From an optimization exercise on the open Yosys and OpenROAD flow, aimed at small area, a short achievable clock period and few clock cycles per item; shortcuts taken in it are not production practice.
At most, simulation tests tie the RTL to the original design; equivalence was not proved.
Not every run is shown, and edits may drop behaviour that the tests do not exercise.
The RTL of runs 2, 3 and 6 was laid out without a check of its function.
In run 7 the design's own scripts or RTL, not TritonCTS, make the clock network.
The clock input has no modelled driver; a real chip could not lean on it and would need a root buffer or a full tree.
Power figures rest on the tool's default switching activity, not on a simulated workload.

Fig. 1: run 1, logic cells by family
Scale bar: 100 um.
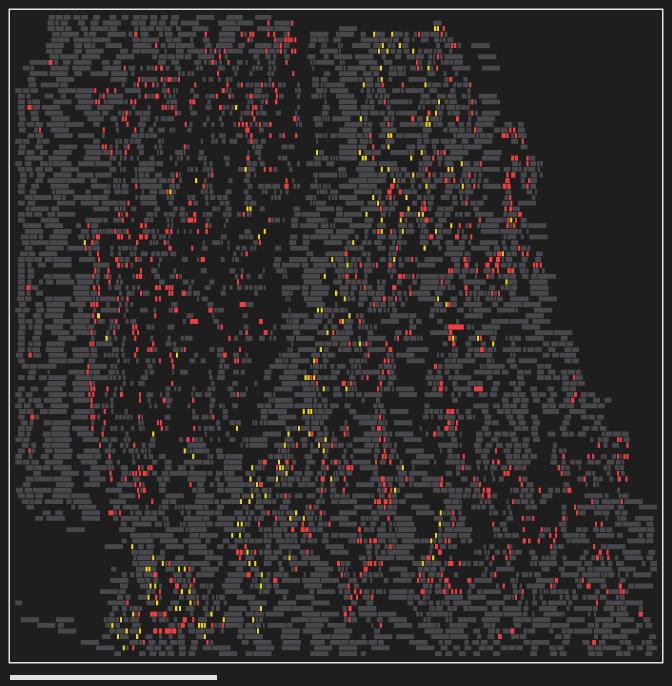
Fig. 2: run 1, track usage over the die
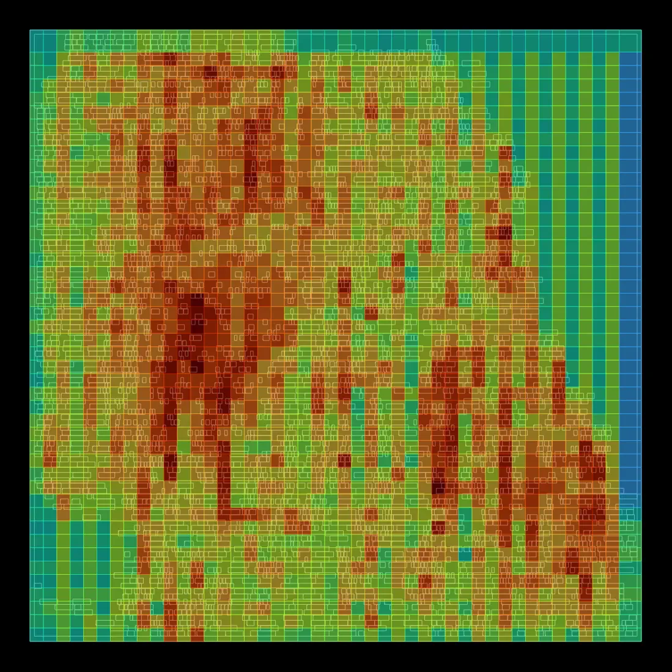
Fig. 3: run 1, register map, names as in the netlist
Other sequential cells in the stronger grey, the rest of the logic in the fainter grey.
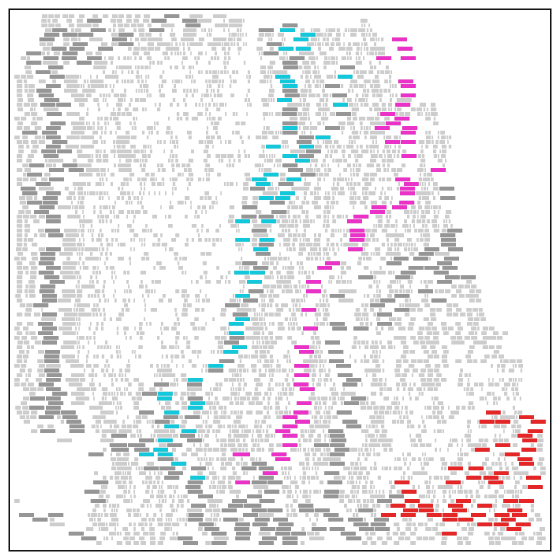
### design.v
    module CLA_8(
        input  wire        Cin,
        input  wire [7:0]  A,
        input  wire [7:0]  B,
        output wire [8:0]  result
    );
        reg [7:0] G, P, S;
        reg [8:0] C;  
        integer i;
        assign result = {C[8], S};
        always @(*) begin
            C[1] = G[0] | (P[0] & C[0]);
            C[2] = G[1] | (P[1] & G[0]) | (P[1] & P[0] & C[0]);
            C[3] = G[2] | (P[2] & G[1]) | (P[2] & P[1] & G[0]) | (P[2] & P[1] & P[0] & C[0]);
            C[4] = G[3] | (P[3] & G[2]) | (P[3] & P[2] & G[1]) | (P[3] & P[2] & P[1] & G[0]) | (P[3] & P[2] & P[1] & P[0] & C[0]);
            C[5] = G[4] | (P[4] & G[3]) | (P[4] & P[3] & G[2]) | (P[4] & P[3] & P[2] & G[1]) | (P[4] & P[3] & P[2] & P[1] & G[0]) | (P[4] & P[3] & P[2] & P[1] & P[0] & C[0]);
            C[6] = G[5] | (P[5] & G[4]) | (P[5] & P[4] & G[3]) | (P[5] & P[4] & P[3] & G[2]) | (P[5] & P[4] & P[3] & P[2] & G[1]) | (P[5] & P[4] & P[3] & P[2] & P[1] & G[0]) | (P[5] & P[4] & P[3] & P[2] & P[1] & P[0] & C[0]);
            C[7] = G[6] | (P[6] & G[5]) | (P[6] & P[5] & G[4]) | (P[6] & P[5] & P[4] & G[3]) | (P[6] & P[5] & P[4] & P[3] & G[2]) | (P[6] & P[5] & P[4] & P[3] & P[2] & G[1]) | (P[6] & P[5] & P[4] & P[3] & P[2] & P[1] & G[0]) | (P[6] & P[5] & P[4] & P[3] & P[2] & P[1] & P[0] & C[0]);
            C[8] = G[7] | (P[7] & G[6]) | (P[7] & P[6] & G[5]) | (P[7] & P[6] & P[5] & G[4]) | (P[7] & P[6] & P[5] & P[4] & G[3]) | (P[7] & P[6] & P[5] & P[4] & P[3] & G[2]) | (P[7] & P[6] & P[5] & P[4] & P[3] & P[2] & G[1]) | (P[7] & P[6] & P[5] & P[4] & P[3] & P[2] & P[1] & G[0]) | (P[7] & P[6] & P[5] & P[4] & P[3] & P[2] & P[1] & P[0] & C[0]);
        end
        always @(*)begin
            C[0] = Cin;
        end
        always @(*) begin
            for (i = 0; i < 8; i = i + 1) begin
                G[i] = A[i] & B[i];
                P[i] = A[i] ^ B[i];
            end
        end
        always @(*) begin
            for (i = 0; i < 8; i = i + 1)begin
                S[i] = P[i] ^ C[i];
            end
        end
    endmodule
module LOD_64 #(
    parameter pDATA_WIDTH    = 64,
    parameter pCOUNTER_WIDTH = 12
)(
    input [(pDATA_WIDTH-1)   :0] A,
    output[(pCOUNTER_WIDTH-1):0] position
);
localparam pSECOND_WIDTH  = pDATA_WIDTH  /2;    
localparam pTHIRD_WIDTH   = pSECOND_WIDTH/2;    
localparam pFOURTH_WIDTH  = pTHIRD_WIDTH /2;    
localparam pFIFTH_WIDTH   = pFOURTH_WIDTH/2;    
localparam pSIXTH_WIDTH   = pFIFTH_WIDTH/2 ;    
wire [5:0]                  data_chk;
wire [(pSECOND_WIDTH-1):0]  part_1;
wire [(pTHIRD_WIDTH-1):0]   part_2;
wire [(pFOURTH_WIDTH-1):0]  part_3;
wire [(pFIFTH_WIDTH-1):0]   part_4;
wire [(pSIXTH_WIDTH-1):0]   part_5;
assign data_chk[5] = |A     [(pDATA_WIDTH-1):pSECOND_WIDTH];   
assign data_chk[4] = |part_1[(pSECOND_WIDTH-1): pTHIRD_WIDTH];
assign data_chk[3] = |part_2[(pTHIRD_WIDTH-1) : pFOURTH_WIDTH];
assign data_chk[2] = |part_3[(pFOURTH_WIDTH-1): pFIFTH_WIDTH ];
assign data_chk[1] = |part_4[(pFIFTH_WIDTH-1) : pSIXTH_WIDTH ];
assign data_chk[0] = |part_5[(pSIXTH_WIDTH-1) ];
assign	part_1	 = (data_chk[5]) ?      A[(pDATA_WIDTH-1):pSECOND_WIDTH]    :      A[(pSECOND_WIDTH-1):0]; 
assign	part_2 	 = (data_chk[4]) ? part_1[(pSECOND_WIDTH-1):pTHIRD_WIDTH]   : part_1[(pTHIRD_WIDTH-1):0];		
assign	part_3 	 = (data_chk[3]) ? part_2[(pTHIRD_WIDTH-1) :pFOURTH_WIDTH]  : part_2[(pFOURTH_WIDTH-1):0];		
assign	part_4 	 = (data_chk[2]) ? part_3[(pFOURTH_WIDTH-1):pFIFTH_WIDTH]   : part_3[(pFIFTH_WIDTH-1 ):0];		
assign  part_5   = (data_chk[1]) ? part_4[(pFIFTH_WIDTH-1 ):pSIXTH_WIDTH]   : part_4[(pSIXTH_WIDTH-1):0];		
assign 	position = (|A) ? {{(pCOUNTER_WIDTH-6){1'b0}}, ~data_chk} : {{(pCOUNTER_WIDTH-8){1'b0}} , 8'd64} ;
endmodule
    module add_11_overflow (
        input [10:0] in_A,
        input [10:0] in_B,
        output[11:0] result
    );
    wire[15:0]      result_expand;
    wire[15:0]      in_A_expand;
    wire[15:0]      in_B_expand;
    wire[7:0]       part_A[0:1];
    wire[7:0]       part_B[0:1];
    wire[8:0]       result_predict_zero[0:1];
    wire[8:0]       result_predict_one [0:1];
    wire            logic_one;
    wire            logic_zero;
    wire[8:0]       r[0:1];            
    assign logic_one   = 1'b1;
    assign logic_zero  = 1'b0;
    assign in_A_expand = {5'd0 ,in_A};
    assign in_B_expand = {5'd0 ,in_B};
    genvar i;
    generate
        for(i=0 ; i<2 ; i=i+1)begin : GEN_PART
            assign part_A[i] = in_A_expand[(8*i+7):(8*i)] ;
            assign part_B[i] = in_B_expand[(8*i+7):(8*i)] ;
        end
    endgenerate
        CLA_8 CLA8_zero(
            .Cin(logic_zero),
            .A( part_A[0] ),
            .B( part_B[0] ),
            .result(result_predict_zero[0])
        );
    genvar j;
    generate
        for(j=1 ; j<2 ; j=j+1)begin : GEN_CLA8
            CLA_8 CLA8_0(
                    .Cin(logic_zero),
                    .A( part_A[j] ),
                    .B( part_B[j] ),
                    .result(result_predict_zero[j])
            );
            CLA_8 CLA8_1(
                    .Cin(logic_one),
                    .A( part_A[j] ),
                    .B( part_B[j] ),
                    .result(result_predict_one[j])
            );
        end
    endgenerate
    assign r[0] = result_predict_zero[0];
    genvar k ;
    generate 
        for(k=1 ; k<2 ; k=k+1)begin : GEN_result
            assign r[k] = (r[k-1][8])? result_predict_one[k] : result_predict_zero[k];
        end
    endgenerate
    assign result_expand    = { r[1][7:0]  , r[0][7:0]  };
    assign result           = result_expand[11:0];
    endmodule
    module add_53_overflow (
        input [52:0] in_A,
        input [52:0] in_B,
        output[53:0] result
    );
    wire[55:0]     result_expand;
    wire[55:0]     in_A_expand;
    wire[55:0]     in_B_expand;
    wire[7:0]       part_A[0:6];
    wire[7:0]       part_B[0:6];
    wire[8:0]       result_predict_zero[0:6];
    wire[8:0]       result_predict_one [0:6];
    wire            logic_one;
    wire            logic_zero;
    wire[8:0]       r[0:6];            
    assign logic_one   = 1'b1;
    assign logic_zero  = 1'b0;
    assign in_A_expand = {3'd0 ,in_A};
    assign in_B_expand = {3'd0 ,in_B};
    genvar i;
    generate
        for(i=0 ; i<7 ; i=i+1)begin : GEN_PART
            assign part_A[i] = in_A_expand[(8*i+7):(8*i)] ;
            assign part_B[i] = in_B_expand[(8*i+7):(8*i)] ;
        end
    endgenerate
        CLA_8 CLA8_zero(
            .Cin(logic_zero),
            .A( part_A[0] ),
            .B( part_B[0] ),
            .result(result_predict_zero[0])
        );
    genvar j;
    generate
        for(j=1 ; j<7 ; j=j+1)begin : GEN_CLA8
            CLA_8 CLA8_0(
                    .Cin(logic_zero),
                    .A( part_A[j] ),
                    .B( part_B[j] ),
                    .result(result_predict_zero[j])
            );
            CLA_8 CLA8_1(
                    .Cin(logic_one),
                    .A( part_A[j] ),
                    .B( part_B[j] ),
                    .result(result_predict_one[j])
            );
        end
    endgenerate
    assign r[0] = result_predict_zero[0];
    genvar k ;
    generate 
        for(k=1 ; k<7 ; k=k+1)begin : GEN_result
            assign r[k] = (r[k-1][8])? result_predict_one[k] : result_predict_zero[k];
        end
    endgenerate
    assign result_expand    = { r[6][7:0], r[5][7:0]  , r[4][7:0]  , r[3][7:0]  , r[2][7:0], r[1][7:0]  , r[0][7:0]  };
    assign result           = result_expand[53:0];
    endmodule
    module add_58 (
        input [57:0] in_A,
        input [57:0] in_B,
        output[57:0] result
    );
    wire[63:0]     result_expand;
    wire[63:0]     in_A_expand;
    wire[63:0]     in_B_expand;
    wire[7:0]       part_A[0:7];
    wire[7:0]       part_B[0:7];
    wire[8:0]       result_predict_zero[0:7];
    wire[8:0]       result_predict_one [0:7];
    wire            logic_one;
    wire            logic_zero;
    wire[8:0]       r[0:7];            
    assign logic_one   = 1'b1;
    assign logic_zero  = 1'b0;
    assign in_A_expand = {6'd0 ,in_A};
    assign in_B_expand = {6'd0 ,in_B};
    genvar i;
    generate
        for(i=0 ; i<8 ; i=i+1)begin : GEN_PART
            assign part_A[i] = in_A_expand[(8*i+7):(8*i)] ;
            assign part_B[i] = in_B_expand[(8*i+7):(8*i)] ;
        end
    endgenerate
        CLA_8 CLA8_zero(
            .Cin(logic_zero),
            .A( part_A[0] ),
            .B( part_B[0] ),
            .result(result_predict_zero[0])
        );
    genvar j;
    generate
        for(j=1 ; j<8 ; j=j+1)begin : GEN_CLA8
            CLA_8 CLA8_0(
                    .Cin(logic_zero),
                    .A( part_A[j] ),
                    .B( part_B[j] ),
                    .result(result_predict_zero[j])
            );
            CLA_8 CLA8_1(
                    .Cin(logic_one),
                    .A( part_A[j] ),
                    .B( part_B[j] ),
                    .result(result_predict_one[j])
            );
        end
    endgenerate
    assign r[0] = result_predict_zero[0];
    genvar k ;
    generate 
        for(k=1 ; k<8 ; k=k+1)begin : GEN_result
            assign r[k] = (r[k-1][8])? result_predict_one[k] : result_predict_zero[k];
        end
    endgenerate
    assign result_expand    = {r[7][7:0] ,  r[6][7:0], r[5][7:0]  , r[4][7:0]  , r[3][7:0]  , r[2][7:0], r[1][7:0]  , r[0][7:0]  };
    assign result           = result_expand[57:0];
    endmodule
    module sub_12 (
        input [11:0] in_A,
        input [11:0] in_B,
        output[11:0] result
    );
    wire[11:0]      in_B_inv     ;
    wire[15:0]      result_expand;
    wire[15:0]      in_A_expand;
    wire[15:0]      in_B_expand;
    wire[7:0]       part_A[0:1];
    wire[7:0]       part_B[0:1];
    wire[8:0]       result_predict_zero[0:1];
    wire[8:0]       result_predict_one [0:1];
    wire            logic_one;
    wire            logic_zero;
    wire[8:0]       r[0:1];            
    assign in_B_inv    = ~in_B ;
    assign logic_one   = 1'b1;
    assign logic_zero  = 1'b0;
    assign in_A_expand = {4'd0 ,in_A};
    assign in_B_expand = {4'd0 ,in_B_inv};
    genvar i;
    generate
        for(i=0 ; i<2 ; i=i+1)begin : GEN_PART
            assign part_A[i] = in_A_expand[(8*i+7):(8*i)] ;
            assign part_B[i] = in_B_expand[(8*i+7):(8*i)] ;
        end
    endgenerate
        CLA_8 CLA8_zero(
            .Cin(logic_one),
            .A( part_A[0] ),
            .B( part_B[0] ),
            .result(result_predict_zero[0])
        );
    genvar j;
    generate
        for(j=1 ; j<2 ; j=j+1)begin : GEN_CLA8
            CLA_8 CLA8_0(
                    .Cin(logic_zero),
                    .A( part_A[j] ),
                    .B( part_B[j] ),
                    .result(result_predict_zero[j])
            );
            CLA_8 CLA8_1(
                    .Cin(logic_one),
                    .A( part_A[j] ),
                    .B( part_B[j] ),
                    .result(result_predict_one[j])
            );
        end
    endgenerate
    assign r[0] = result_predict_zero[0];
    genvar k ;
    generate 
        for(k=1 ; k<2 ; k=k+1)begin : GEN_result
            assign r[k] = (r[k-1][8])? result_predict_one[k] : result_predict_zero[k];
        end
    endgenerate
    assign result_expand    = { r[1][7:0]  , r[0][7:0]  };
    assign result           = result_expand[11:0];
    endmodule
    module sub_58 (
        input [57:0] in_A,
        input [57:0] in_B,
        output[57:0] result
    );
    wire[57:0]      in_B_inv ;
    wire[63:0]      result_expand;
    wire[63:0]      in_A_expand;
    wire[63:0]      in_B_expand;
    wire[7:0]       part_A[0:7];
    wire[7:0]       part_B[0:7];
    wire[8:0]       result_predict_zero[0:7];
    wire[8:0]       result_predict_one [0:7];
    wire            logic_one;
    wire            logic_zero;
    wire[8:0]       r[0:7];            
    assign in_B_inv    = ~in_B ;
    assign logic_one   = 1'b1;
    assign logic_zero  = 1'b0;
    assign in_A_expand = {6'd0 ,in_A};
    assign in_B_expand = {6'd0 ,in_B_inv};
    genvar i;
    generate
        for(i=0 ; i<8 ; i=i+1)begin : GEN_PART
            assign part_A[i] = in_A_expand[(8*i+7):(8*i)] ;
            assign part_B[i] = in_B_expand[(8*i+7):(8*i)] ;
        end
    endgenerate
        CLA_8 CLA8_zero(
            .Cin(logic_one),
            .A( part_A[0] ),
            .B( part_B[0] ),
            .result(result_predict_zero[0])
        );
    genvar j;
    generate
        for(j=1 ; j<8 ; j=j+1)begin : GEN_CLA8
            CLA_8 CLA8_0(
                    .Cin(logic_zero),
                    .A( part_A[j] ),
                    .B( part_B[j] ),
                    .result(result_predict_zero[j])
            );
            CLA_8 CLA8_1(
                    .Cin(logic_one),
                    .A( part_A[j] ),
                    .B( part_B[j] ),
                    .result(result_predict_one[j])
            );
        end
    endgenerate
    assign r[0] = result_predict_zero[0];
    genvar k ;
    generate 
        for(k=1 ; k<8 ; k=k+1)begin : GEN_result
            assign r[k] = (r[k-1][8])? result_predict_one[k] : result_predict_zero[k];
        end
    endgenerate
    assign result_expand    = {r[7][7:0] ,  r[6][7:0], r[5][7:0]  , r[4][7:0]  , r[3][7:0]  , r[2][7:0], r[1][7:0]  , r[0][7:0]  };
    assign result           = result_expand[57:0];
    endmodule
module fp_add#(
    parameter pDATA_WIDTH = 64,
    parameter pEXP_WIDTH  = 11, 
    parameter pFRAC_WIDTH = 52
)
(
    in_A,
    in_B,
    clk,
    rst_n,
    in_valid,
    result,
    out_valid
);
input  [(pDATA_WIDTH-1):0]          in_A ;
input  [(pDATA_WIDTH-1):0]          in_B ;
input                               clk  ;
input                               rst_n ;
input                               in_valid ;
output [(pDATA_WIDTH-1):0]          result;
output                              out_valid ;   
localparam pLOD_WIDTH   = 64;
localparam postive   = 0;
localparam negative  = 1;
localparam posA_posB = 2'b00;
localparam negA_negB = 2'b11;
localparam negA_posB = 2'b10;
localparam posA_negB = 2'b01;
localparam ADD       = 1;
localparam SUB       = 0;
localparam A_ADD_B   = 2'b00;
localparam A_SUB_B   = 2'b01;
localparam B_SUB_A   = 2'b10;
wire[(pFRAC_WIDTH)  :0]             frac_a        ;
wire[(pFRAC_WIDTH)  :0]             frac_b        ;
wire[(pEXP_WIDTH-1) :0]             exp_a         ;
wire[(pEXP_WIDTH-1) :0]             exp_b         ;
wire[(pEXP_WIDTH)   :0]             exp_A         ;
wire[(pEXP_WIDTH)   :0]             exp_B         ;
wire[(pEXP_WIDTH)   :0]             exp_diff_ab   ;
wire[(pEXP_WIDTH)   :0]             exp_diff_ba   ;
wire[(pEXP_WIDTH-1) :0]             pip1_exp_nxt  ;
wire[(pEXP_WIDTH-1) :0]             pip1_shift_nxt;
wire                                exp_compare   ;
wire                                sign_a;
wire                                sign_b;
wire                                hid_a ;
wire                                hid_b ;
wire                                inf_a ; 
wire                                inf_b ;
wire                                NaN   ;
wire                                mantissa_nonzero_a;
wire                                mantissa_nonzero_b;
reg [(pEXP_WIDTH-1) :0]             pip1_exp    ;     
reg [(pEXP_WIDTH-1) :0]             pip1_shift  ;
reg [(pFRAC_WIDTH)  :0]             pip1_frac_a ;     
reg [(pFRAC_WIDTH)  :0]             pip1_frac_b ;
reg                                 pip1_sign_a ;     
reg                                 pip1_sign_b ;    
reg                                 pip1_inf_a ;
reg                                 pip1_inf_b ;
reg                                 pip1_NaN   ;
reg                                 pip1_exp_compare ;
reg                                 pip1_v; 
wire [(pFRAC_WIDTH*2+1) :0]         frac_a_shifted ;
wire [(pFRAC_WIDTH*2+1) :0]         frac_a_expand  ;
wire [(pFRAC_WIDTH*2+1) :0]         frac_b_shifted ;
wire [(pFRAC_WIDTH*2+1) :0]         frac_b_expand  ;
wire [(pFRAC_WIDTH*2+1) :0]         operand_1    ;
wire [(pFRAC_WIDTH*2+1) :0]         operand_2    ;
wire                                inf          ;
wire [1:0]                          sign_ab      ;
reg  [1:0]                          op           ;
reg                                 pip2_op_nxt  ;
reg                                 sign_predict ;
wire                                operand_1_sticky ;
wire                                operand_2_sticky ;
reg  [(pFRAC_WIDTH)   :0]           pip2_operand_1 ; 
reg  [(pFRAC_WIDTH)   :0]           pip2_operand_2 ;  
reg  [(pEXP_WIDTH-1)  :0]           pip2_exp  ;
reg                                 pip2_NaN  ;       
reg                                 pip2_inf  ;   
reg                                 pip2_sign ;      
reg                                 pip2_op   ;       
reg                                 pip2_sticky1   ;
reg                                 pip2_round1    ;
reg                                 pip2_guard1    ;
reg                                 pip2_sticky2   ;
reg                                 pip2_round2    ;
reg                                 pip2_guard2    ;
reg                                 pip2_v         ;
wire [(pFRAC_WIDTH+5) :0]           operand1 ;
wire [(pFRAC_WIDTH+5) :0]           operand2 ;
wire [(pFRAC_WIDTH+5) :0]           adder_op1 ;
wire [(pFRAC_WIDTH+5) :0]           adder_op2 ;
wire [(pFRAC_WIDTH+5) :0]           op1_add_op2 ;
wire [(pFRAC_WIDTH+5) :0]           op1_sub_op2 ;
wire [(pFRAC_WIDTH+5) :0]           adder_out   ; 
wire [(pFRAC_WIDTH+5) :0]           frac_result ;
wire [(pFRAC_WIDTH+5) :0]           logic_one ;
wire [(pFRAC_WIDTH+5) :0]           op1_sub_op2_abs ;
wire [(pFRAC_WIDTH+5) :0]           op1_sub_op2_inv ;
wire                                sign_result ;
reg  [(pEXP_WIDTH-1)  :0]           pip3_exp  ;
reg  [(pFRAC_WIDTH+4) :0]           pip3_frac ;
reg                                 pip3_NaN  ;
reg                                 pip3_inf  ;
reg                                 pip3_sign ;
reg                                 pip3_v    ;
wire [(pEXP_WIDTH)    :0]           exp_add1 ;
wire [(pEXP_WIDTH)    :0]           exp_add2 ;
wire [(pEXP_WIDTH)    :0]           exp_normal_0 ;
wire [(pFRAC_WIDTH)   :0]           frac     ;
wire [(pFRAC_WIDTH+1) :0]           frac_add ;
wire [(pFRAC_WIDTH+1) :0]           frac_rounded ;
wire [(pEXP_WIDTH-1)  :0]           logic_two ;
wire                                guard_bit  ;
wire                                round_bit  ;
wire                                sticky_bit ;
wire                                lsb        ;
reg                                 pip4_NaN  ;
reg                                 pip4_inf  ;
reg                                 pip4_sign ;
reg  [(pEXP_WIDTH)    :0]           pip4_exp  ;
reg  [(pFRAC_WIDTH)   :0]           pip4_frac ;
reg                                 pip4_v    ;
wire [(pLOD_WIDTH-1):0]             frac_expand  ;
wire [(pEXP_WIDTH  ):0]             shift        ;
wire [(pEXP_WIDTH  ):0]             shift_amount ;
wire [(pEXP_WIDTH  ):0]             exp_normal_1 ;
wire [(pFRAC_WIDTH ):0]             frac_shifted ;
wire [(pEXP_WIDTH-1) :0]            exp_final    ;
reg  [(pFRAC_WIDTH-1):0]            frac_final   ;
reg  [(pEXP_WIDTH-1) :0]            pip5_exp  ;
reg  [(pFRAC_WIDTH-1):0]            pip5_frac ;
reg                                 pip5_sign ;
reg                                 pip5_v    ;
assign NaN    = (in_A[pDATA_WIDTH-1] != in_B[pDATA_WIDTH-1])? ((inf_a & inf_b) | ( ((inf_a & mantissa_nonzero_a) | (inf_b & mantissa_nonzero_b)) )) : ((inf_a & mantissa_nonzero_a) | (inf_b & mantissa_nonzero_b));
assign sign_a = in_A[pDATA_WIDTH-1];
assign sign_b = in_B[pDATA_WIDTH-1];
assign exp_a  = in_A[(pDATA_WIDTH-2) : pFRAC_WIDTH]; 
assign exp_b  = in_B[(pDATA_WIDTH-2) : pFRAC_WIDTH];
assign hid_a  = |exp_a;
assign hid_b  = |exp_b;
assign inf_a  = &(exp_a);
assign inf_b  = &(exp_b);
assign frac_a = (hid_a)?  {hid_a , in_A[(pFRAC_WIDTH-1) : 0] } : {in_A[(pFRAC_WIDTH-1) : 0] , 1'b0};      
assign frac_b = (hid_b)?  {hid_b , in_B[(pFRAC_WIDTH-1) : 0] } : {in_B[(pFRAC_WIDTH-1) : 0] , 1'b0};      
assign mantissa_nonzero_a  = (| (in_A[(pFRAC_WIDTH-1):0]));
assign mantissa_nonzero_b  = (| (in_B[(pFRAC_WIDTH-1):0]));
localparam a_bigger = 1'b1;
localparam b_bigger = 1'b0;
assign exp_A = { 1'b0 , exp_a } ;
assign exp_B = { 1'b0 , exp_b } ; 
sub_12 sub_12_00( .in_A( exp_A ) , .in_B( exp_B ) , .result( exp_diff_ab ));
sub_12 sub_12_01( .in_A( exp_B ) , .in_B( exp_A ) , .result( exp_diff_ba ));
assign pip1_shift_nxt  = ( exp_diff_ba[pEXP_WIDTH] )?   exp_diff_ab[(pEXP_WIDTH-1):0] : exp_diff_ba[(pEXP_WIDTH-1):0] ;
assign pip1_exp_nxt    = ( exp_diff_ba[pEXP_WIDTH] )?   exp_a                         : exp_b    ;
assign exp_compare     = ( exp_diff_ba[pEXP_WIDTH] )?   a_bigger                      : b_bigger ;
always @(posedge clk or negedge rst_n) begin
    if(!rst_n)begin
        pip1_NaN         <= 1'b0 ;
        pip1_inf_a       <= 1'b0 ;
        pip1_inf_b       <= 1'b0 ;
        pip1_sign_a      <= 1'b0 ;
        pip1_sign_b      <= 1'b0 ;
        pip1_frac_a      <= {(pFRAC_WIDTH+1){1'b0}} ;
        pip1_frac_b      <= {(pFRAC_WIDTH+1){1'b0}} ;
        pip1_exp         <= {(pEXP_WIDTH){1'b0}} ;
        pip1_shift       <= {(pEXP_WIDTH){1'b0}} ;
        pip1_exp_compare <= 1'b0 ;
        pip1_v           <= 1'b0;
    end else begin
        pip1_NaN         <= NaN    ;
        pip1_inf_a       <= inf_a  ;
        pip1_inf_b       <= inf_b  ; 
        pip1_sign_a      <= sign_a ;
        pip1_sign_b      <= sign_b ;
        pip1_frac_a      <= frac_a ;
        pip1_frac_b      <= frac_b ;
        pip1_exp         <= pip1_exp_nxt  ;
        pip1_shift       <= pip1_shift_nxt;
        pip1_exp_compare <= exp_compare ;
        pip1_v           <= in_valid;
    end
end
assign sign_ab          = {pip1_sign_a , pip1_sign_b};
assign frac_a_expand    = {pip1_frac_a , {(pFRAC_WIDTH+1){1'b0}}};
assign frac_b_expand    = {pip1_frac_b , {(pFRAC_WIDTH+1){1'b0}}};
assign frac_a_shifted   = (pip1_exp_compare == b_bigger)?  (frac_a_expand >> pip1_shift) : frac_a_expand ; 
assign frac_b_shifted   = (pip1_exp_compare == a_bigger)?  (frac_b_expand >> pip1_shift) : frac_b_expand ;
assign operand_1        = (op == B_SUB_A)?  frac_b_shifted : frac_a_shifted ;
assign operand_2        = (op == B_SUB_A)?  frac_a_shifted : frac_b_shifted ;
assign operand_1_sticky = |(operand_1[(pFRAC_WIDTH-2) : 0]);
assign operand_2_sticky = |(operand_2[(pFRAC_WIDTH-2) : 0]);
assign inf              = pip1_inf_a | pip1_inf_b ;
always @(*) begin
    case(sign_ab)
        posA_posB : op =  A_ADD_B ;
        negA_negB : op =  A_ADD_B ;
        negA_posB : op =  B_SUB_A ;
        posA_negB : op =  A_SUB_B ;
    endcase
end
always @(*) begin
    case(sign_ab)
        posA_posB : sign_predict =  postive ;
        negA_negB : sign_predict =  negative ;
        negA_posB : sign_predict =  (pip1_inf_a)? negative : postive ;
        posA_negB : sign_predict =  (pip1_inf_b)? negative : postive ;
    endcase
end
always @(*) begin
    case(sign_ab)
        posA_posB : pip2_op_nxt =  ADD ;
        negA_negB : pip2_op_nxt =  ADD ;
        negA_posB : pip2_op_nxt =  SUB ;
        posA_negB : pip2_op_nxt =  SUB ;
    endcase
end
always @(posedge clk or negedge rst_n) begin
    if(!rst_n)begin
        pip2_NaN         <= 1'b0 ;
        pip2_inf         <= 1'b0 ;
        pip2_sign        <= 1'b0 ;
        pip2_op          <= 1'b0 ;
        pip2_operand_1   <= {(pFRAC_WIDTH+1){1'b0}} ;
        pip2_operand_2   <= {(pFRAC_WIDTH+1){1'b0}} ;
        pip2_exp         <= {(pEXP_WIDTH){1'b0}} ;
        pip2_guard1      <= 1'b0 ;
        pip2_round1      <= 1'b0 ;
        pip2_sticky1     <= 1'b0 ;
        pip2_guard2      <= 1'b0 ;
        pip2_round2      <= 1'b0 ;
        pip2_sticky2     <= 1'b0 ;
        pip2_v           <= 1'b0 ;
    end else begin
        pip2_NaN         <= pip1_NaN  ;
        pip2_inf         <= inf  ;
        pip2_sign        <= sign_predict ;
        pip2_op          <= pip2_op_nxt  ;
        pip2_operand_1   <= operand_1[(pFRAC_WIDTH*2+1):(pFRAC_WIDTH+1)] ;
        pip2_operand_2   <= operand_2[(pFRAC_WIDTH*2+1):(pFRAC_WIDTH+1)] ;
        pip2_guard1      <= operand_1[pFRAC_WIDTH]   ;
        pip2_round1      <= operand_1[pFRAC_WIDTH-1] ;
        pip2_sticky1     <= operand_1_sticky         ;
        pip2_guard2      <= operand_2[pFRAC_WIDTH]   ;
        pip2_round2      <= operand_2[pFRAC_WIDTH-1] ;
        pip2_sticky2     <= operand_2_sticky         ;
        pip2_exp         <= pip1_exp  ;
        pip2_v           <= pip1_v;
    end
end
assign logic_one       = {{(pFRAC_WIDTH+5){1'b0}} , 1'b1}   ;
assign operand1        = { 2'b00 , pip2_operand_1 , pip2_guard1 , pip2_round1 , pip2_sticky1};
assign operand2        = { 2'b00 , pip2_operand_2 , pip2_guard2 , pip2_round2 , pip2_sticky2};
assign op1_sub_op2_inv = ~op1_sub_op2 ;
assign frac_result     = (pip2_op == ADD)?   op1_add_op2 : ((op1_sub_op2[pFRAC_WIDTH+5])?  op1_sub_op2_abs : op1_sub_op2) ;
assign sign_result     = (pip2_inf )?        pip2_sign   : ((pip2_op == ADD)?   pip2_sign   : ( pip2_sign ^ op1_sub_op2[pFRAC_WIDTH+5] ));
assign adder_op1        = (pip2_op == ADD)?  operand1 : op1_sub_op2_inv ;
assign adder_op2        = (pip2_op == ADD)?  operand2 : logic_one   ;
assign op1_add_op2      = adder_out ;
assign op1_sub_op2_abs  = adder_out ;
add_58 add_58_00 (.in_A( adder_op1       ), .in_B( adder_op2  ), .result( adder_out       ));
sub_58 sub_58_00 (.in_A( operand1        ), .in_B( operand2   ), .result( op1_sub_op2     ));
always @(posedge clk or negedge rst_n) begin
    if(!rst_n)begin
        pip3_NaN         <= 1'b0 ;
        pip3_inf         <= 1'b0 ;
        pip3_sign        <= 1'b0 ;
        pip3_exp         <= {(pEXP_WIDTH){1'b0}} ;
        pip3_frac        <= {(pFRAC_WIDTH+5){1'b0}};
        pip3_v           <= 1'b0 ;
    end else begin
        pip3_NaN         <= pip2_NaN  ;
        pip3_inf         <= pip2_inf  ;
        pip3_sign        <= sign_result ;
        pip3_exp         <= pip2_exp  ;
        pip3_frac        <= frac_result[(pFRAC_WIDTH+4):0] ;
        pip3_v           <= pip2_v;
    end
end
assign logic_two    = { {(pEXP_WIDTH-2){1'b0}}  , 2'b10 } ;
assign exp_normal_0 = ( pip3_frac[pFRAC_WIDTH+4] )? ((frac_rounded[pFRAC_WIDTH+1])?  exp_add2 : exp_add1 ) : ((frac_rounded[pFRAC_WIDTH+1])? exp_add1 : ({1'b0 , pip3_exp }));
assign lsb          = ( pip3_frac[pFRAC_WIDTH+4] )? pip3_frac[4]      : pip3_frac[3] ;
assign guard_bit    = ( pip3_frac[pFRAC_WIDTH+4] )? pip3_frac[3]      : pip3_frac[2] ;
assign round_bit    = ( pip3_frac[pFRAC_WIDTH+4] )? pip3_frac[2]      : pip3_frac[1] ;
assign sticky_bit   = ( pip3_frac[pFRAC_WIDTH+4] )? |(pip3_frac[1:0]) : pip3_frac[0] ;
assign frac         = ( pip3_frac[pFRAC_WIDTH+4] )? pip3_frac[(pFRAC_WIDTH+4):4] : pip3_frac[(pFRAC_WIDTH+3):3];
assign frac_rounded = ( guard_bit && (round_bit | lsb | sticky_bit) )?  frac_add : {1'b0 , frac} ;
add_11_overflow add_11_00( .in_A( pip3_exp ) , .in_B( logic_one[(pEXP_WIDTH-1):0] ) , .result( exp_add1  ));
add_11_overflow add_11_01( .in_A( pip3_exp ) , .in_B( logic_two[(pEXP_WIDTH-1):0] ) , .result( exp_add2  ));
add_53_overflow add_53_02( .in_A( frac )     , .in_B( logic_one[(pFRAC_WIDTH):0]  ) , .result( frac_add ));
always @(posedge clk or negedge rst_n) begin
    if(!rst_n)begin
        pip4_NaN         <= 1'b0 ;
        pip4_inf         <= 1'b0 ;
        pip4_sign        <= 1'b0 ;
        pip4_exp         <= {(pEXP_WIDTH+1){1'b0}} ;
        pip4_frac        <= {(pFRAC_WIDTH+1){1'b0}};
        pip4_v           <= 1'b0 ;
    end else begin
        pip4_NaN         <= pip3_NaN  ;
        pip4_inf         <= pip3_inf  ;
        pip4_sign        <= pip3_sign ;
        pip4_exp         <= exp_normal_0  ;
        pip4_frac        <= (frac_rounded[pFRAC_WIDTH+1])? frac_rounded[(pFRAC_WIDTH+1):1] : frac_rounded [pFRAC_WIDTH:0] ;
        pip4_v           <= pip3_v;
    end
end
localparam EXP_MAX      = 11'd2047 ;
localparam EXP_MIN      = 11'd0    ;
localparam FRAC_ZERO    = 52'd0    ;
localparam FRAC_ONE     = 52'd1    ;
assign frac_expand   = {pip4_frac , {(pLOD_WIDTH-pFRAC_WIDTH-1){1'b0}}};
assign frac_shifted  =  pip4_frac << shift_amount;
assign shift_amount  = (shift > pip4_exp)?      pip4_exp : shift ;
assign exp_normal_1  = ((shift > pip4_exp)||(~(|pip4_frac)))?  {(pEXP_WIDTH+1){1'b0}} : (pip4_exp - shift);  
assign exp_final     = (pip4_inf || pip4_NaN)?  EXP_MAX :(( exp_normal_1[pEXP_WIDTH] )?  EXP_MAX  : exp_normal_1[(pEXP_WIDTH-1) : 0]) ;
always @(*) begin
    if(pip4_NaN)begin
        frac_final = FRAC_ONE ;
    end else if ( pip4_inf )begin
        frac_final = FRAC_ZERO ;
    end else if ( exp_normal_1[pEXP_WIDTH] )begin
        frac_final = FRAC_ZERO ;
    end else if ( &(exp_normal_1[(pEXP_WIDTH-1):0])  )begin
        frac_final = FRAC_ZERO ;
    end else if ( |(exp_normal_1[(pEXP_WIDTH)  :0]) )begin
        frac_final = frac_shifted[(pFRAC_WIDTH-1) :0];
    end else begin
        frac_final = frac_shifted[(pFRAC_WIDTH)   :1];
    end
end            
LOD_64 LOD_02  ( .A(frac_expand) , .position(shift));
wire sign_final ;
always @(posedge clk or negedge rst_n) begin
    if(!rst_n)begin
        pip5_sign        <= 1'b0 ;
        pip5_exp         <= {(pEXP_WIDTH){1'b0}} ;
        pip5_frac        <= {(pFRAC_WIDTH){1'b0}};
        pip5_v           <= 1'b0 ;
    end else begin
        pip5_sign        <= (pip4_NaN)? 1'b0 : pip4_sign  ;
        pip5_exp         <= exp_final  ;
        pip5_frac        <= frac_final ;
        pip5_v           <= pip4_v     ;
    end
end
assign sign_final = ((~(| pip5_exp)) && (~(| pip5_frac)))?  1'b0  : pip5_sign ;
assign out_valid  = pip5_v ;
assign result     = { sign_final , pip5_exp , pip5_frac};
endmodule
### run.sh
#!/bin/bash
# synth_recipe.tcl (not shown) runs the flow's synth.tcl, then flattens the netlist and writes it again
# the make line also repeats each setting of config.mk as NAME=value (left out here)
make -C /OpenROAD-flow-scripts/flow DESIGN_CONFIG=/design/flow/config.mk WORK_HOME=/design/flow/orfs CLKGATE_MAP_FILE= SYNTH_SCRIPT=/design/flow/synth_recipe.tcl finish
### config.mk
export PLATFORM = sky130hd
export DESIGN_NAME = fp_add
export DESIGN_NICKNAME = fp_add
export VERILOG_FILES = /design/flow/design.v
export SDC_FILE = /design/flow/constraint.sdc
export NUM_CORES = 8
export LEC_CHECK = 0
export CAP_MARGIN = 20
export CORE_MARGIN = 2
export CORE_UTILIZATION = 40
export SLEW_MARGIN = 20
### constraint.sdc
create_clock -name core_clock -period 10.0 [get_ports {clk}]
set_input_delay 2.0000 -clock core_clock [delete_from_list [all_inputs] [get_ports {clk}]]
set_output_delay 2.0000 -clock core_clock [all_outputs]
set_load 0.01 [all_outputs]
==> flow_summary.json, run 1 <==
{
  "status": "finished clean",
  "final_cells": 5737,
  "layout_common_cells": "nand2_1 (497), dfrtp_1 (461), nor2_1 (361)",
  "synth_edf_count": 0,
  "seq_share_pct": 27.0,
  "synthAdderAreaFrac_pct": 5.70,
  "r2r_start": "pip4_frac[7]$_DFF_PN0_",
  "dp_worst_setup_slack_ns": 2.47,
  "pg_clk_mw": 2.08,
  "worstSetupStartpoint": "pip4_frac[7]$_DFF_PN0_",
  "min-delay-start": "pip2_exp[1]$_DFF_PN0_",
  "synth_fp_nets": 4679,
  "cp_data_required_time_ns": 10.52,
  "vias_per_cell": 5.87,
  "num-fill-cells": 9397,
  "synth-seq-area-share_pct": 30.3,
  "finalSetupViolations": 0,
  "busiest_layer": "met2",
  "fmax_ghz": 0.128,
  "diodes": 1,
  "rsz0062_at_grt": "false",
  "synth_ff_type": "dfrtp_1",
  "design_area_um2": 43600,
  "slowest_delay_ns": 0.60,
  "via_count": 33700,
  "die_h_um": 315,
  "nonClockBufferCount": 258,
  "p_leak_nw": 18.6,
  "portBuffers": 195,
  "design.core.area_um2": 96300,
  "crit_path_end_kind": "register",
  "regMostFlops": "pip3_frac",
  "endpoint": "pip5_frac[34]$_DFF_PN0_",
  "dr.max_layer_used": "met4",
  "ir_drop_v": 0.000150,
  "synthSimpleGateAreaFrac_pct": 17.4,
  "place_congestion": 1.03,
  "setup_tns_ns": 0,
  "crit_type": "reg2reg",
  "crit_path_start_kind": "register",
  "synthTopCellsByArea": "dfrtp_1 (30%), mux2i_1 (9.2%), mux2_2 (6.3%)",
  "postSynth.asyncResetShare_pct": 100,
  "yosysTopAreaCell": "dfrtp_1",
  "hold_end": "pip3_exp[1]$_DFF_PN0_",
  "bufAreaShareNonClock_pct": 5.60,
  "clockPowerShare_pct": 17.6,
  "drv_cap": 0,
  "cp_num_buf_inv": 3,
  "place_inst": 5636,
  "crit_cells": 26,
  "tap_cells": 1276,
  "synth_top_family_by_area": "multiplexers",
  "clock_buffers": 68,
  "synth.most_common_cell": "nand2_1",
  "slew_headroom_pct": 29.1,
  "maxSlewViolCount": 0,
  "die_w_um": 315,
  "synth_top_area_share_pct": 30.3,
  "combPwrFrac_pct": 56.6,
  "clkCellAreaFrac_pct": 4.31,
  "nFlopsAndLatches": 469,
  "grt_pass1_wl_um": 202000,
  "multi_input_area_share_pct": 57.9,
  "pwr_density_cell_nw_per_um2": 271,
  "area_delta_synth_final_pct": 12.7,
  "total_power_mw": 11.8,
  "worst-slew-pin-transition_ns": 1.05,
  "synth-seq-cells": 469,
  "arrival_ns": 8.36,
  "synthCells": 4374,
  "holdPathStages": 0,
  "layout.nets": 4721,
  "layout_min_cycle_time_ns": 7.84,
  "internal_power_mw": 6.32,
  "r2r-end": "pip5_frac[34]$_DFF_PN0_",
  "dominant_cells": "multi-input combinational cells",
  "grt_pass1_vias": 32400
}
Testbench counts for the RTL of run 1, summed over its fixed seeds: cycles 80,040, items 80,000.
Notes on Fig. 1 above:
inv cells -> yellow  # cells 173, most used inv_1
nand cells -> red  # cells 663, most used nand2_1, where spread over the die

Notes on Fig. 2 above:
grt met3 use: 3.46%
routing usage on met1: 36.3%
routed len/inst: 23.3 um
met2 Resource Use GR: 41.8%
Tot GR Track Use: 26.5%

Notes on Fig. 3 above:
`pip2_operand_1` -> cyan  # sequential cells 53
`pip3_frac` -> magenta  # sequential cells 57
`pip5_frac` -> red  # sequential cells 52, where lower right
not coloured = 307

Fig. 4: run 1, local utilization
Scale bar: 100 um. The die is cut into 32 by 32 equal tiles; black is low, pale yellow is high, 0 to 100% covered.
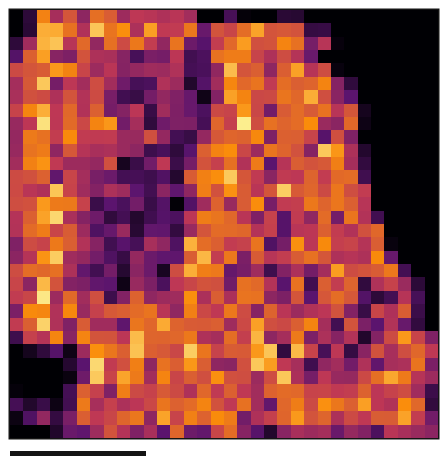

--- run 2 (changed files replaced; the others as in run 1) ---
==> design.v <==
module fp_add (
    input  [63:0] in_A,
    input  [63:0] in_B,
    input         clk,
    input         rst_n,
    input         in_valid,
    output [63:0] result,
    output        out_valid
);
reg v0, v1, v2, v3, v4;
always @(posedge clk or negedge rst_n) begin
    if (!rst_n) begin
        v0 <= 1'b0; v1 <= 1'b0; v2 <= 1'b0; v3 <= 1'b0; v4 <= 1'b0;
    end else begin
        v0 <= in_valid; v1 <= v0; v2 <= v1; v3 <= v2; v4 <= v3;
    end
end
assign out_valid = v4;
reg [63:0] a0, b0;
always @(posedge clk) begin
    a0 <= in_A;
    b0 <= in_B;
end
wire        sA = a0[63], sB = b0[63];
wire [10:0] eA = a0[62:52], eB = b0[62:52];
wire [51:0] mA = a0[51:0],  mB = b0[51:0];
wire        hA = |eA, hB = |eB;
wire [52:0] fA = hA ? {1'b1, mA} : {mA, 1'b0};
wire [52:0] fB = hB ? {1'b1, mB} : {mB, 1'b0};
wire        infA = &eA, infB = &eB;
wire        nanA = infA & (|mA), nanB = infB & (|mB);
wire        nan1_n = nanA | nanB | (infA & infB & (sA ^ sB));
wire        inf1_n = infA | infB;
wire        a_big = a0[62:0] > b0[62:0];
wire [11:0] dAB = {1'b0, eA} - {1'b0, eB};
wire [11:0] dBA = {1'b0, eB} - {1'b0, eA};
wire [10:0] s   = dAB[11] ? dBA[10:0] : dAB[10:0];    
wire [10:0] eBig = a_big ? eA : eB;
wire [52:0] fBig = a_big ? fA : fB;
wire [52:0] fSm  = a_big ? fB : fA;
wire        sgn  = a_big ? sA : sB;
wire        s_big = |s[10:6];
wire [54:0] w0 = {fSm, 2'b00};
wire [54:0] w1 = s[0] ? {1'b0,  w0[54:1]}  : w0;
wire [54:0] w2 = s[1] ? {2'b0,  w1[54:2]}  : w1;
wire [54:0] w3 = s[2] ? {4'b0,  w2[54:4]}  : w2;
wire [54:0] w4 = s[3] ? {8'b0,  w3[54:8]}  : w3;
wire [54:0] w5 = s[4] ? {16'b0, w4[54:16]} : w4;
wire [54:0] w6 = s[5] ? {32'b0, w5[54:32]} : w5;
wire [54:0] ysh = s_big ? 55'd0 : w6;
reg  [52:0] band;
integer k;
always @(*) begin
    for (k = 0; k < 53; k = k + 1)
        band[k] = ({1'b0, s} >= k + 3) && ({1'b0, s} <= k + 53);
end
wire        stk = |(fSm & band);
reg  [52:0] X1;
reg  [54:0] Y1;
reg         st1;
reg  [10:0] E1;
reg         sgn1, sub1, inf1, nan1;
always @(posedge clk) begin
    X1   <= fBig;
    Y1   <= ysh;
    st1  <= stk;
    E1   <= eBig;
    sgn1 <= sgn;
    sub1 <= sA ^ sB;
    inf1 <= inf1_n;
    nan1 <= nan1_n;
end
wire [55:0] opX = {X1, 3'b000};
wire [55:0] opY = {Y1, st1};
wire [56:0] F   = sub1 ? ({1'b0, opX} - {1'b0, opY}) : ({1'b0, opX} + {1'b0, opY});
reg  [56:0] F2;
reg  [10:0] E2;
reg         sgn2, inf2, nan2;
always @(posedge clk) begin
    F2   <= F;
    E2   <= E1;
    sgn2 <= sgn1;
    inf2 <= inf1;
    nan2 <= nan1;
end
wire        hi   = F2[56];
wire [52:0] frac = hi ? F2[56:4] : F2[55:3];
wire        gb   = hi ? F2[3] : F2[2];
wire        rb   = hi ? F2[2] : F2[1];
wire        sb   = hi ? (F2[1] | F2[0]) : F2[0];
wire        rnd  = gb & (rb | frac[0] | sb);
wire [53:0] fr   = {1'b0, frac} + {53'd0, rnd};
wire [11:0] exp0 = {1'b0, E2} + {11'd0, hi} + {11'd0, fr[53]};
wire [52:0] f4   = {fr[53] | fr[52], fr[51:0]};
reg  [52:0] f3;
reg  [11:0] x3;
reg         sgn3, inf3, nan3;
always @(posedge clk) begin
    f3   <= f4;
    x3   <= exp0;
    sgn3 <= sgn2;
    inf3 <= inf2;
    nan3 <= nan2;
end
reg  [53:0] mark;
always @(*) begin
    for (k = 0; k < 54; k = k + 1)
        mark[k] = (x3 == 53 - k);
end
wire [63:0] lz_in = {({1'b0, f3} | mark), 10'h3ff};
wire [31:0] l1v; wire [31:0] l1c;
wire [15:0] l2v; wire [31:0] l2c;
wire [7:0]  l3v; wire [23:0] l3c;
wire [3:0]  l4v; wire [15:0] l4c;
wire [1:0]  l5v; wire [9:0]  l5c;
wire [5:0]  t;
genvar g;
generate
    for (g = 0; g < 32; g = g + 1) begin : L1
        assign l1v[g] = lz_in[2*g+1] | lz_in[2*g];
        assign l1c[g] = ~lz_in[2*g+1];
    end
    for (g = 0; g < 16; g = g + 1) begin : L2
        assign l2v[g] = l1v[2*g+1] | l1v[2*g];
        assign l2c[2*g+1:2*g] = l1v[2*g+1] ? {1'b0, l1c[2*g+1]} : {1'b1, l1c[2*g]};
    end
    for (g = 0; g < 8; g = g + 1) begin : L3
        assign l3v[g] = l2v[2*g+1] | l2v[2*g];
        assign l3c[3*g+2:3*g] = l2v[2*g+1] ? {1'b0, l2c[4*g+3:4*g+2]} : {1'b1, l2c[4*g+1:4*g]};
    end
    for (g = 0; g < 4; g = g + 1) begin : L4
        assign l4v[g] = l3v[2*g+1] | l3v[2*g];
        assign l4c[4*g+3:4*g] = l3v[2*g+1] ? {1'b0, l3c[6*g+5:6*g+3]} : {1'b1, l3c[6*g+2:6*g]};
    end
    for (g = 0; g < 2; g = g + 1) begin : L5
        assign l5v[g] = l4v[2*g+1] | l4v[2*g];
        assign l5c[5*g+4:5*g] = l4v[2*g+1] ? {1'b0, l4c[8*g+7:8*g+4]} : {1'b1, l4c[8*g+3:8*g]};
    end
endgenerate
assign t = l5v[1] ? {1'b0, l5c[9:5]} : {1'b1, l5c[4:0]};
wire [53:0] p0 = {1'b0, f3};
wire [53:0] p1 = t[5] ? {p0[21:0], 32'd0} : p0;
wire [53:0] p2 = t[4] ? {p1[37:0], 16'd0} : p1;
wire [53:0] p3 = t[3] ? {p2[45:0], 8'd0}  : p2;
wire [53:0] p4 = t[2] ? {p3[49:0], 4'd0}  : p3;
wire [53:0] p5 = t[1] ? {p4[51:0], 2'd0}  : p4;
wire [53:0] p6 = t[0] ? {p5[52:0], 1'd0}  : p5;
wire        normal = p6[53];
wire [11:0] exp1   = normal ? (x3 + 12'd1 - {6'd0, t}) : 12'd0;
wire        ovf    = exp1[11] | (&exp1[10:0]);
wire [51:0] fout   = p6[52:1];
wire        zero   = ~normal & ~(|fout);
reg  [63:0] res;
always @(posedge clk) begin
    if (nan3)
        res <= {1'b0, 11'h7ff, 52'd1};
    else if (inf3 | ovf)
        res <= {sgn3, 11'h7ff, 52'd0};
    else
        res <= {sgn3 & ~zero, exp1[10:0], fout};
end
assign result = res;
endmodule
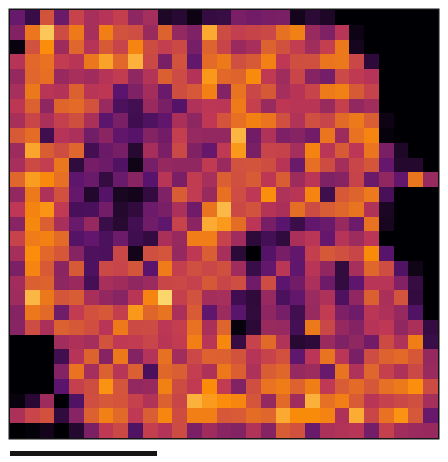
Fig. 5. Local utilization (run 2).
Scale bar: 100 um. The die is cut into 29 by 29 equal tiles; black is low, pale yellow is high, 0 to 100% covered.
nearly empty tiles = 9.5%
fullest tile = 91%
mean over tiles = 43%

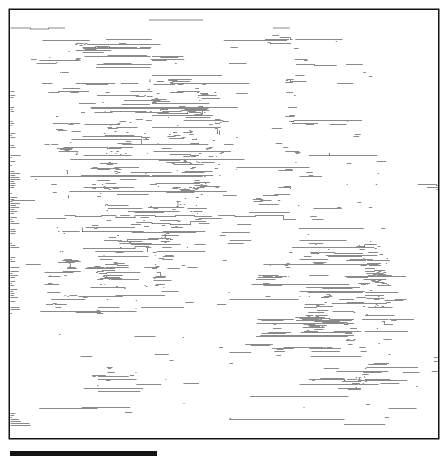
Fig. 6. The metal 3 layer (run 2).
Scale bar: 100 um.
longest straight run = 118 um
nets with wire on the layer = 517
grt met3 use: 4.02%
total wire length: 129000 um
via count: 32200

==> flow_summary.json, run 2 <==
{
  "synth.most_common_cell": "dfxtp_1",
  "crit_path_start_kind": "register",
  "cp_data_required_time_ns": 10.51,
  "cp_num_buf_inv": 5,
  "grt_pass1_vias": 30300,
  "synth-seq-area-share_pct": 28.0,
  "layout_min_cycle_time_ns": 7.72,
  "synthCells": 4157,
  "seq_share_pct": 24.6,
  "clockPowerShare_pct": 24.7,
  "pwr_density_cell_nw_per_um2": 210,
  "synthAdderAreaFrac_pct": 8.00,
  "total_power_mw": 7.89,
  "slew_headroom_pct": 15.9,
  "r2r_start": "x3[6]$_DFF_P_",
  "pg_clk_mw": 1.95,
  "p_leak_nw": 15.4,
  "ir_drop_v": 0.000126,
  "holdPathStages": 0,
  "synth-seq-cells": 460,
  "dp_worst_setup_slack_ns": 2.35,
  "slowest_delay_ns": 0.57,
  "worstSetupStartpoint": "x3[6]$_DFF_P_",
  "min-delay-start": "E1[7]$_DFF_P_",
  "layout.nets": 4538,
  "postSynth.asyncResetShare_pct": 1.09,
  "portBuffers": 195,
  "finalSetupViolations": 0,
  "synth_edf_count": 0,
  "wl_per_cell_um": 24.3,
  "r2r-end": "res[13]$_SDFF_PP0_",
  "status": "finished clean",
  "area_delta_synth_final_pct": 13.6,
  "crit_cells": 29,
  "maxSlewViolCount": 0,
  "clkCellAreaFrac_pct": 4.69,
  "clock_buffers": 63,
  "synth_ff_type": "dfxtp_1",
  "drv_cap": 0,
  "synthTopCellsByArea": "dfxtp_1 (28%), mux2i_1 (9.0%), ha_1 (7.7%)",
  "rsz0062_at_grt": "false",
  "htreeDepth": 2,
  "combPwrFrac_pct": 42.3,
  "diodes": 2,
  "syn_area_um2": 33000,
  "place_inst": 5215,
  "vias_per_cell": 6.07,
  "dr.max_layer_used": "met5",
  "yosysTopAreaCell": "dfxtp_1",
  "crit_type": "reg2reg",
  "arrival_ns": 8.23,
  "hold_end": "E2[7]$_DFF_P_",
  "die_h_um": 291,
  "synthSimpleGateAreaFrac_pct": 18.5,
  "grt_pass1_wl_um": 191000,
  "nFlopsAndLatches": 460,
  "dominant_cells": "multi-input combinational cells",
  "place_congestion": 1.02,
  "num-fill-cells": 8168,
  "design_area_um2": 37500,
  "die_w_um": 291,
  "endpoint": "res[13]$_SDFF_PP0_",
  "synth_fp_nets": 4496,
  "nonClockBufferCount": 249,
  "fmax_ghz": 0.130,
  "synth_top_family_by_area": "compound AO/OA/AOI/OAI gates"
}
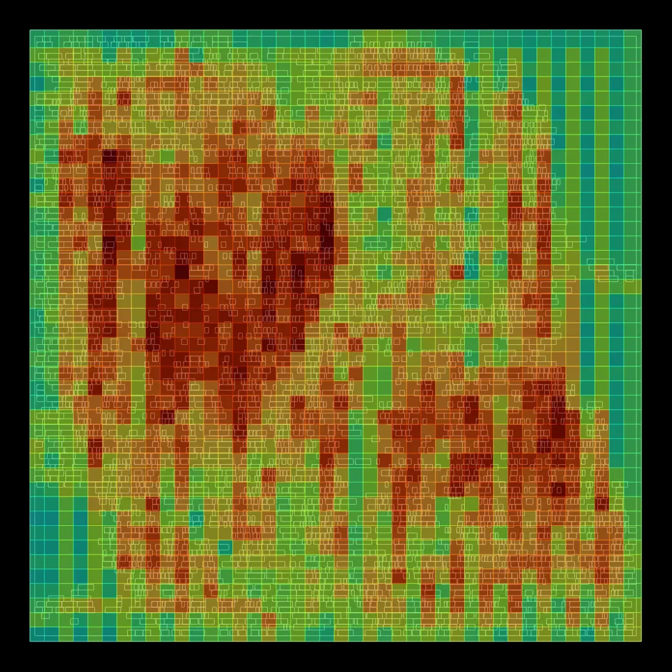
Fig. 7. Track usage over the die (run 2).
GR peak layer: met2
met2 Resource Use GR: 47.3%
Tot GR Track Use: 29.2%

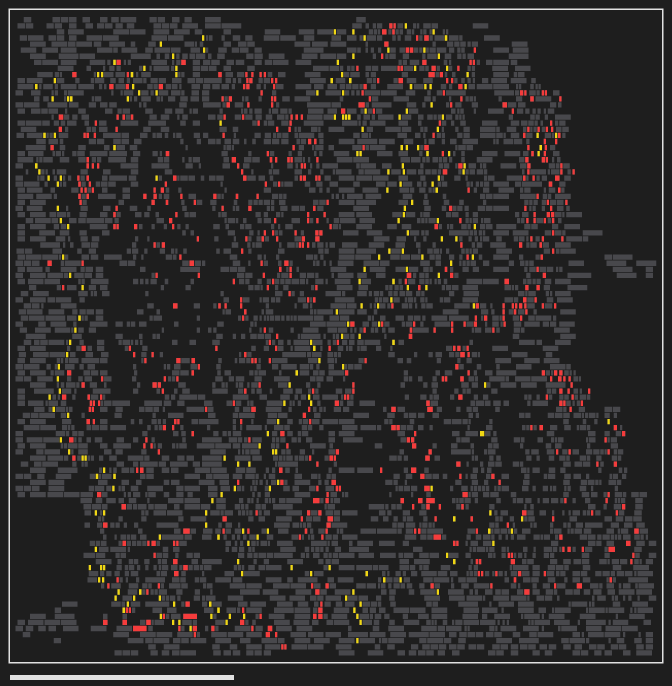
Fig. 8. Logic cells by family (run 2).
Scale bar: 100 um.
inv cells -> yellow  # cells 225, most used inv_1
nand cells -> red  # cells 555, most used nand2_1, where spread over the die
multi-input combinational area share: 58.6%
final cell count without fillers: 5312
most common cell after layout, fill and taps aside: dfxtp_1

Fig. 9: run 2, register map, names as in the netlist
Other sequential cells in the stronger grey, the rest of the logic in the fainter grey.
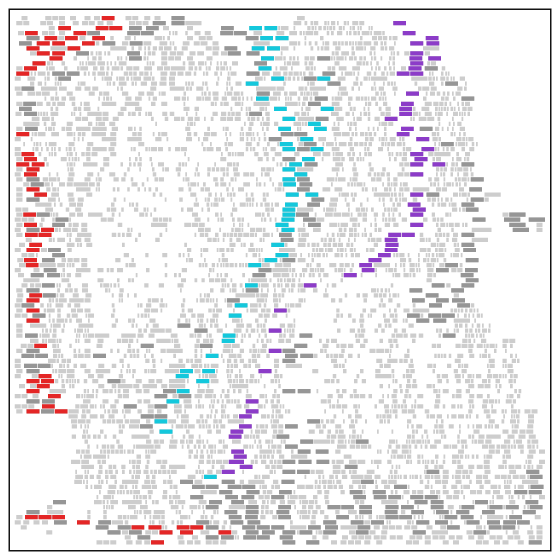

==> run 3, diff against run 2 <==
--- a/config.mk
+++ b/config.mk
@@ -5,7 +5,9 @@
 export SDC_FILE = /design/flow/constraint.sdc
 export NUM_CORES = 8
 export LEC_CHECK = 0
+export ABC_CLOCK_PERIOD_IN_PS = 3000
 export CAP_MARGIN = 20
 export CORE_MARGIN = 2
 export CORE_UTILIZATION = 40
+export SETUP_SLACK_MARGIN = 5
 export SLEW_MARGIN = 20
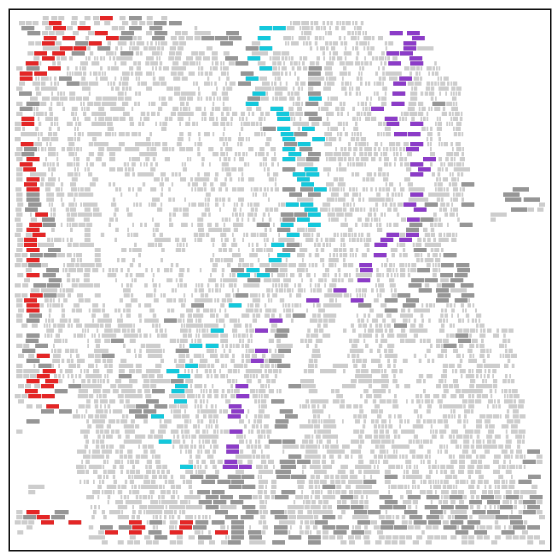
Fig. 10. Register map, names as in the netlist (run 3).
Other sequential cells in the stronger grey, the rest of the logic in the fainter grey.
`Y1` -> cyan  # sequential cells 55
`F2` -> purple  # sequential cells 57
`b0` -> red  # sequential cells 64, where a column on the left
total area of sequential cells: 9270 um^2
fraction of area in registers: 23.1%
seq pwr: 2.60 mW
utilization after layout: 49.0%

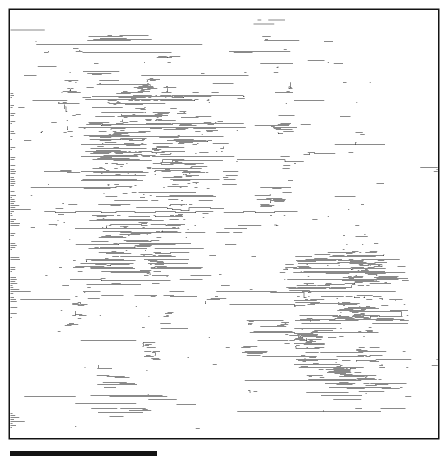
Fig. 11. The metal 3 layer (run 3).
Scale bar: 100 um.
longest straight run = 114 um
main direction = horizontal
via count: 33100
grt met3 use: 4.58%
total wire length: 133000 um

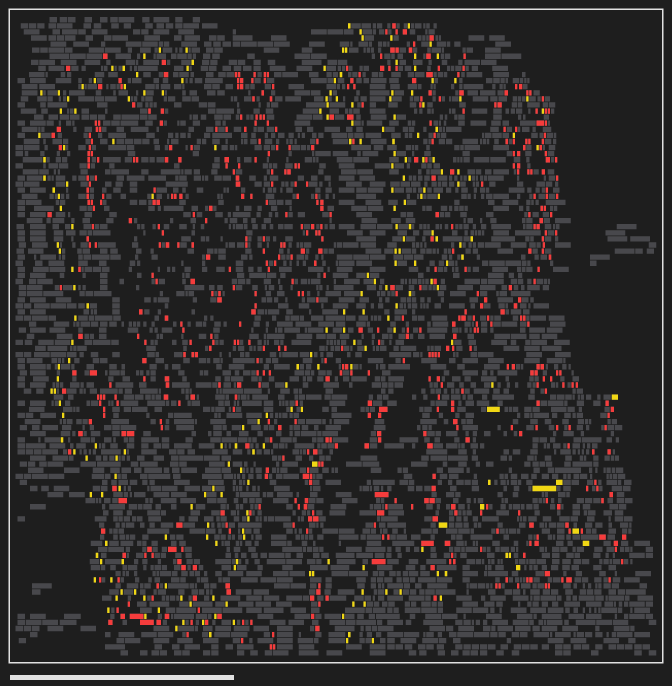
Fig. 12. Logic cells by family (run 3).
Scale bar: 100 um.
inv cells -> yellow  # cells 229, most used inv_1
nand cells -> red  # cells 555, most used nand2_1, where spread over the die

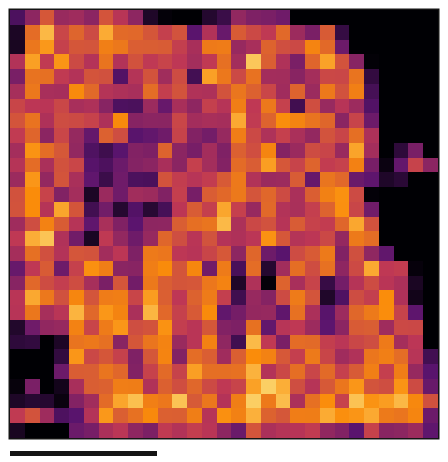
Fig. 13. Local utilization (run 3).
Scale bar: 100 um. The die is cut into 29 by 29 equal tiles; black is low, pale yellow is high, 0 to 100% covered.
tiles over 75% full = 7.3%
emptiest ninth of the die = upper right
nearly empty tiles = 11%
densest ninth of the die = bottom centre
mean over tiles = 46%
fullest tile = 90%

==> flow_summary.json, run 3 <==
{
  "status": "finished clean",
  "synth_fp_nets": 4496,
  "p_leak_nw": 16.3,
  "powerComb_mw": 3.76,
  "crit_path_end_kind": "register",
  "min_path_type": "reg2reg",
  "design_area_um2": 40100,
  "slowest_delay_ns": 0.55,
  "ir_drop_v": 0.000142,
  "fmax_ghz": 0.169,
  "cts_tree": "done",
  "dp_worst_setup_slack_ns": 2.52,
  "die_w_um": 291,
  "combPwrFrac_pct": 45.2,
  "gr-total-overflow": 0,
  "htreeDepth": 2,
  "min-delay-start": "E1[1]$_DFF_P_",
  "grt_usage_pct": 29.6,
  "worstSetupStartpoint": "x3[6]$_DFF_P_",
  "cts_resized": 197,
  "ios": 196,
  "synth-seq-area-share_pct": 28.0,
  "diodes": 2,
  "cp_num_buf_inv": 6,
  "synthSimpleGateAreaFrac_pct": 18.5,
  "final_cells": 5420,
  "grt_pass1_vias": 30900,
  "crit_fanout": 8,
  "start_util_pct": 40.3,
  "grtUsageMet1_pct": 37.9,
  "hold_slack_ns": 0.326,
  "postSynth.asyncResetShare_pct": 1.09,
  "tap_cells": 1070,
  "maxSlewViolCount": 0,
  "clockBufferDepth": 3,
  "dr.max_layer_used": "met5",
  "worst-slew-pin-transition_ns": 1.00,
  "r2r-end": "res[12]$_SDFF_PP0_",
  "clock_buffers": 68,
  "p_switching_mw": 3.47,
  "placedInstanceArea_um2": 36000,
  "synth-seq-cells": 460,
  "hold_end": "E2[1]$_DFF_P_",
  "syn_area_um2": 33000,
  "design.core.area_um2": 81800,
  "synthAdderAreaFrac_pct": 8.00,
  "holdPathStages": 0,
  "vias_per_cell": 6.10,
  "multi_input_area_share_pct": 58.1,
  "syn_area_per_cell_um2": 7.94,
  "die_h_um": 291,
  "arrival_ns": 6.39,
  "layout_commonest_cell": "dfxtp_1",
  "place_congestion": 1.04,
  "crit_cells": 28,
  "skew_ns": 0.0180,
  "layout.nets": 4647,
  "rsz0062_at_grt": "true",
  "bufAreaShareNonClock_pct": 8.65,
  "pg_clk_mw": 1.96,
  "synth-compound-area-share_pct": 22.9,
  "cts-root-buf": "clkbuf_16",
  "setup_tns_ns": 0,
  "dominant_cells": "multi-input combinational cells",
  "maxPowerGroup": "combinational logic",
  "first_pass_iters": 6,
  "synth_commonest_cells": "dfxtp_1 (455), nor2_1 (419), nand2_1 (372)",
  "internal_power_mw": 4.85,
  "synth_edf_count": 0,
  "place_inst": 5214,
  "crit_path_start_kind": "register",
  "met2_length_um": 59800,
  "worst_slack_ns": 4.08,
  "p_seq_share_pct": 31.2,
  "area_delta_synth_final_pct": 21.3,
  "synthTopCellsByArea": "dfxtp_1 (28%), mux2i_1 (9.0%), ha_1 (7.7%)",
  "clkCellAreaFrac_pct": 4.38,
  "num-nonclk-inverters": 229,
  "finalSetupViolations": 0,
  "hpwl_um": 99300,
  "num-fill-cells": 7952,
  "reg2regPathDepth": 28,
  "synth_ff_type": "dfxtp_1",
  "wl_met3_um": 10400,
  "drv_cap": 0,
  "synthCells": 4157,
  "r2r_start": "x3[6]$_DFF_P_",
  "nonClockBufferCount": 348,
  "endpoint": "res[12]$_SDFF_PP0_",
  "synth_top_area_share_pct": 27.6,
  "slew_headroom_pct": 31.5,
  "grt_max_degree": 74,
  "grt_pass1_wl_um": 194000,
  "die_area_um2": 84900,
  "synth_top_family_by_area": "compound AO/OA/AOI/OAI gates",
  "yosysTopAreaCell": "dfxtp_1",
  "clk_latency_ns": 0.62,
  "synth.most_common_cell": "dfxtp_1",
  "pwr_density_cell_nw_per_um2": 208,
  "clockPowerShare_pct": 23.6,
  "crit_type": "reg2reg",
  "layout_min_cycle_time_ns": 5.92,
  "multi_input_cells": 3218,
  "clkSlewWorstSetupHoldPaths_ns": 0.06,
  "busiest_layer": "met2",
  "cp_data_required_time_ns": 10.47,
  "total_power_mw": 8.32,
  "cp_slowest_cell": "or4_4",
  "nFlopsAndLatches": 460,
  "row_count": 105,
  "portBuffers": 195,
  "grt_use_met2_pct": 47.9,
  "wl_per_cell_um": 24.5,
  "layout_common_cells": "dfxtp_1 (438), nor2_1 (388), nand2_1 (362)"
}
Fig. 14: run 3, track usage over the die
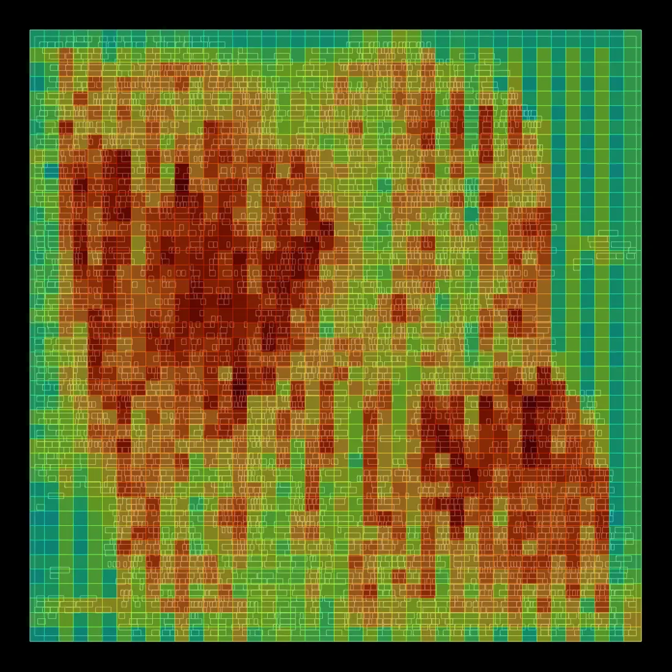

--- run 4 (changed files replaced; the others as in run 3) ---
==> design.v <==
module fp_add (
    input  [63:0] in_A,
    input  [63:0] in_B,
    input         clk,
    input         rst_n,
    input         in_valid,
    output [63:0] result,
    output        out_valid
);
integer k;
reg [6:0] v;
always @(posedge clk or negedge rst_n) begin
    if (!rst_n) v <= 7'd0;
    else        v <= {v[5:0], in_valid};
end
assign out_valid = v[6];
wire hA_i = |in_A[62:52], hB_i = |in_B[62:52];
reg [63:0] a0, b0;
reg        hA, hB;
always @(posedge clk) begin
    a0 <= {in_A[63:53], in_A[52] | ~hA_i, in_A[51:0]};
    b0 <= {in_B[63:53], in_B[52] | ~hB_i, in_B[51:0]};
    hA <= hA_i;
    hB <= hB_i;
end
wire        sA = a0[63], sB = b0[63];
wire [10:0] eA = a0[62:52], eB = b0[62:52];
wire [51:0] mA = a0[51:0],  mB = b0[51:0];
wire [52:0] fA = {hA, mA};
wire [52:0] fB = {hB, mB};
wire        infA = &eA, infB = &eB;
wire        nanA = infA & (|mA), nanB = infB & (|mB);
wire [11:0] dAB  = {1'b0, eA} - {1'b0, eB};
wire [11:0] dBA  = {1'b0, eB} - {1'b0, eA};
wire        a_ge = ~dAB[11];                        
wire [6:0]  s7   = a_ge ? dAB[6:0] : dBA[6:0];    
wire        o64  = a_ge ? (|dAB[10:6]) : (|dBA[10:6]);
wire        o128 = a_ge ? (|dAB[10:7]) : (|dBA[10:7]);
wire        sub  = sA ^ sB;
reg  [52:0] fBig1, fSm1;
reg  [6:0]  sc1;
reg         o64_1, o128_1;
reg  [10:0] E1;
reg         sgn1, sub1, inf1, nan1;
always @(posedge clk) begin
    fBig1 <= a_ge ? fA : fB;
    fSm1  <= a_ge ? (fB ^ {53{sub}}) : (fA ^ {53{sub}});
    sc1   <= s7;
    o64_1 <= o64;
    o128_1 <= o128;
    E1    <= a_ge ? eA : eB;
    sgn1  <= a_ge ? sA : sB;
    sub1  <= sub;
    inf1  <= infA | infB;
    nan1  <= nanA | nanB | (infA & infB & (sA ^ sB));
end
wire [54:0] w0 = o64_1 ? {55{sub1}} : {fSm1, {2{sub1}}};
wire [54:0] w1 = sc1[5] ? {{32{sub1}}, w0[54:32]} : w0;
wire [54:0] w2 = sc1[4] ? {{16{sub1}}, w1[54:16]} : w1;
wire [54:0] w3 = sc1[3] ? {{8{sub1}},  w2[54:8]}  : w2;
wire [54:0] w4 = sc1[2] ? {{4{sub1}},  w3[54:4]}  : w3;
wire [54:0] w5 = sc1[1] ? {{2{sub1}},  w4[54:2]}  : w4;
wire [54:0] w6 = sc1[0] ? {sub1,       w5[54:1]}  : w5;
reg  [52:0] band;
always @(*) begin
    for (k = 0; k < 53; k = k + 1)
        band[k] = (sc1 >= k + 3) && ({1'b0, sc1} <= k + 53);
end
reg  [52:0] X2;
reg  [54:0] Y2;
reg         st2;
reg  [10:0] E2;
reg         sgn2, sub2, inf2, nan2;
always @(posedge clk) begin
    X2   <= fBig1;
    Y2   <= w6;
    st2  <= ~o128_1 & (|((fSm1 ^ {53{sub1}}) & band));
    E2   <= E1;
    sgn2 <= sgn1;
    sub2 <= sub1;
    inf2 <= inf1;
    nan2 <= nan1;
end
wire [55:0] opX = {X2, 3'b000};
wire [55:0] opY = {Y2, st2 ^ sub2};    
wire [56:0] F   = {1'b0, opX} + {sub2, opY} + {56'd0, sub2};
reg  [56:0] F3;
reg  [10:0] E3;
reg         sgn3, sub3, inf3, nan3;
always @(posedge clk) begin
    F3   <= F;
    E3   <= E2;
    sgn3 <= sgn2;
    sub3 <= sub2;
    inf3 <= inf2;
    nan3 <= nan2;
end
wire        neg  = sub3 & F3[56];
wire        hi   = ~sub3 & F3[56];
wire [52:0] frac = neg ? ~F3[55:3] : hi ? F3[56:4] : F3[55:3];
wire        gb   = hi ? F3[3] : F3[2];
wire        rb   = hi ? F3[2] : F3[1];
wire        sb   = hi ? (F3[1] | F3[0]) : F3[0];
wire        rnd  = neg | (gb & (rb | frac[0] | sb));
wire [53:0] fr   = {1'b0, frac} + {53'd0, rnd};
wire        ones = neg ? ~(|F3[55:3]) : hi ? (&F3[56:4]) : (&F3[55:3]);
wire        fr53 = rnd & ones;
wire [11:0] E3p0 = {1'b0, E3};
wire [11:0] E3p1 = {1'b0, E3} + 12'd1;
wire [11:0] E3p2 = {1'b0, E3} + 12'd2;
wire [11:0] exp0 = (hi & fr53) ? E3p2 : (hi | fr53) ? E3p1 : E3p0;
reg  [52:0] f4;
reg  [11:0] x4;
reg         sgn4, inf4, nan4;
always @(posedge clk) begin
    f4   <= {fr53 | fr[52], fr[51:0]};
    x4   <= exp0;
    sgn4 <= sgn3 ^ neg;
    inf4 <= inf3;
    nan4 <= nan3;
end
reg  [53:0] mark;
always @(*) begin
    for (k = 0; k < 54; k = k + 1)
        mark[k] = (x4 == 53 - k);
end
wire [63:0] lz_in = {({1'b0, f4} | mark), 10'h3ff};
wire [31:0] l1v; wire [31:0] l1c;
wire [15:0] l2v; wire [31:0] l2c;
wire [7:0]  l3v; wire [23:0] l3c;
wire [3:0]  l4v; wire [15:0] l4c;
wire [1:0]  l5v; wire [9:0]  l5c;
wire [5:0]  t;
genvar g;
generate
    for (g = 0; g < 32; g = g + 1) begin : L1
        assign l1v[g] = lz_in[2*g+1] | lz_in[2*g];
        assign l1c[g] = ~lz_in[2*g+1];
    end
    for (g = 0; g < 16; g = g + 1) begin : L2
        assign l2v[g] = l1v[2*g+1] | l1v[2*g];
        assign l2c[2*g+1:2*g] = l1v[2*g+1] ? {1'b0, l1c[2*g+1]} : {1'b1, l1c[2*g]};
    end
    for (g = 0; g < 8; g = g + 1) begin : L3
        assign l3v[g] = l2v[2*g+1] | l2v[2*g];
        assign l3c[3*g+2:3*g] = l2v[2*g+1] ? {1'b0, l2c[4*g+3:4*g+2]} : {1'b1, l2c[4*g+1:4*g]};
    end
    for (g = 0; g < 4; g = g + 1) begin : L4
        assign l4v[g] = l3v[2*g+1] | l3v[2*g];
        assign l4c[4*g+3:4*g] = l3v[2*g+1] ? {1'b0, l3c[6*g+5:6*g+3]} : {1'b1, l3c[6*g+2:6*g]};
    end
    for (g = 0; g < 2; g = g + 1) begin : L5
        assign l5v[g] = l4v[2*g+1] | l4v[2*g];
        assign l5c[5*g+4:5*g] = l4v[2*g+1] ? {1'b0, l4c[8*g+7:8*g+4]} : {1'b1, l4c[8*g+3:8*g]};
    end
endgenerate
assign t = l5v[1] ? {1'b0, l5c[9:5]} : {1'b1, l5c[4:0]};
wire ovf  = ((x4 == 12'd2047) & f4[52]) |
            ((x4 == 12'd2048) & (|f4[52:51])) |
            ((x4 == 12'd2049) & (|f4[52:50]));
wire zero = ~(|f4);
wire [11:0] x4p1   = x4 + 12'd1;
reg  [53:0] p5;
reg  [5:0]  t5;
reg  [11:0] x5;           
reg         sgn5, big5, nan5;
always @(posedge clk) begin
    p5   <= t[5] ? {f4[21:0], 32'd0} : {1'b0, f4};
    t5   <= t;
    x5   <= x4p1;
    sgn5 <= sgn4 & ~nan4 & (inf4 | ~zero);
    big5 <= inf4 | ovf;
    nan5 <= nan4;
end
wire [53:0] p6 = t5[4] ? {p5[37:0], 16'd0} : p5;
wire [53:0] p7 = t5[3] ? {p6[45:0], 8'd0}  : p6;
wire [53:0] p8 = t5[2] ? {p7[49:0], 4'd0}  : p7;
wire [53:0] p9 = t5[1] ? {p8[51:0], 2'd0}  : p8;
wire [53:0] pa = t5[0] ? {p9[52:0], 1'd0}  : p9;
wire        normal = pa[53];
wire [11:0] e1     = x5 - {6'd0, t5};
reg  [63:0] res;
always @(posedge clk) begin
    if (nan5)
        res <= {1'b0, 11'h7ff, 52'd1};
    else if (big5)
        res <= {sgn5, 11'h7ff, 52'd0};
    else
        res <= {sgn5, normal ? e1[10:0] : 11'd0, pa[52:1]};
end
assign result = res;
endmodule
==> config.mk <==
export PLATFORM = sky130hd
export DESIGN_NAME = fp_add
export DESIGN_NICKNAME = fp_add
export VERILOG_FILES = /design/flow/design.v
export SDC_FILE = /design/flow/constraint.sdc
export NUM_CORES = 8
export LEC_CHECK = 0
export CAP_MARGIN = 20
export CORE_MARGIN = 2
export CORE_UTILIZATION = 40
export SETUP_SLACK_MARGIN = 5
export SLEW_MARGIN = 20
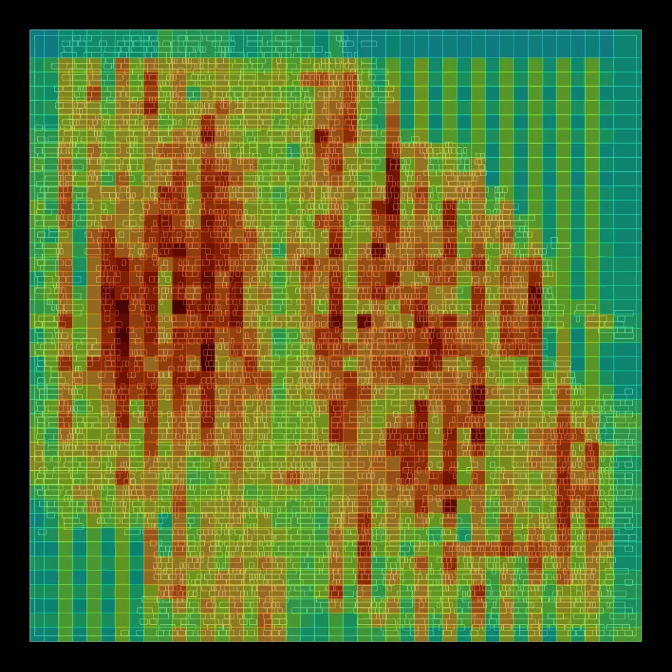
Fig. 15. Track usage over the die (run 4).
grt met3 use: 3.42%
utilization after layout: 46.4%
Tot GR Track Use: 24.0%

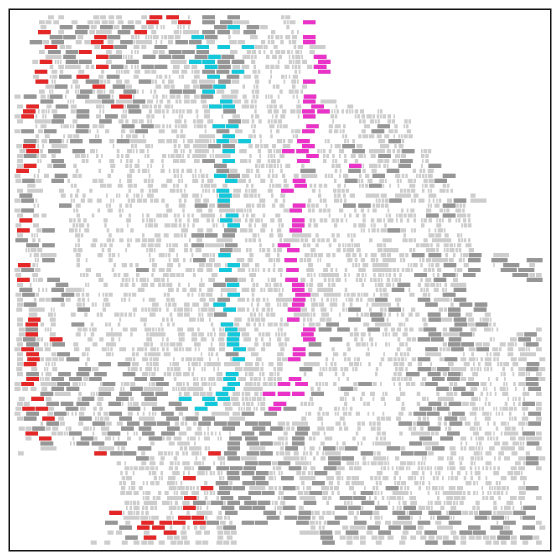
Fig. 16. Register map, names as in the netlist (run 4).
Other sequential cells in the stronger grey, the rest of the logic in the fainter grey.
`F3` -> magenta  # sequential cells 57
`b0` -> red  # sequential cells 64
`Y2` -> cyan  # sequential cells 55, where a column down the middle

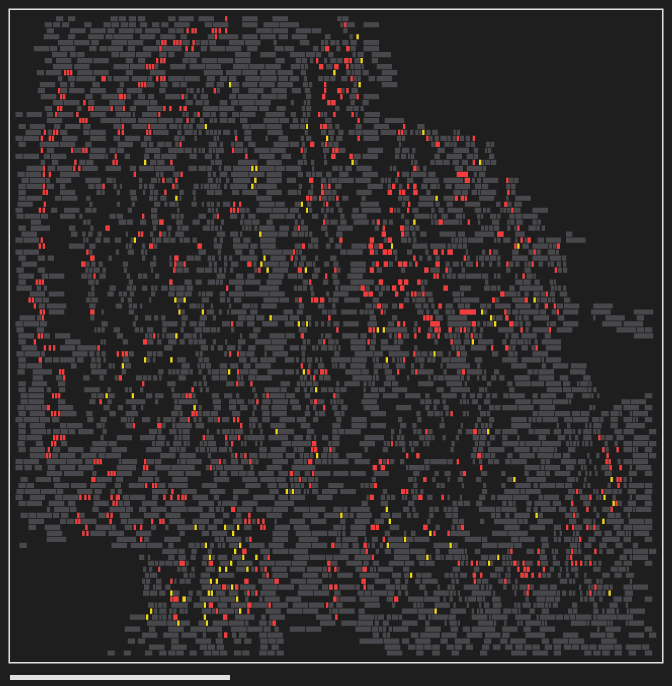
Fig. 17. Logic cells by family (run 4).
Scale bar: 100 um.
inv cells -> yellow  # cells 108, most used inv_1
nand cells -> red  # cells 592, most used nand2_1, where spread over the die
final cell count without fillers: 5211
multi-input combinational area share: 48.9%

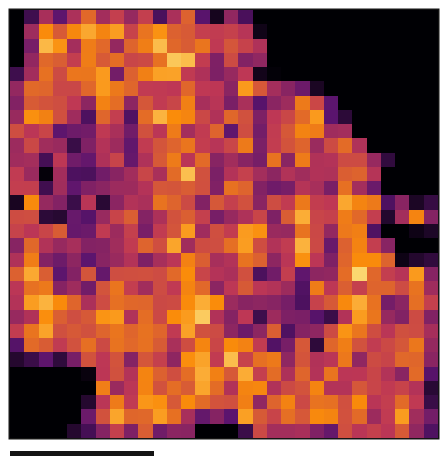
Fig. 18. Local utilization (run 4).
Scale bar: 100 um. The die is cut into 30 by 30 equal tiles; black is low, pale yellow is high, 0 to 100% covered.
nearly empty tiles = 16%
fullest tile = 91%
tiles over 75% full = 6.3%
emptiest ninth of the die = upper right
mean over tiles = 43%

==> flow_summary.json, run 4 <==
{
  "holdBufCountCts": 0,
  "synth.most_common_cell": "dfxtp_1",
  "die_h_um": 296,
  "maxPowerGroup": "combinational logic",
  "die_area_um2": 87800,
  "grt_use_met2_pct": 40.5,
  "tap_cells": 1144,
  "slowest_delay_ns": 0.74,
  "multi_input_cells": 2931,
  "layout.nets": 4233,
  "row_count": 107,
  "r2r_start": "sub3$_DFF_P_",
  "post_route_cells_drive_above_1_share_pct": 8.48,
  "synth_top_area_share_pct": 38.8,
  "layout_commonest_cell": "dfxtp_1",
  "grtUsageMet1_pct": 29.5,
  "endpoint": "f4[51]$_DFF_P_",
  "skew_ns": 0.0283,
  "postSynth.asyncResetShare_pct": 1.05,
  "antenna_found_initial": 1,
  "reg2regPathDepth": 13,
  "clock_buffers": 95,
  "num-nonclk-inverters": 108,
  "holdPathStages": 0,
  "die_w_um": 296,
  "first_iter_violations": 2250,
  "design.core.area_um2": 84900,
  "diodes": 0,
  "hpwl_um": 82100,
  "synth_top_family_by_area": "compound AO/OA/AOI/OAI gates",
  "cp_data_required_time_ns": 10.51,
  "clockBufferDepth": 3,
  "cts_tree": "done",
  "min-delay-start": "fBig1[5]$_DFF_P_",
  "total_power_mw": 12.8,
  "dominant_cells": "multi-input combinational cells",
  "portBuffers": 195,
  "vias_per_cell": 5.53,
  "synthMuxAreaShare_pct": 11.8,
  "synth-compound-area-share_pct": 17.6,
  "r2r-end": "f4[51]$_DFF_P_",
  "synth_fp_nets": 4216,
  "combPwrFrac_pct": 41.3,
  "cp_top_family": "simple AND/OR/NAND/NOR gates",
  "worstSetupStartpoint": "sub3$_DFF_P_",
  "synth-seq-cells": 669,
  "nonClockBufferCount": 224,
  "worst-slew-pin-transition_ns": 1.05,
  "multi_input_area_um2": 19300,
  "synth_ff_type": "dfxtp_1",
  "ios": 196,
  "clk_latency_ns": 0.64,
  "cp_num_buf_inv": 2,
  "min_path_type": "reg2reg",
  "yosysTopAreaCell": "dfxtp_1",
  "hold_viol_final": 0,
  "nFlopsAndLatches": 669,
  "pg_seq_mw": 4.63,
  "crit_path_end_kind": "register",
  "synthCells": 3992,
  "rsz0062_at_grt": "false",
  "place_inst": 5076,
  "crit_fanout": 95,
  "finalSetupViolations": 0,
  "wl_um": 108000,
  "cp_slowest_cell": "buf_4",
  "num-fill-cells": 8365,
  "busiest_layer": "met2",
  "clockPowerShare_pct": 22.6,
  "wl_per_cell_um": 20.7,
  "syn_area_per_cell_um2": 8.57,
  "slew_headroom_pct": 30.0,
  "crit_cells": 13,
  "area_delta_synth_final_pct": 15.1,
  "grt_max_degree": 103,
  "layout_min_cycle_time_ns": 4.75,
  "clkCellAreaFrac_pct": 6.69,
  "cts_resized": 0,
  "crit_path_start_kind": "register",
  "arrival_ns": 5.26,
  "drv_cap": 0,
  "grt_pass1_vias": 27600,
  "synth-seq-area-share_pct": 39.3,
  "post_cts_buffers": 0,
  "pg_clk_mw": 2.89,
  "hold_slack_ns": 0.326,
  "placedInstanceArea_um2": 36700,
  "grt_pass1_wl_um": 163000,
  "ir_drop_v": 0.000154,
  "htreeDepth": 3,
  "status": "finished clean",
  "postRouteAntennaNets": 0,
  "bufAreaShareNonClock_pct": 5.51,
  "cts_buffers": 75,
  "wl_met3_um": 5460,
  "crit_chain": "buf_4 -> nand2b_1 -> o21ai_0 -> a211o_1 -> nand2_1 -> ha_1 -> inv_1 -> a2111oi_4 -> nand4_2 -> nor4_4 -> nand2b_1 -> or3_1 -> xor2_1",
  "met2_length_um": 51000,
  "clkSlewWorstSetupHoldPaths_ns": 0.06,
  "seq_share_pct": 34.2,
  "gr-total-overflow": 0,
  "internal_power_mw": 7.53,
  "place_congestion": 0.977,
  "layout_common_cells": "dfxtp_1 (650), nand2_1 (423), nor2_1 (341)",
  "via_count": 28800,
  "powerComb_mw": 5.29,
  "syn_area_um2": 34200,
  "maxSlewViolCount": 0,
  "p_seq_share_pct": 36.1,
  "pwr_density_cell_nw_per_um2": 326,
  "regArea_um2": 13400,
  "wl_met1_um": 45100,
  "setup_tns_ns": 0,
  "hold_end": "X2[5]$_DFF_P_",
  "synth_commonest_cells": "dfxtp_1 (662), nand2_1 (423), nor2_1 (341)",
  "synthSimpleGateAreaFrac_pct": 17.5,
  "dr.max_layer_used": "met4",
  "worst_slack_ns": 5.25,
  "first_pass_iters": 6,
  "start_util_pct": 40.3,
  "p_leak_nw": 16.0,
  "design_area_um2": 39300,
  "p_switching_mw": 5.28,
  "fmax_ghz": 0.211,
  "synthTopCellsByArea": "dfxtp_1 (39%), mux2i_1 (7.8%), a21oi_1 (5.0%)",
  "cts-root-buf": "clkbuf_16",
  "path_common_cell": "nand2b_1",
  "synth_edf_count": 0,
  "dp_worst_setup_slack_ns": 5.40,
  "synthAdderAreaFrac_pct": 3.47,
  "crit_type": "reg2reg"
}
Testbench counts for the RTL of run 4, summed over its fixed seeds: cycles 80,056, items 80,000.
Fig. 19: run 4, the metal 3 layer
Scale bar: 100 um.
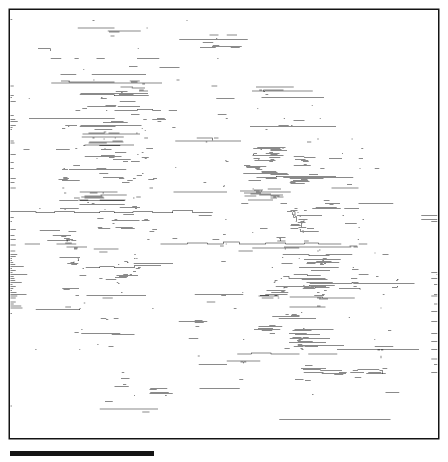

==> run 5, diff against run 4 <==
==> flow/run.sh (new file) <==
#!/bin/bash
set -euo pipefail
bash standard.sh synth > synth.log 2>&1
for step in floorplan place cts grt route finish; do
  bash standard.sh SETUP_SLACK_MARGIN=7 $step > $step.log 2>&1
done
==> standard.sh (new file) <==
#!/bin/bash
# synth_recipe.tcl (not shown) runs the flow's synth.tcl, then flattens the netlist and writes it again
# the make line also repeats each setting of config.mk as NAME=value (left out here)
make -C /OpenROAD-flow-scripts/flow DESIGN_CONFIG=/design/flow/config.mk WORK_HOME=/design/flow/orfs CLKGATE_MAP_FILE= SYNTH_SCRIPT=/design/flow/synth_recipe.tcl "${@:-finish}"
--- a/config.mk
+++ b/config.mk
@@ -7,6 +7,5 @@
 export LEC_CHECK = 0
 export CAP_MARGIN = 20
 export CORE_MARGIN = 2
-export CORE_UTILIZATION = 40
-export SETUP_SLACK_MARGIN = 5
+export CORE_UTILIZATION = 55
 export SLEW_MARGIN = 20
removed: run.sh
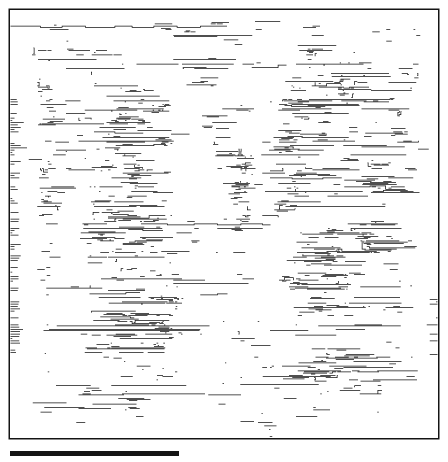
Fig. 20. The metal 3 layer (run 5).
Scale bar: 100 um.
longest straight run = 92.0 um
share of all routed wire = 7.5%

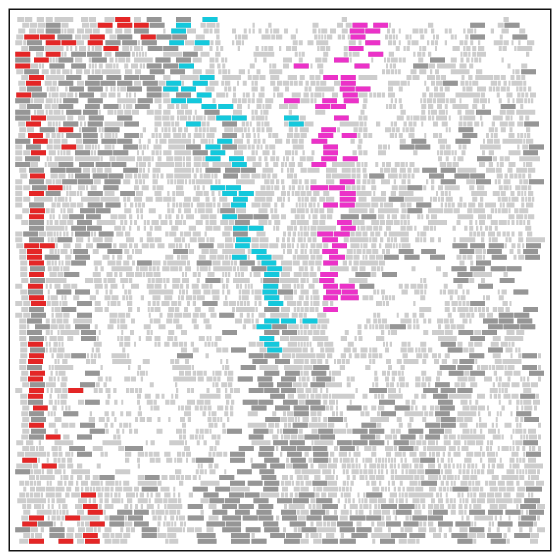
Fig. 21. Register map, names as in the netlist (run 5).
Other sequential cells in the stronger grey, the rest of the logic in the fainter grey.
`Y2` -> cyan  # sequential cells 55
`F3` -> magenta  # sequential cells 57
`b0` -> red  # sequential cells 64, where a column on the left
not coloured = 493

==> flow_summary.json, run 5 <==
{
  "status": "finished clean",
  "arrival_ns": 3.65,
  "antenna_found_initial": 2,
  "cts-root-buf": "clkbuf_16",
  "synth-compound-area-share_pct": 17.6,
  "seq_share_pct": 33.4,
  "crit_chain": "buf_6 -> buf_4 -> nor2_1 -> a21oi_1 -> mux2_2 -> ha_4 -> inv_4 -> a221oi_4 -> nand4_4 -> nor4b_4 -> and4_4 -> nand4_1 -> xnor2_1 -> nand2_1",
  "crit_path_end_kind": "register",
  "slew_headroom_pct": 34.8,
  "first_pass_iters": 8,
  "layout_common_cells": "dfxtp_1 (606), nand2_1 (415), a21oi_1 (333)",
  "slowest_delay_ns": 0.41,
  "multi_input_cells": 2933,
  "synth_commonest_cells": "dfxtp_1 (662), nand2_1 (423), nor2_1 (341)",
  "num-fill-cells": 4978,
  "grt_use_met2_pct": 58.1,
  "layout_min_cycle_time_ns": 3.12,
  "holdBufCountCts": 0,
  "grt_max_degree": 78,
  "crit_fanout": 6,
  "clkCellAreaFrac_pct": 5.88,
  "p_switching_mw": 5.70,
  "grt_pass1_wl_um": 173000,
  "r2r_start": "sub3$_DFF_P_",
  "postRouteAntennaNets": 0,
  "endpoint": "f4[52]$_DFF_P_",
  "row_count": 91,
  "r2r-end": "f4[52]$_DFF_P_",
  "syn_area_um2": 34200,
  "crit_path_start_kind": "register",
  "portBuffers": 195,
  "holdPathStages": 0,
  "met2_length_um": 54700,
  "grtUsageMet1_pct": 42.9,
  "place_congestion": 1.00,
  "hold_end": "E2[0]$_DFF_P_",
  "cp_slowest_cell": "dfxtp_4",
  "first_iter_violations": 3176,
  "synth-seq-area-share_pct": 39.3,
  "gr-total-overflow": 0,
  "clk_latency_ns": 0.64,
  "setup_tns_ns": 0,
  "hold_viol_final": 0,
  "p_leak_nw": 16.8,
  "synth_top_area_share_pct": 38.8,
  "synthTopCellsByArea": "dfxtp_1 (39%), mux2i_1 (7.8%), a21oi_1 (5.0%)",
  "diodes": 1,
  "dp_worst_setup_slack_ns": 5.82,
  "combPwrFrac_pct": 44.7,
  "wl_met3_um": 8650,
  "die_w_um": 253,
  "maxSlewViolCount": 0,
  "pg_clk_mw": 2.65,
  "hold_slack_ns": 0.320,
  "synth.most_common_cell": "dfxtp_1",
  "crit_cells": 14,
  "synthCells": 3992,
  "cts_buffers": 70,
  "ios": 196,
  "synthAdderAreaFrac_pct": 3.47,
  "dr.max_layer_used": "met4",
  "synth_edf_count": 0,
  "drv_cap": 0,
  "tap_cells": 837,
  "worstSetupStartpoint": "sub3$_DFF_P_",
  "layout.nets": 4326,
  "maxPowerGroup": "combinational logic",
  "vias_per_cell": 6.21,
  "worst-slew-pin-transition_ns": 0.969,
  "nonClockBufferCount": 319,
  "synthMuxAreaShare_pct": 11.8,
  "crit_type": "reg2reg",
  "clockPowerShare_pct": 20.0,
  "htreeDepth": 3,
  "multi_input_area_um2": 19900,
  "skew_ns": 0.0263,
  "synthSimpleGateAreaFrac_pct": 17.5,
  "yosysTopAreaCell": "dfxtp_1",
  "regArea_um2": 13500,
  "design.core.area_um2": 61600,
  "cts_tree": "done",
  "die_h_um": 253,
  "powerComb_mw": 5.94,
  "worst_slack_ns": 6.88,
  "place_inst": 4767,
  "finalSetupViolations": 0,
  "num-nonclk-inverters": 109,
  "cp_top_family": "simple AND/OR/NAND/NOR gates",
  "clkSlewWorstSetupHoldPaths_ns": 0.07,
  "cts_resized": 406,
  "design_area_um2": 40500,
  "pwr_density_cell_nw_per_um2": 328,
  "post_route_cells_drive_above_1_share_pct": 15.4,
  "postSynth.asyncResetShare_pct": 1.05,
  "p_seq_share_pct": 35.3,
  "nFlopsAndLatches": 669,
  "total_power_mw": 13.3,
  "synth_fp_nets": 4216,
  "placedInstanceArea_um2": 36400,
  "syn_area_per_cell_um2": 8.57,
  "clock_buffers": 92,
  "area_delta_synth_final_pct": 18.4,
  "busiest_layer": "met2",
  "min-delay-start": "E1[0]$_DFF_P_"
}
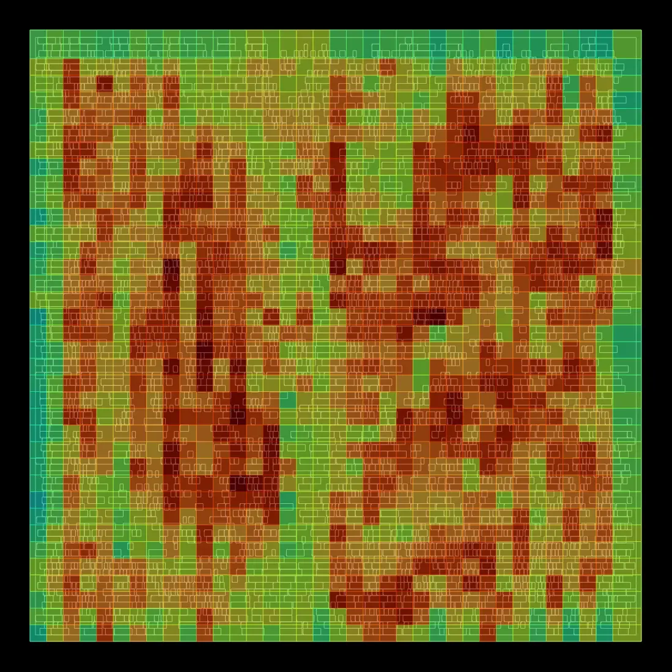
Fig. 22. Track usage over the die (run 5).
routed len/inst: 23.2 um
utilization after layout: 65.8%
grt met3 use: 5.23%

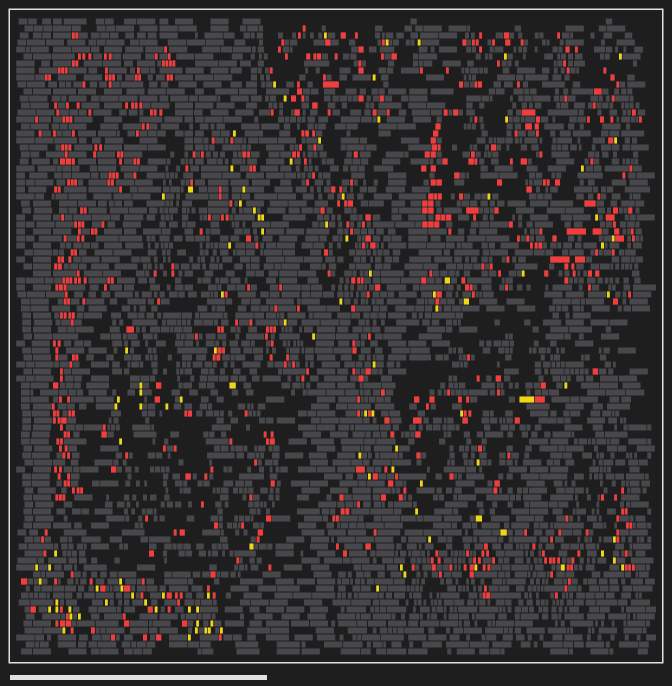
Fig. 23. Logic cells by family (run 5).
Scale bar: 100 um.
nand cells -> red  # cells 594, most used nand2_1, where spread over the die
inv cells -> yellow  # cells 109, most used inv_1, where spread over the die
multi-input combinational area share: 49.0%
final cell count without fillers: 4996

Fig. 24: run 5, local utilization
Scale bar: 100 um. The die is cut into 25 by 25 equal tiles; black is low, pale yellow is high, 0 to 100% covered.
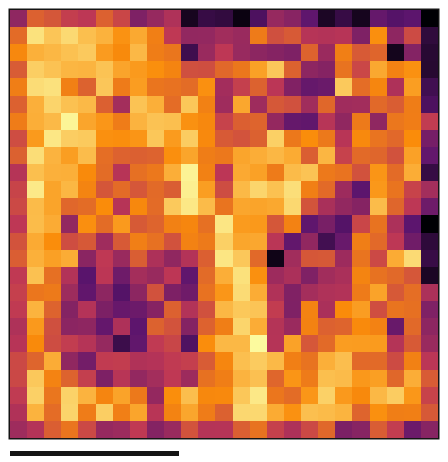

==> run 6, diff against run 5 <==
--- a/design.v
+++ b/design.v
@@ -61,11 +61,12 @@
 wire [54:0] w4 = sc1[2] ? {{4{sub1}},  w3[54:4]}  : w3;
 wire [54:0] w5 = sc1[1] ? {{2{sub1}},  w4[54:2]}  : w4;
 wire [54:0] w6 = sc1[0] ? {sub1,       w5[54:1]}  : w5;
-reg  [52:0] band;
+reg  [106:0] ge;
 always @(*) begin
-    for (k = 0; k < 53; k = k + 1)
-        band[k] = (sc1 >= k + 3) && ({1'b0, sc1} <= k + 53);
-end
+    for (k = 0; k < 107; k = k + 1)
+        ge[k] = (sc1 >= k);
+end
+wire [52:0] band = ge[55:3] & ~ge[106:54];
 reg  [52:0] X2;
 reg  [54:0] Y2;
 reg         st2;
@@ -95,16 +96,34 @@
     inf3 <= inf2;
     nan3 <= nan2;
 end
-wire        neg  = sub3 & F3[56];
-wire        hi   = ~sub3 & F3[56];
-wire [52:0] frac = neg ? ~F3[55:3] : hi ? F3[56:4] : F3[55:3];
-wire        gb   = hi ? F3[3] : F3[2];
-wire        rb   = hi ? F3[2] : F3[1];
-wire        sb   = hi ? (F3[1] | F3[0]) : F3[0];
-wire        rnd  = neg | (gb & (rb | frac[0] | sb));
-wire [53:0] fr   = {1'b0, frac} + {53'd0, rnd};
-wire        ones = neg ? ~(|F3[55:3]) : hi ? (&F3[56:4]) : (&F3[55:3]);
-wire        fr53 = rnd & ones;
+wire        neg    = sub3 & F3[56];
+wire        hi     = ~sub3 & F3[56];
+wire        rnd_hi = F3[3] & (F3[2] | F3[4] | F3[1] | F3[0]);
+wire        rnd_lo = F3[2] & (F3[1] | F3[3] | F3[0]);
+wire [53:0] xr     = F3[56:3] ^ {54{neg}};
+wire        inc0   = neg | (~hi & rnd_lo);
+wire        inc1   = hi & rnd_hi;
+wire        cin1   = inc1 | (inc0 & xr[0]);      
+wire [52:0] pfx [0:6];
+assign pfx[0] = xr[53:1];
+genvar l, j;
+generate
+    for (l = 0; l < 6; l = l + 1) begin : PAL
+        for (j = 0; j < 53; j = j + 1) begin : PAB
+            if ((j >> l) & 1) begin : C
+                assign pfx[l+1][j] = pfx[l][j] & pfx[l][((j >> l) << l) - 1];
+            end else begin : N
+                assign pfx[l+1][j] = pfx[l][j];
+            end
+        end
+    end
+endgenerate
+wire [54:0] R    = {cin1 & pfx[6][52],
+                    xr[53:2] ^ ({52{cin1}} & pfx[6][51:0]),
+                    xr[1] ^ cin1,
+                    xr[0] ^ inc0};
+wire [52:0] frac = hi ? R[53:1] : R[52:0];
+wire        fr53 = hi ? R[54] : R[53];           
 wire [11:0] E3p0 = {1'b0, E3};
 wire [11:0] E3p1 = {1'b0, E3} + 12'd1;
 wire [11:0] E3p2 = {1'b0, E3} + 12'd2;
@@ -113,7 +132,7 @@
 reg  [11:0] x4;
 reg         sgn4, inf4, nan4;
 always @(posedge clk) begin
-    f4   <= {fr53 | fr[52], fr[51:0]};
+    f4   <= {fr53 | frac[52], frac[51:0]};
     x4   <= exp0;
     sgn4 <= sgn3 ^ neg;
     inf4 <= inf3;
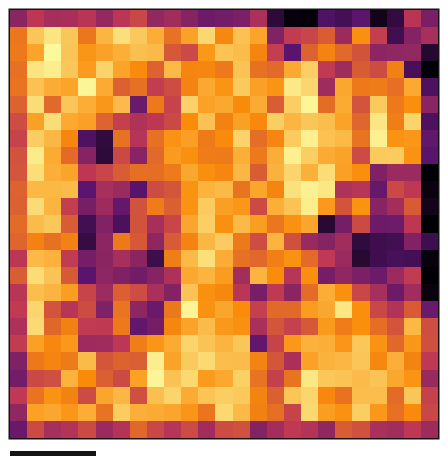
Fig. 25. Local utilization (run 6).
Scale bar: 50 um. The die is cut into 25 by 25 equal tiles; black is low, pale yellow is high, 0 to 100% covered.
emptiest ninth of the die = middle right
mean over tiles = 64%
nearly empty tiles = 1.1%

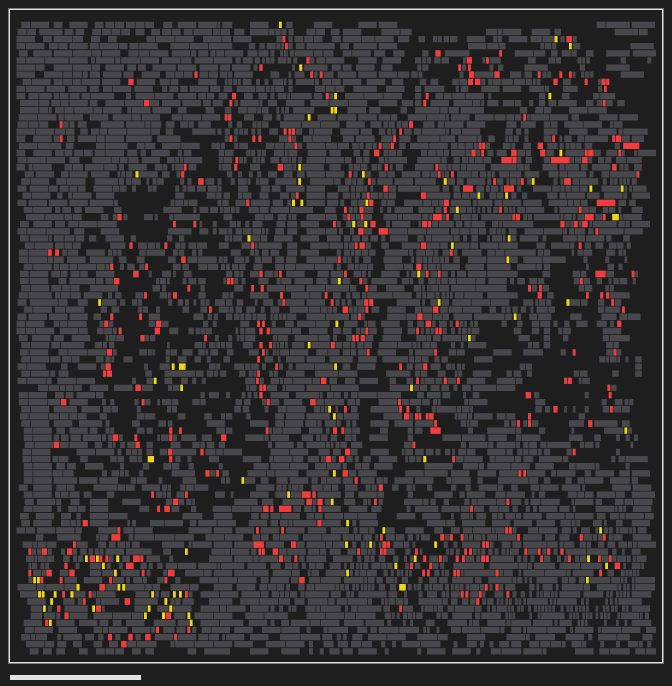
Fig. 26. Logic cells by family (run 6).
Scale bar: 50 um.
inv cells -> yellow  # cells 97, most used inv_1, where spread over the die
nand cells -> red  # cells 397, most used nand2_1, where spread over the die
final cell count without fillers: 4728
multi-input combinational area share: 48.0%

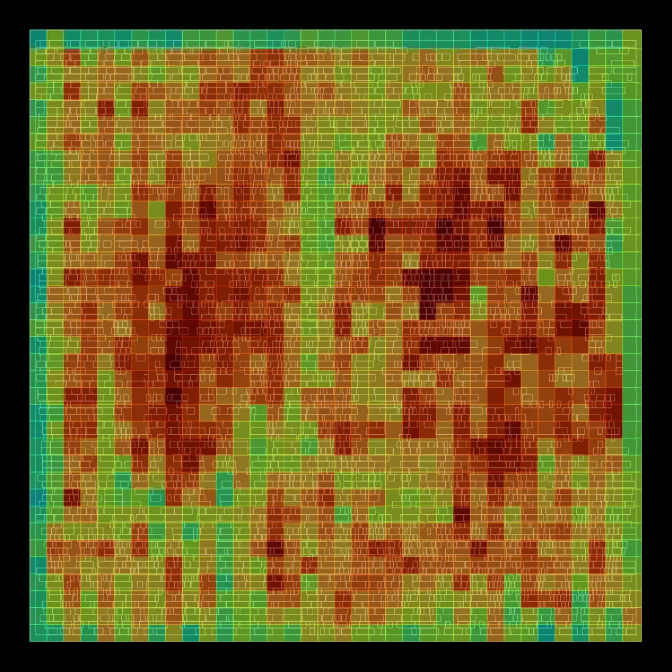
Fig. 27. Track usage over the die (run 6).
routing usage on met1: 43.2%
grt met3 use: 6.18%
routed len/inst: 24.0 um
utilization after layout: 68.5%

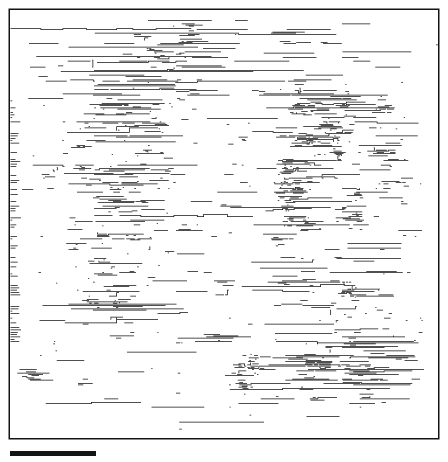
Fig. 28. The metal 3 layer (run 6).
Scale bar: 50 um.
nets with wire on the layer = 517
share of all routed wire = 8.1%
wire length on this layer = 9240 um

==> flow_summary.json, run 6 <==
{
  "status": "finished clean",
  "design.core.area_um2": 59200,
  "first_pass_iters": 6,
  "layout.nets": 4121,
  "cp_data_required_time_ns": 10.49,
  "portBuffers": 195,
  "clockBufferDepth": 3,
  "p_seq_share_pct": 35.5,
  "place_inst": 4478,
  "htreeDepth": 3,
  "hold_end": "inf3$_DFF_P_",
  "grt_max_degree": 85,
  "pg_seq_mw": 4.45,
  "nFlopsAndLatches": 669,
  "die_area_um2": 62100,
  "synth-seq-cells": 669,
  "slew_headroom_pct": 33.6,
  "ir_drop_v": 0.000189,
  "num-fill-cells": 4590,
  "clk_latency_ns": 0.63,
  "drv_cap": 0,
  "fmax_ghz": 0.312,
  "nonClockBufferCount": 355,
  "synthCells": 3728,
  "dp_worst_setup_slack_ns": 5.10,
  "cts-root-buf": "clkbuf_16",
  "synth-seq-area-share_pct": 40.6,
  "synth_top_area_share_pct": 40.1,
  "grt_pass1_vias": 28300,
  "yosysTopAreaCell": "dfxtp_1",
  "grt_use_met2_pct": 56.3,
  "arrival_ns": 3.70,
  "multi_input_cells": 2705,
  "pg_clk_mw": 2.73,
  "r2r_start": "sub3$_DFF_P_",
  "internal_power_mw": 7.49,
  "grt_usage_pct": 34.2,
  "reg2regPathDepth": 13,
  "grt_pass1_wl_um": 166000,
  "maxSlewViolCount": 0,
  "worstSetupStartpoint": "sub3$_DFF_P_",
  "synthTopCellsByArea": "dfxtp_1 (40%), mux2i_1 (6.9%), a21oi_1 (4.5%)",
  "synth_ff_type": "dfxtp_1",
  "crit_path_end_kind": "register",
  "regArea_um2": 13500,
  "clkSlewWorstSetupHoldPaths_ns": 0.06,
  "holdBufCountCts": 0,
  "holdPathStages": 0,
  "cts_tree": "done",
  "crit_chain": "buf_12 -> and2_4 -> buf_8 -> nor3_1 -> o2111ai_4 -> nor4_4 -> buf_4 -> buf_8 -> buf_12 -> nand2_8 -> and3_4 -> a2111oi_4 -> a21oi_1",
  "finalSetupViolations": 0,
  "die_h_um": 249,
  "cts_resized": 473,
  "bufAreaShareNonClock_pct": 9.32,
  "layout_commonest_cell": "dfxtp_1",
  "min_path_type": "reg2reg",
  "total_power_mw": 12.5,
  "dominant_cells": "multi-input combinational cells",
  "diodes": 4,
  "synth_top_family_by_area": "compound AO/OA/AOI/OAI gates",
  "synth-compound-area-share_pct": 18.7,
  "multi_input_area_um2": 19500,
  "die_w_um": 249,
  "slowest_delay_ns": 0.49,
  "pwr_density_cell_nw_per_um2": 309,
  "skew_ns": 0.0317,
  "powerComb_mw": 5.36,
  "ios": 196,
  "worst_slack_ns": 6.79,
  "post_cts_buffers": 42,
  "clock_buffers": 92,
  "tap_cells": 773,
  "clockPowerShare_pct": 21.8,
  "design_area_um2": 40600,
  "placedInstanceArea_um2": 35300,
  "synth_commonest_cells": "dfxtp_1 (662), nor2_1 (377), a21oi_1 (295)",
  "crit_path_start_kind": "register",
  "synthMuxAreaShare_pct": 12.6,
  "cp_top_family": "simple AND/OR/NAND/NOR gates",
  "synth.most_common_cell": "dfxtp_1",
  "synth_edf_count": 0,
  "area_delta_synth_final_pct": 22.8,
  "cp_num_buf_inv": 5,
  "combPwrFrac_pct": 42.7,
  "busiest_layer": "met2",
  "antenna_found_initial": 10
}
Fig. 29: run 6, register map, names as in the netlist
Other sequential cells in the stronger grey, the rest of the logic in the fainter grey.
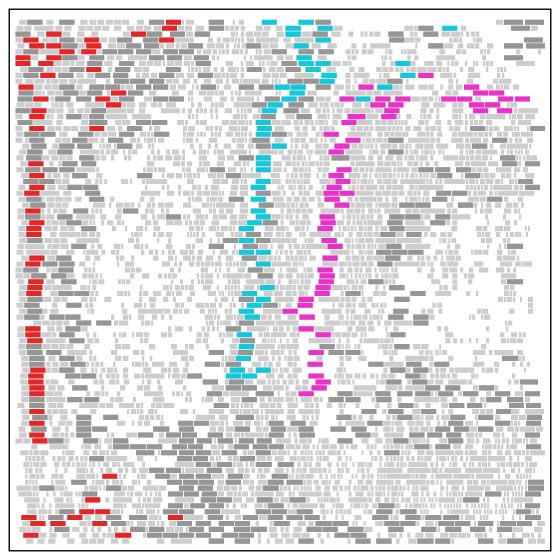

==> run 7, diff against run 6 <==
--- a/design.v
+++ b/design.v
@@ -61,12 +61,11 @@
 wire [54:0] w4 = sc1[2] ? {{4{sub1}},  w3[54:4]}  : w3;
 wire [54:0] w5 = sc1[1] ? {{2{sub1}},  w4[54:2]}  : w4;
 wire [54:0] w6 = sc1[0] ? {sub1,       w5[54:1]}  : w5;
-reg  [106:0] ge;
+reg  [52:0] band;
 always @(*) begin
-    for (k = 0; k < 107; k = k + 1)
-        ge[k] = (sc1 >= k);
+    for (k = 0; k < 53; k = k + 1)
+        band[k] = (sc1 >= k + 3) && ({1'b0, sc1} <= k + 53);
 end
-wire [52:0] band = ge[55:3] & ~ge[106:54];
 reg  [52:0] X2;
 reg  [54:0] Y2;
 reg         st2;
@@ -96,34 +95,16 @@
     inf3 <= inf2;
     nan3 <= nan2;
 end
-wire        neg    = sub3 & F3[56];
-wire        hi     = ~sub3 & F3[56];
-wire        rnd_hi = F3[3] & (F3[2] | F3[4] | F3[1] | F3[0]);
-wire        rnd_lo = F3[2] & (F3[1] | F3[3] | F3[0]);
-wire [53:0] xr     = F3[56:3] ^ {54{neg}};
-wire        inc0   = neg | (~hi & rnd_lo);
-wire        inc1   = hi & rnd_hi;
-wire        cin1   = inc1 | (inc0 & xr[0]);      
-wire [52:0] pfx [0:6];
-assign pfx[0] = xr[53:1];
-genvar l, j;
-generate
-    for (l = 0; l < 6; l = l + 1) begin : PAL
-        for (j = 0; j < 53; j = j + 1) begin : PAB
-            if ((j >> l) & 1) begin : C
-                assign pfx[l+1][j] = pfx[l][j] & pfx[l][((j >> l) << l) - 1];
-            end else begin : N
-                assign pfx[l+1][j] = pfx[l][j];
-            end
-        end
-    end
-endgenerate
-wire [54:0] R    = {cin1 & pfx[6][52],
-                    xr[53:2] ^ ({52{cin1}} & pfx[6][51:0]),
-                    xr[1] ^ cin1,
-                    xr[0] ^ inc0};
-wire [52:0] frac = hi ? R[53:1] : R[52:0];
-wire        fr53 = hi ? R[54] : R[53];           
+wire        neg  = sub3 & F3[56];
+wire        hi   = ~sub3 & F3[56];
+wire [52:0] frac = neg ? ~F3[55:3] : hi ? F3[56:4] : F3[55:3];
+wire        gb   = hi ? F3[3] : F3[2];
+wire        rb   = hi ? F3[2] : F3[1];
+wire        sb   = hi ? (F3[1] | F3[0]) : F3[0];
+wire        rnd  = neg | (gb & (rb | frac[0] | sb));
+wire [53:0] fr   = {1'b0, frac} + {53'd0, rnd};
+wire        ones = neg ? ~(|F3[55:3]) : hi ? (&F3[56:4]) : (&F3[55:3]);
+wire        fr53 = rnd & ones;
 wire [11:0] E3p0 = {1'b0, E3};
 wire [11:0] E3p1 = {1'b0, E3} + 12'd1;
 wire [11:0] E3p2 = {1'b0, E3} + 12'd2;
@@ -132,7 +113,7 @@
 reg  [11:0] x4;
 reg         sgn4, inf4, nan4;
 always @(posedge clk) begin
-    f4   <= {fr53 | frac[52], frac[51:0]};
+    f4   <= {fr53 | fr[52], fr[51:0]};
     x4   <= exp0;
     sgn4 <= sgn3 ^ neg;
     inf4 <= inf3;
==> flow/run.sh (replaced) <==
#!/bin/bash
set -euo pipefail
TREE=$PWD/flow/cts_tree.tcl
PORTS="BUFFER_PORTS_ARGS=-inputs -outputs -buffer_cell sky130_fd_sc_hd__buf_1"
bash standard.sh synth > synth.log 2>&1
bash standard.sh SETUP_SLACK_MARGIN=7 floorplan > floorplan.log 2>&1
bash standard.sh SETUP_SLACK_MARGIN=7 "$PORTS" place > place.log 2>&1
bash standard.sh SETUP_SLACK_MARGIN=7 PRE_CTS_TCL=$TREE cts > cts.log 2>&1
for step in grt route finish; do
  bash standard.sh SETUP_SLACK_MARGIN=7 $step > $step.log 2>&1
done
==> flow/cts_tree.tcl (new file) <==
# Sourced by ORFS's cts.tcl (PRE_CTS_TCL) in place of TritonCTS: builds a
# two-level clock tree. Root buffers on the clock port each drive a group
# of leaf buffers; each leaf buffer sits at the centre of a k-means cluster
# of flip-flops and drives them. All flip-flops see the same two buffer
# stages; the tree only shortens the clock's insertion delay.
proc my_clock_tree { {nleaf 20} {nroot 4} {bufname sky130_fd_sc_hd__clkbuf_16} } {
  set db [ord::get_db]
  set block [ord::get_db_block]
  set master [$db findMaster $bufname]
  set clk_net [$block findNet clk]
  set sinks {}
  foreach it [$clk_net getITerms] {
    set inst [$it getInst]
    set bb [$inst getBBox]
    lappend sinks [list $it [expr {([$bb xMin] + [$bb xMax]) / 2.0}] [expr {([$bb yMin] + [$bb yMax]) / 2.0}]]
  }
  set n [llength $sinks]
  # k-means: seed with sinks spread by sorted order
  set sorted [lsort -real -index 1 $sinks]
  set cx {}; set cy {}
  for {set k 0} {$k < $nleaf} {incr k} {
    set s [lindex $sorted [expr {int(($k + 0.5) * $n / $nleaf)}]]
    lappend cx [lindex $s 1]; lappend cy [lindex $s 2]
  }
  for {set iter 0} {$iter < 30} {incr iter} {
    set sx [lrepeat $nleaf 0.0]; set sy [lrepeat $nleaf 0.0]; set cnt [lrepeat $nleaf 0]
    set assign {}
    foreach s $sinks {
      set x [lindex $s 1]; set y [lindex $s 2]
      set best 0; set bd 1e30
      for {set k 0} {$k < $nleaf} {incr k} {
        set d [expr {abs($x - [lindex $cx $k]) + abs($y - [lindex $cy $k])}]
        if {$d < $bd} { set bd $d; set best $k }
      }
      lappend assign $best
      lset sx $best [expr {[lindex $sx $best] + $x}]
      lset sy $best [expr {[lindex $sy $best] + $y}]
      lset cnt $best [expr {[lindex $cnt $best] + 1}]
    }
    for {set k 0} {$k < $nleaf} {incr k} {
      if {[lindex $cnt $k] > 0} {
        lset cx $k [expr {[lindex $sx $k] / [lindex $cnt $k]}]
        lset cy $k [expr {[lindex $sy $k] / [lindex $cnt $k]}]
      }
    }
  }
  # roots: k-means of leaf centres into nroot groups
  set leaves {}
  for {set k 0} {$k < $nleaf} {incr k} { lappend leaves [list $k [lindex $cx $k] [lindex $cy $k]] }
  set lsorted [lsort -real -index 1 $leaves]
  set rx {}; set ry {}
  for {set r 0} {$r < $nroot} {incr r} {
    set s [lindex $lsorted [expr {int(($r + 0.5) * $nleaf / $nroot)}]]
    lappend rx [lindex $s 1]; lappend ry [lindex $s 2]
  }
  set rassign [lrepeat $nleaf 0]
  for {set iter 0} {$iter < 20} {incr iter} {
    set sx [lrepeat $nroot 0.0]; set sy [lrepeat $nroot 0.0]; set cnt [lrepeat $nroot 0]
    for {set k 0} {$k < $nleaf} {incr k} {
      set x [lindex $cx $k]; set y [lindex $cy $k]
      set best 0; set bd 1e30
      for {set r 0} {$r < $nroot} {incr r} {
        set d [expr {abs($x - [lindex $rx $r]) + abs($y - [lindex $ry $r])}]
        if {$d < $bd} { set bd $d; set best $r }
      }
      lset rassign $k $best
      lset sx $best [expr {[lindex $sx $best] + $x}]
      lset sy $best [expr {[lindex $sy $best] + $y}]
      lset cnt $best [expr {[lindex $cnt $best] + 1}]
    }
    for {set r 0} {$r < $nroot} {incr r} {
      if {[lindex $cnt $r] > 0} {
        lset rx $r [expr {[lindex $sx $r] / [lindex $cnt $r]}]
        lset ry $r [expr {[lindex $sy $r] / [lindex $cnt $r]}]
      }
    }
  }
  set w [$master getWidth]; set h [$master getHeight]
  # root buffers
  set rnets {}
  for {set r 0} {$r < $nroot} {incr r} {
    set inst [odb::dbInst_create $block $master "clkroot_$r"]
    set net [odb::dbNet_create $block "clkroot_net_$r"]
    $net setSigType CLOCK
    [$inst findITerm A] connect $clk_net
    [$inst findITerm X] connect $net
    $inst setLocation [expr {int([lindex $rx $r] - $w / 2)}] [expr {int([lindex $ry $r] - $h / 2)}]
    $inst setPlacementStatus PLACED
    lappend rnets $net
  }
  # leaf buffers
  set lnets {}
  for {set k 0} {$k < $nleaf} {incr k} {
    set inst [odb::dbInst_create $block $master "clkleaf_$k"]
    set net [odb::dbNet_create $block "clkleaf_net_$k"]
    $net setSigType CLOCK
    [$inst findITerm A] connect [lindex $rnets [lindex $rassign $k]]
    [$inst findITerm X] connect $net
    $inst setLocation [expr {int([lindex $cx $k] - $w / 2)}] [expr {int([lindex $cy $k] - $h / 2)}]
    $inst setPlacementStatus PLACED
    lappend lnets $net
  }
  set i 0
  foreach s $sinks {
    set it [lindex $s 0]
    $it disconnect
    $it connect [lindex $lnets [lindex $assign $i]]
    incr i
  }
  $clk_net setSigType CLOCK
  puts "my_clock_tree: $n sinks, $nleaf leaves, $nroot roots"
}

rename clock_tree_synthesis tritoncts_clock_tree_synthesis
proc clock_tree_synthesis { args } {
  my_clock_tree 40 4
}
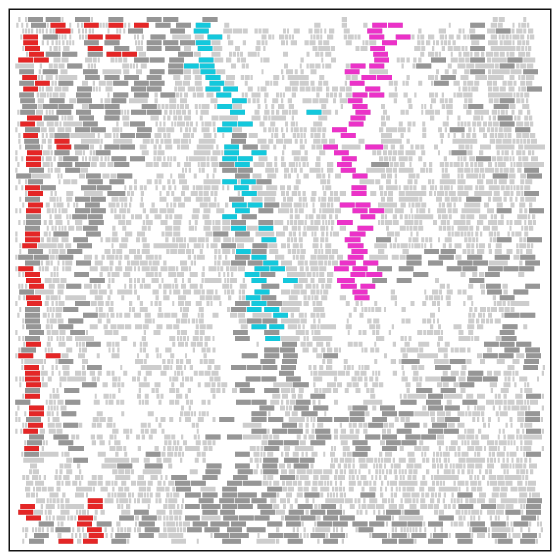
Fig. 30. Register map, names as in the netlist (run 7).
Other sequential cells in the stronger grey, the rest of the logic in the fainter grey.
`F3` -> magenta  # sequential cells 57
`Y2` -> cyan  # sequential cells 55
`b0` -> red  # sequential cells 64, where a column on the left
fraction of area in registers: 35.4%
seq pwr: 4.71 mW
total area of sequential cells: 13500 um^2
utilization after layout: 61.8%

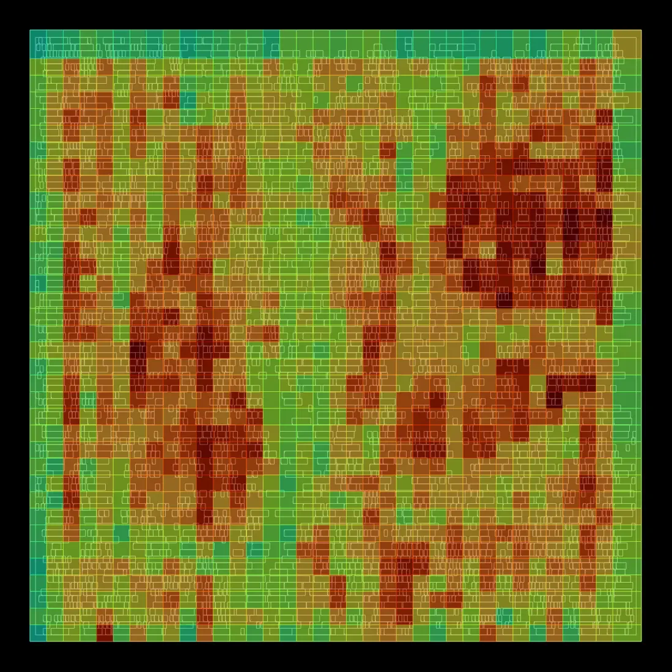
Fig. 31. Track usage over the die (run 7).
Tot GR Track Use: 33.1%
grt met3 use: 4.35%
met2 Resource Use GR: 52.9%

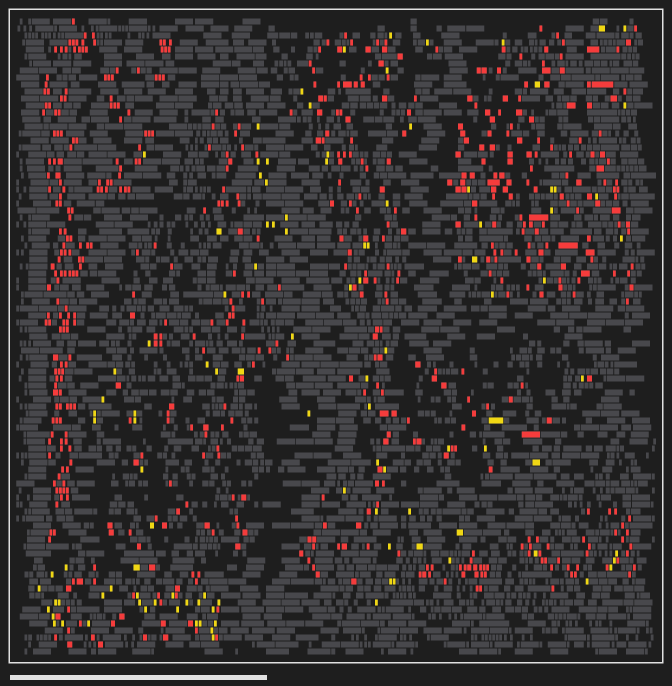
Fig. 32. Logic cells by family (run 7).
Scale bar: 100 um.
inv cells -> yellow  # cells 110, most used inv_1, where spread over the die
nand cells -> red  # cells 592, most used nand2_1, where spread over the die

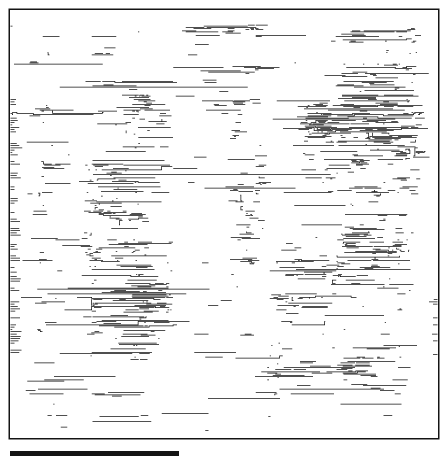
Fig. 33. The metal 3 layer (run 7).
Scale bar: 100 um.
wire length on this layer = 8950 um
nets with wire on the layer = 562
main direction = horizontal
via count: 30400
total wire length: 112000 um

==> flow_summary.json, run 7 <==
{
  "status": "finished clean",
  "reg2regPathDepth": 13,
  "synth_fp_nets": 4216,
  "grtUsageMet1_pct": 44.3,
  "dr.max_layer_used": "met4",
  "die_h_um": 253,
  "grt_pass1_wl_um": 167000,
  "final_cells": 4891,
  "crit_fanout": 35,
  "layout_common_cells": "dfxtp_1 (634), nand2_1 (414), nor2_1 (330), a21oi_1 (330), mux2i_1 (265)",
  "ios": 196,
  "crit_cells": 13,
  "clkSlewWorstSetupHoldPaths_ns": 0.10,
  "p_seq_share_pct": 39.0,
  "first_pass_iters": 10,
  "synth_top_area_share_pct": 38.8,
  "multi_input_area_um2": 19900,
  "holdPathStages": 0,
  "skew_ns": 0.136,
  "cp_data_required_time_ns": 10.32,
  "design.core.area_um2": 61600,
  "rsz0062_at_grt": "true",
  "gr-total-overflow": 0,
  "vias_per_cell": 6.21,
  "worst-slew-pin-transition_ns": 0.905,
  "multi_input_cells": 2931,
  "yosysTopAreaCell": "dfxtp_1",
  "row_count": 91,
  "synthSimpleGateAreaFrac_pct": 17.5,
  "setup_tns_ns": 0,
  "crit_chain": "buf_4 -> buf_4 -> buf_8 -> buf_16 -> o21ai_2 -> a221oi_4 -> nand4_4 -> nor4b_4 -> buf_4 -> nand4b_4 -> or3b_4 -> nor3_4 -> xnor2_1",
  "clk_latency_ns": 0.46,
  "synth.most_common_cell": "dfxtp_1",
  "hold_end": "E2[7]$_DFF_P_",
  "synthMuxAreaShare_pct": 11.8,
  "path_common_cell": "buf_4",
  "ir_drop_v": 0.000186,
  "dominant_cells": "multi-input combinational cells",
  "start_util_pct": 55.5,
  "worst_slack_ns": 6.79,
  "num-fill-cells": 5399,
  "arrival_ns": 3.53,
  "tap_cells": 837,
  "synth-compound-area-share_pct": 17.6,
  "synth_edf_count": 0,
  "dp_worst_setup_slack_ns": 5.38,
  "cp_num_buf_inv": 5,
  "place_congestion": 1.05,
  "wl_met3_um": 8950,
  "cp_top_family": "buffers and inverters",
  "design_area_um2": 38100,
  "synthCells": 3992,
  "p_switching_mw": 5.33,
  "multi_input_area_share_pct": 52.2,
  "worstSetupStartpoint": "F3[56]$_DFF_P_",
  "hold_slack_ns": 0.207,
  "area_delta_synth_final_pct": 11.4,
  "finalSetupViolations": 0,
  "slowest_delay_ns": 0.42,
  "placedInstanceArea_um2": 35100,
  "r2r-end": "f4[50]$_DFF_P_",
  "syn_area_um2": 34200,
  "num-nonclk-inverters": 110,
  "grt_max_degree": 80,
  "synthTopCellsByArea": "dfxtp_1 (39%), mux2i_1 (7.8%), a21oi_1 (5.0%)",
  "combPwrFrac_pct": 47.9,
  "min-delay-start": "E1[7]$_DFF_P_",
  "grt_pass1_vias": 28200,
  "portBuffers": 195,
  "crit_path_start_kind": "register",
  "syn_area_per_cell_um2": 8.57,
  "synthAdderAreaFrac_pct": 3.47,
  "synth_commonest_cells": "dfxtp_1 (662), nand2_1 (423), nor2_1 (341)",
  "min_path_type": "reg2reg",
  "synth-seq-cells": 669,
  "wl_per_cell_um": 22.9,
  "place_inst": 4765,
  "nFlopsAndLatches": 669,
  "pg_clk_mw": 1.58,
  "hold_viol_final": 0,
  "die_w_um": 253,
  "first_iter_violations": 3638,
  "busiest_layer": "met2",
  "maxPowerGroup": "combinational logic",
  "layout_commonest_cell": "dfxtp_1",
  "cts_resized": 106,
  "hpwl_um": 81600,
  "post_cts_buffers": 44,
  "postSynth.asyncResetShare_pct": 1.05,
  "synth_top_family_by_area": "compound AO/OA/AOI/OAI gates",
  "r2r_start": "F3[56]$_DFF_P_",
  "crit_type": "reg2reg",
  "synth_ff_type": "dfxtp_1",
  "total_power_mw": 12.1,
  "slew_headroom_pct": 39.7,
  "die_area_um2": 64200,
  "layout_min_cycle_time_ns": 3.21,
  "layout.nets": 4280,
  "post_route_cells_drive_above_1_share_pct": 11.5,
  "endpoint": "f4[50]$_DFF_P_",
  "diodes": 0,
  "clockPowerShare_pct": 13.1,
  "crit_path_end_kind": "register",
  "holdBufCountCts": 0,
  "pwr_density_cell_nw_per_um2": 317,
  "internal_power_mw": 6.73,
  "p_leak_nw": 15.5,
  "maxSlewViolCount": 0,
  "synth-seq-area-share_pct": 39.3,
  "fmax_ghz": 0.312,
  "antenna_found_initial": 4,
  "wl_met1_um": 46500
}
Testbench counts for the RTL of run 7, summed over its fixed seeds: cycles 80,056, items 80,000.

[re-timing with driven ports]
The flow's constraints put no driver on any port. The routed layouts listed below were extracted and timed again, unchanged, in two steps.
Step 1 sets driving cells, clkbuf_16 on the clock port and buf_2 on the other inputs (assumed; they add their load-dependent delay and slew).
Step 2 moves the port delays by t, midway between the first and last clock arrival at a register: inputs arrive t later, outputs are due t later. That takes back most of the time a late clock gives input paths.
a / b / c = ideal ports / drivers / drivers and shift; a / b = the first two.
run	t (ns)	slack for setup (ns)	worst slew at a driven data input, ns
run 1	0.721	2.160 / 2.160 / 2.160	0.06
run 2	0.687	2.279 / 2.279 / 2.279	0.05
run 3	0.689	4.081 / 4.081 / 4.081	0.05
run 4	0.693	5.252 / 5.252 / 5.252	0.06
run 5	0.690	6.876 / 6.845 / 6.780	0.06
run 6	0.679	6.793 / 6.793 / 6.793	0.06
run 7	0.522	6.790 / 6.790 / 6.790	0.04
After both steps setup and hold are still met in every run listed. For run 5, which loses most, drivers alone change the setup slack by -0.031 ns; drivers and shift together by -0.096 ns.
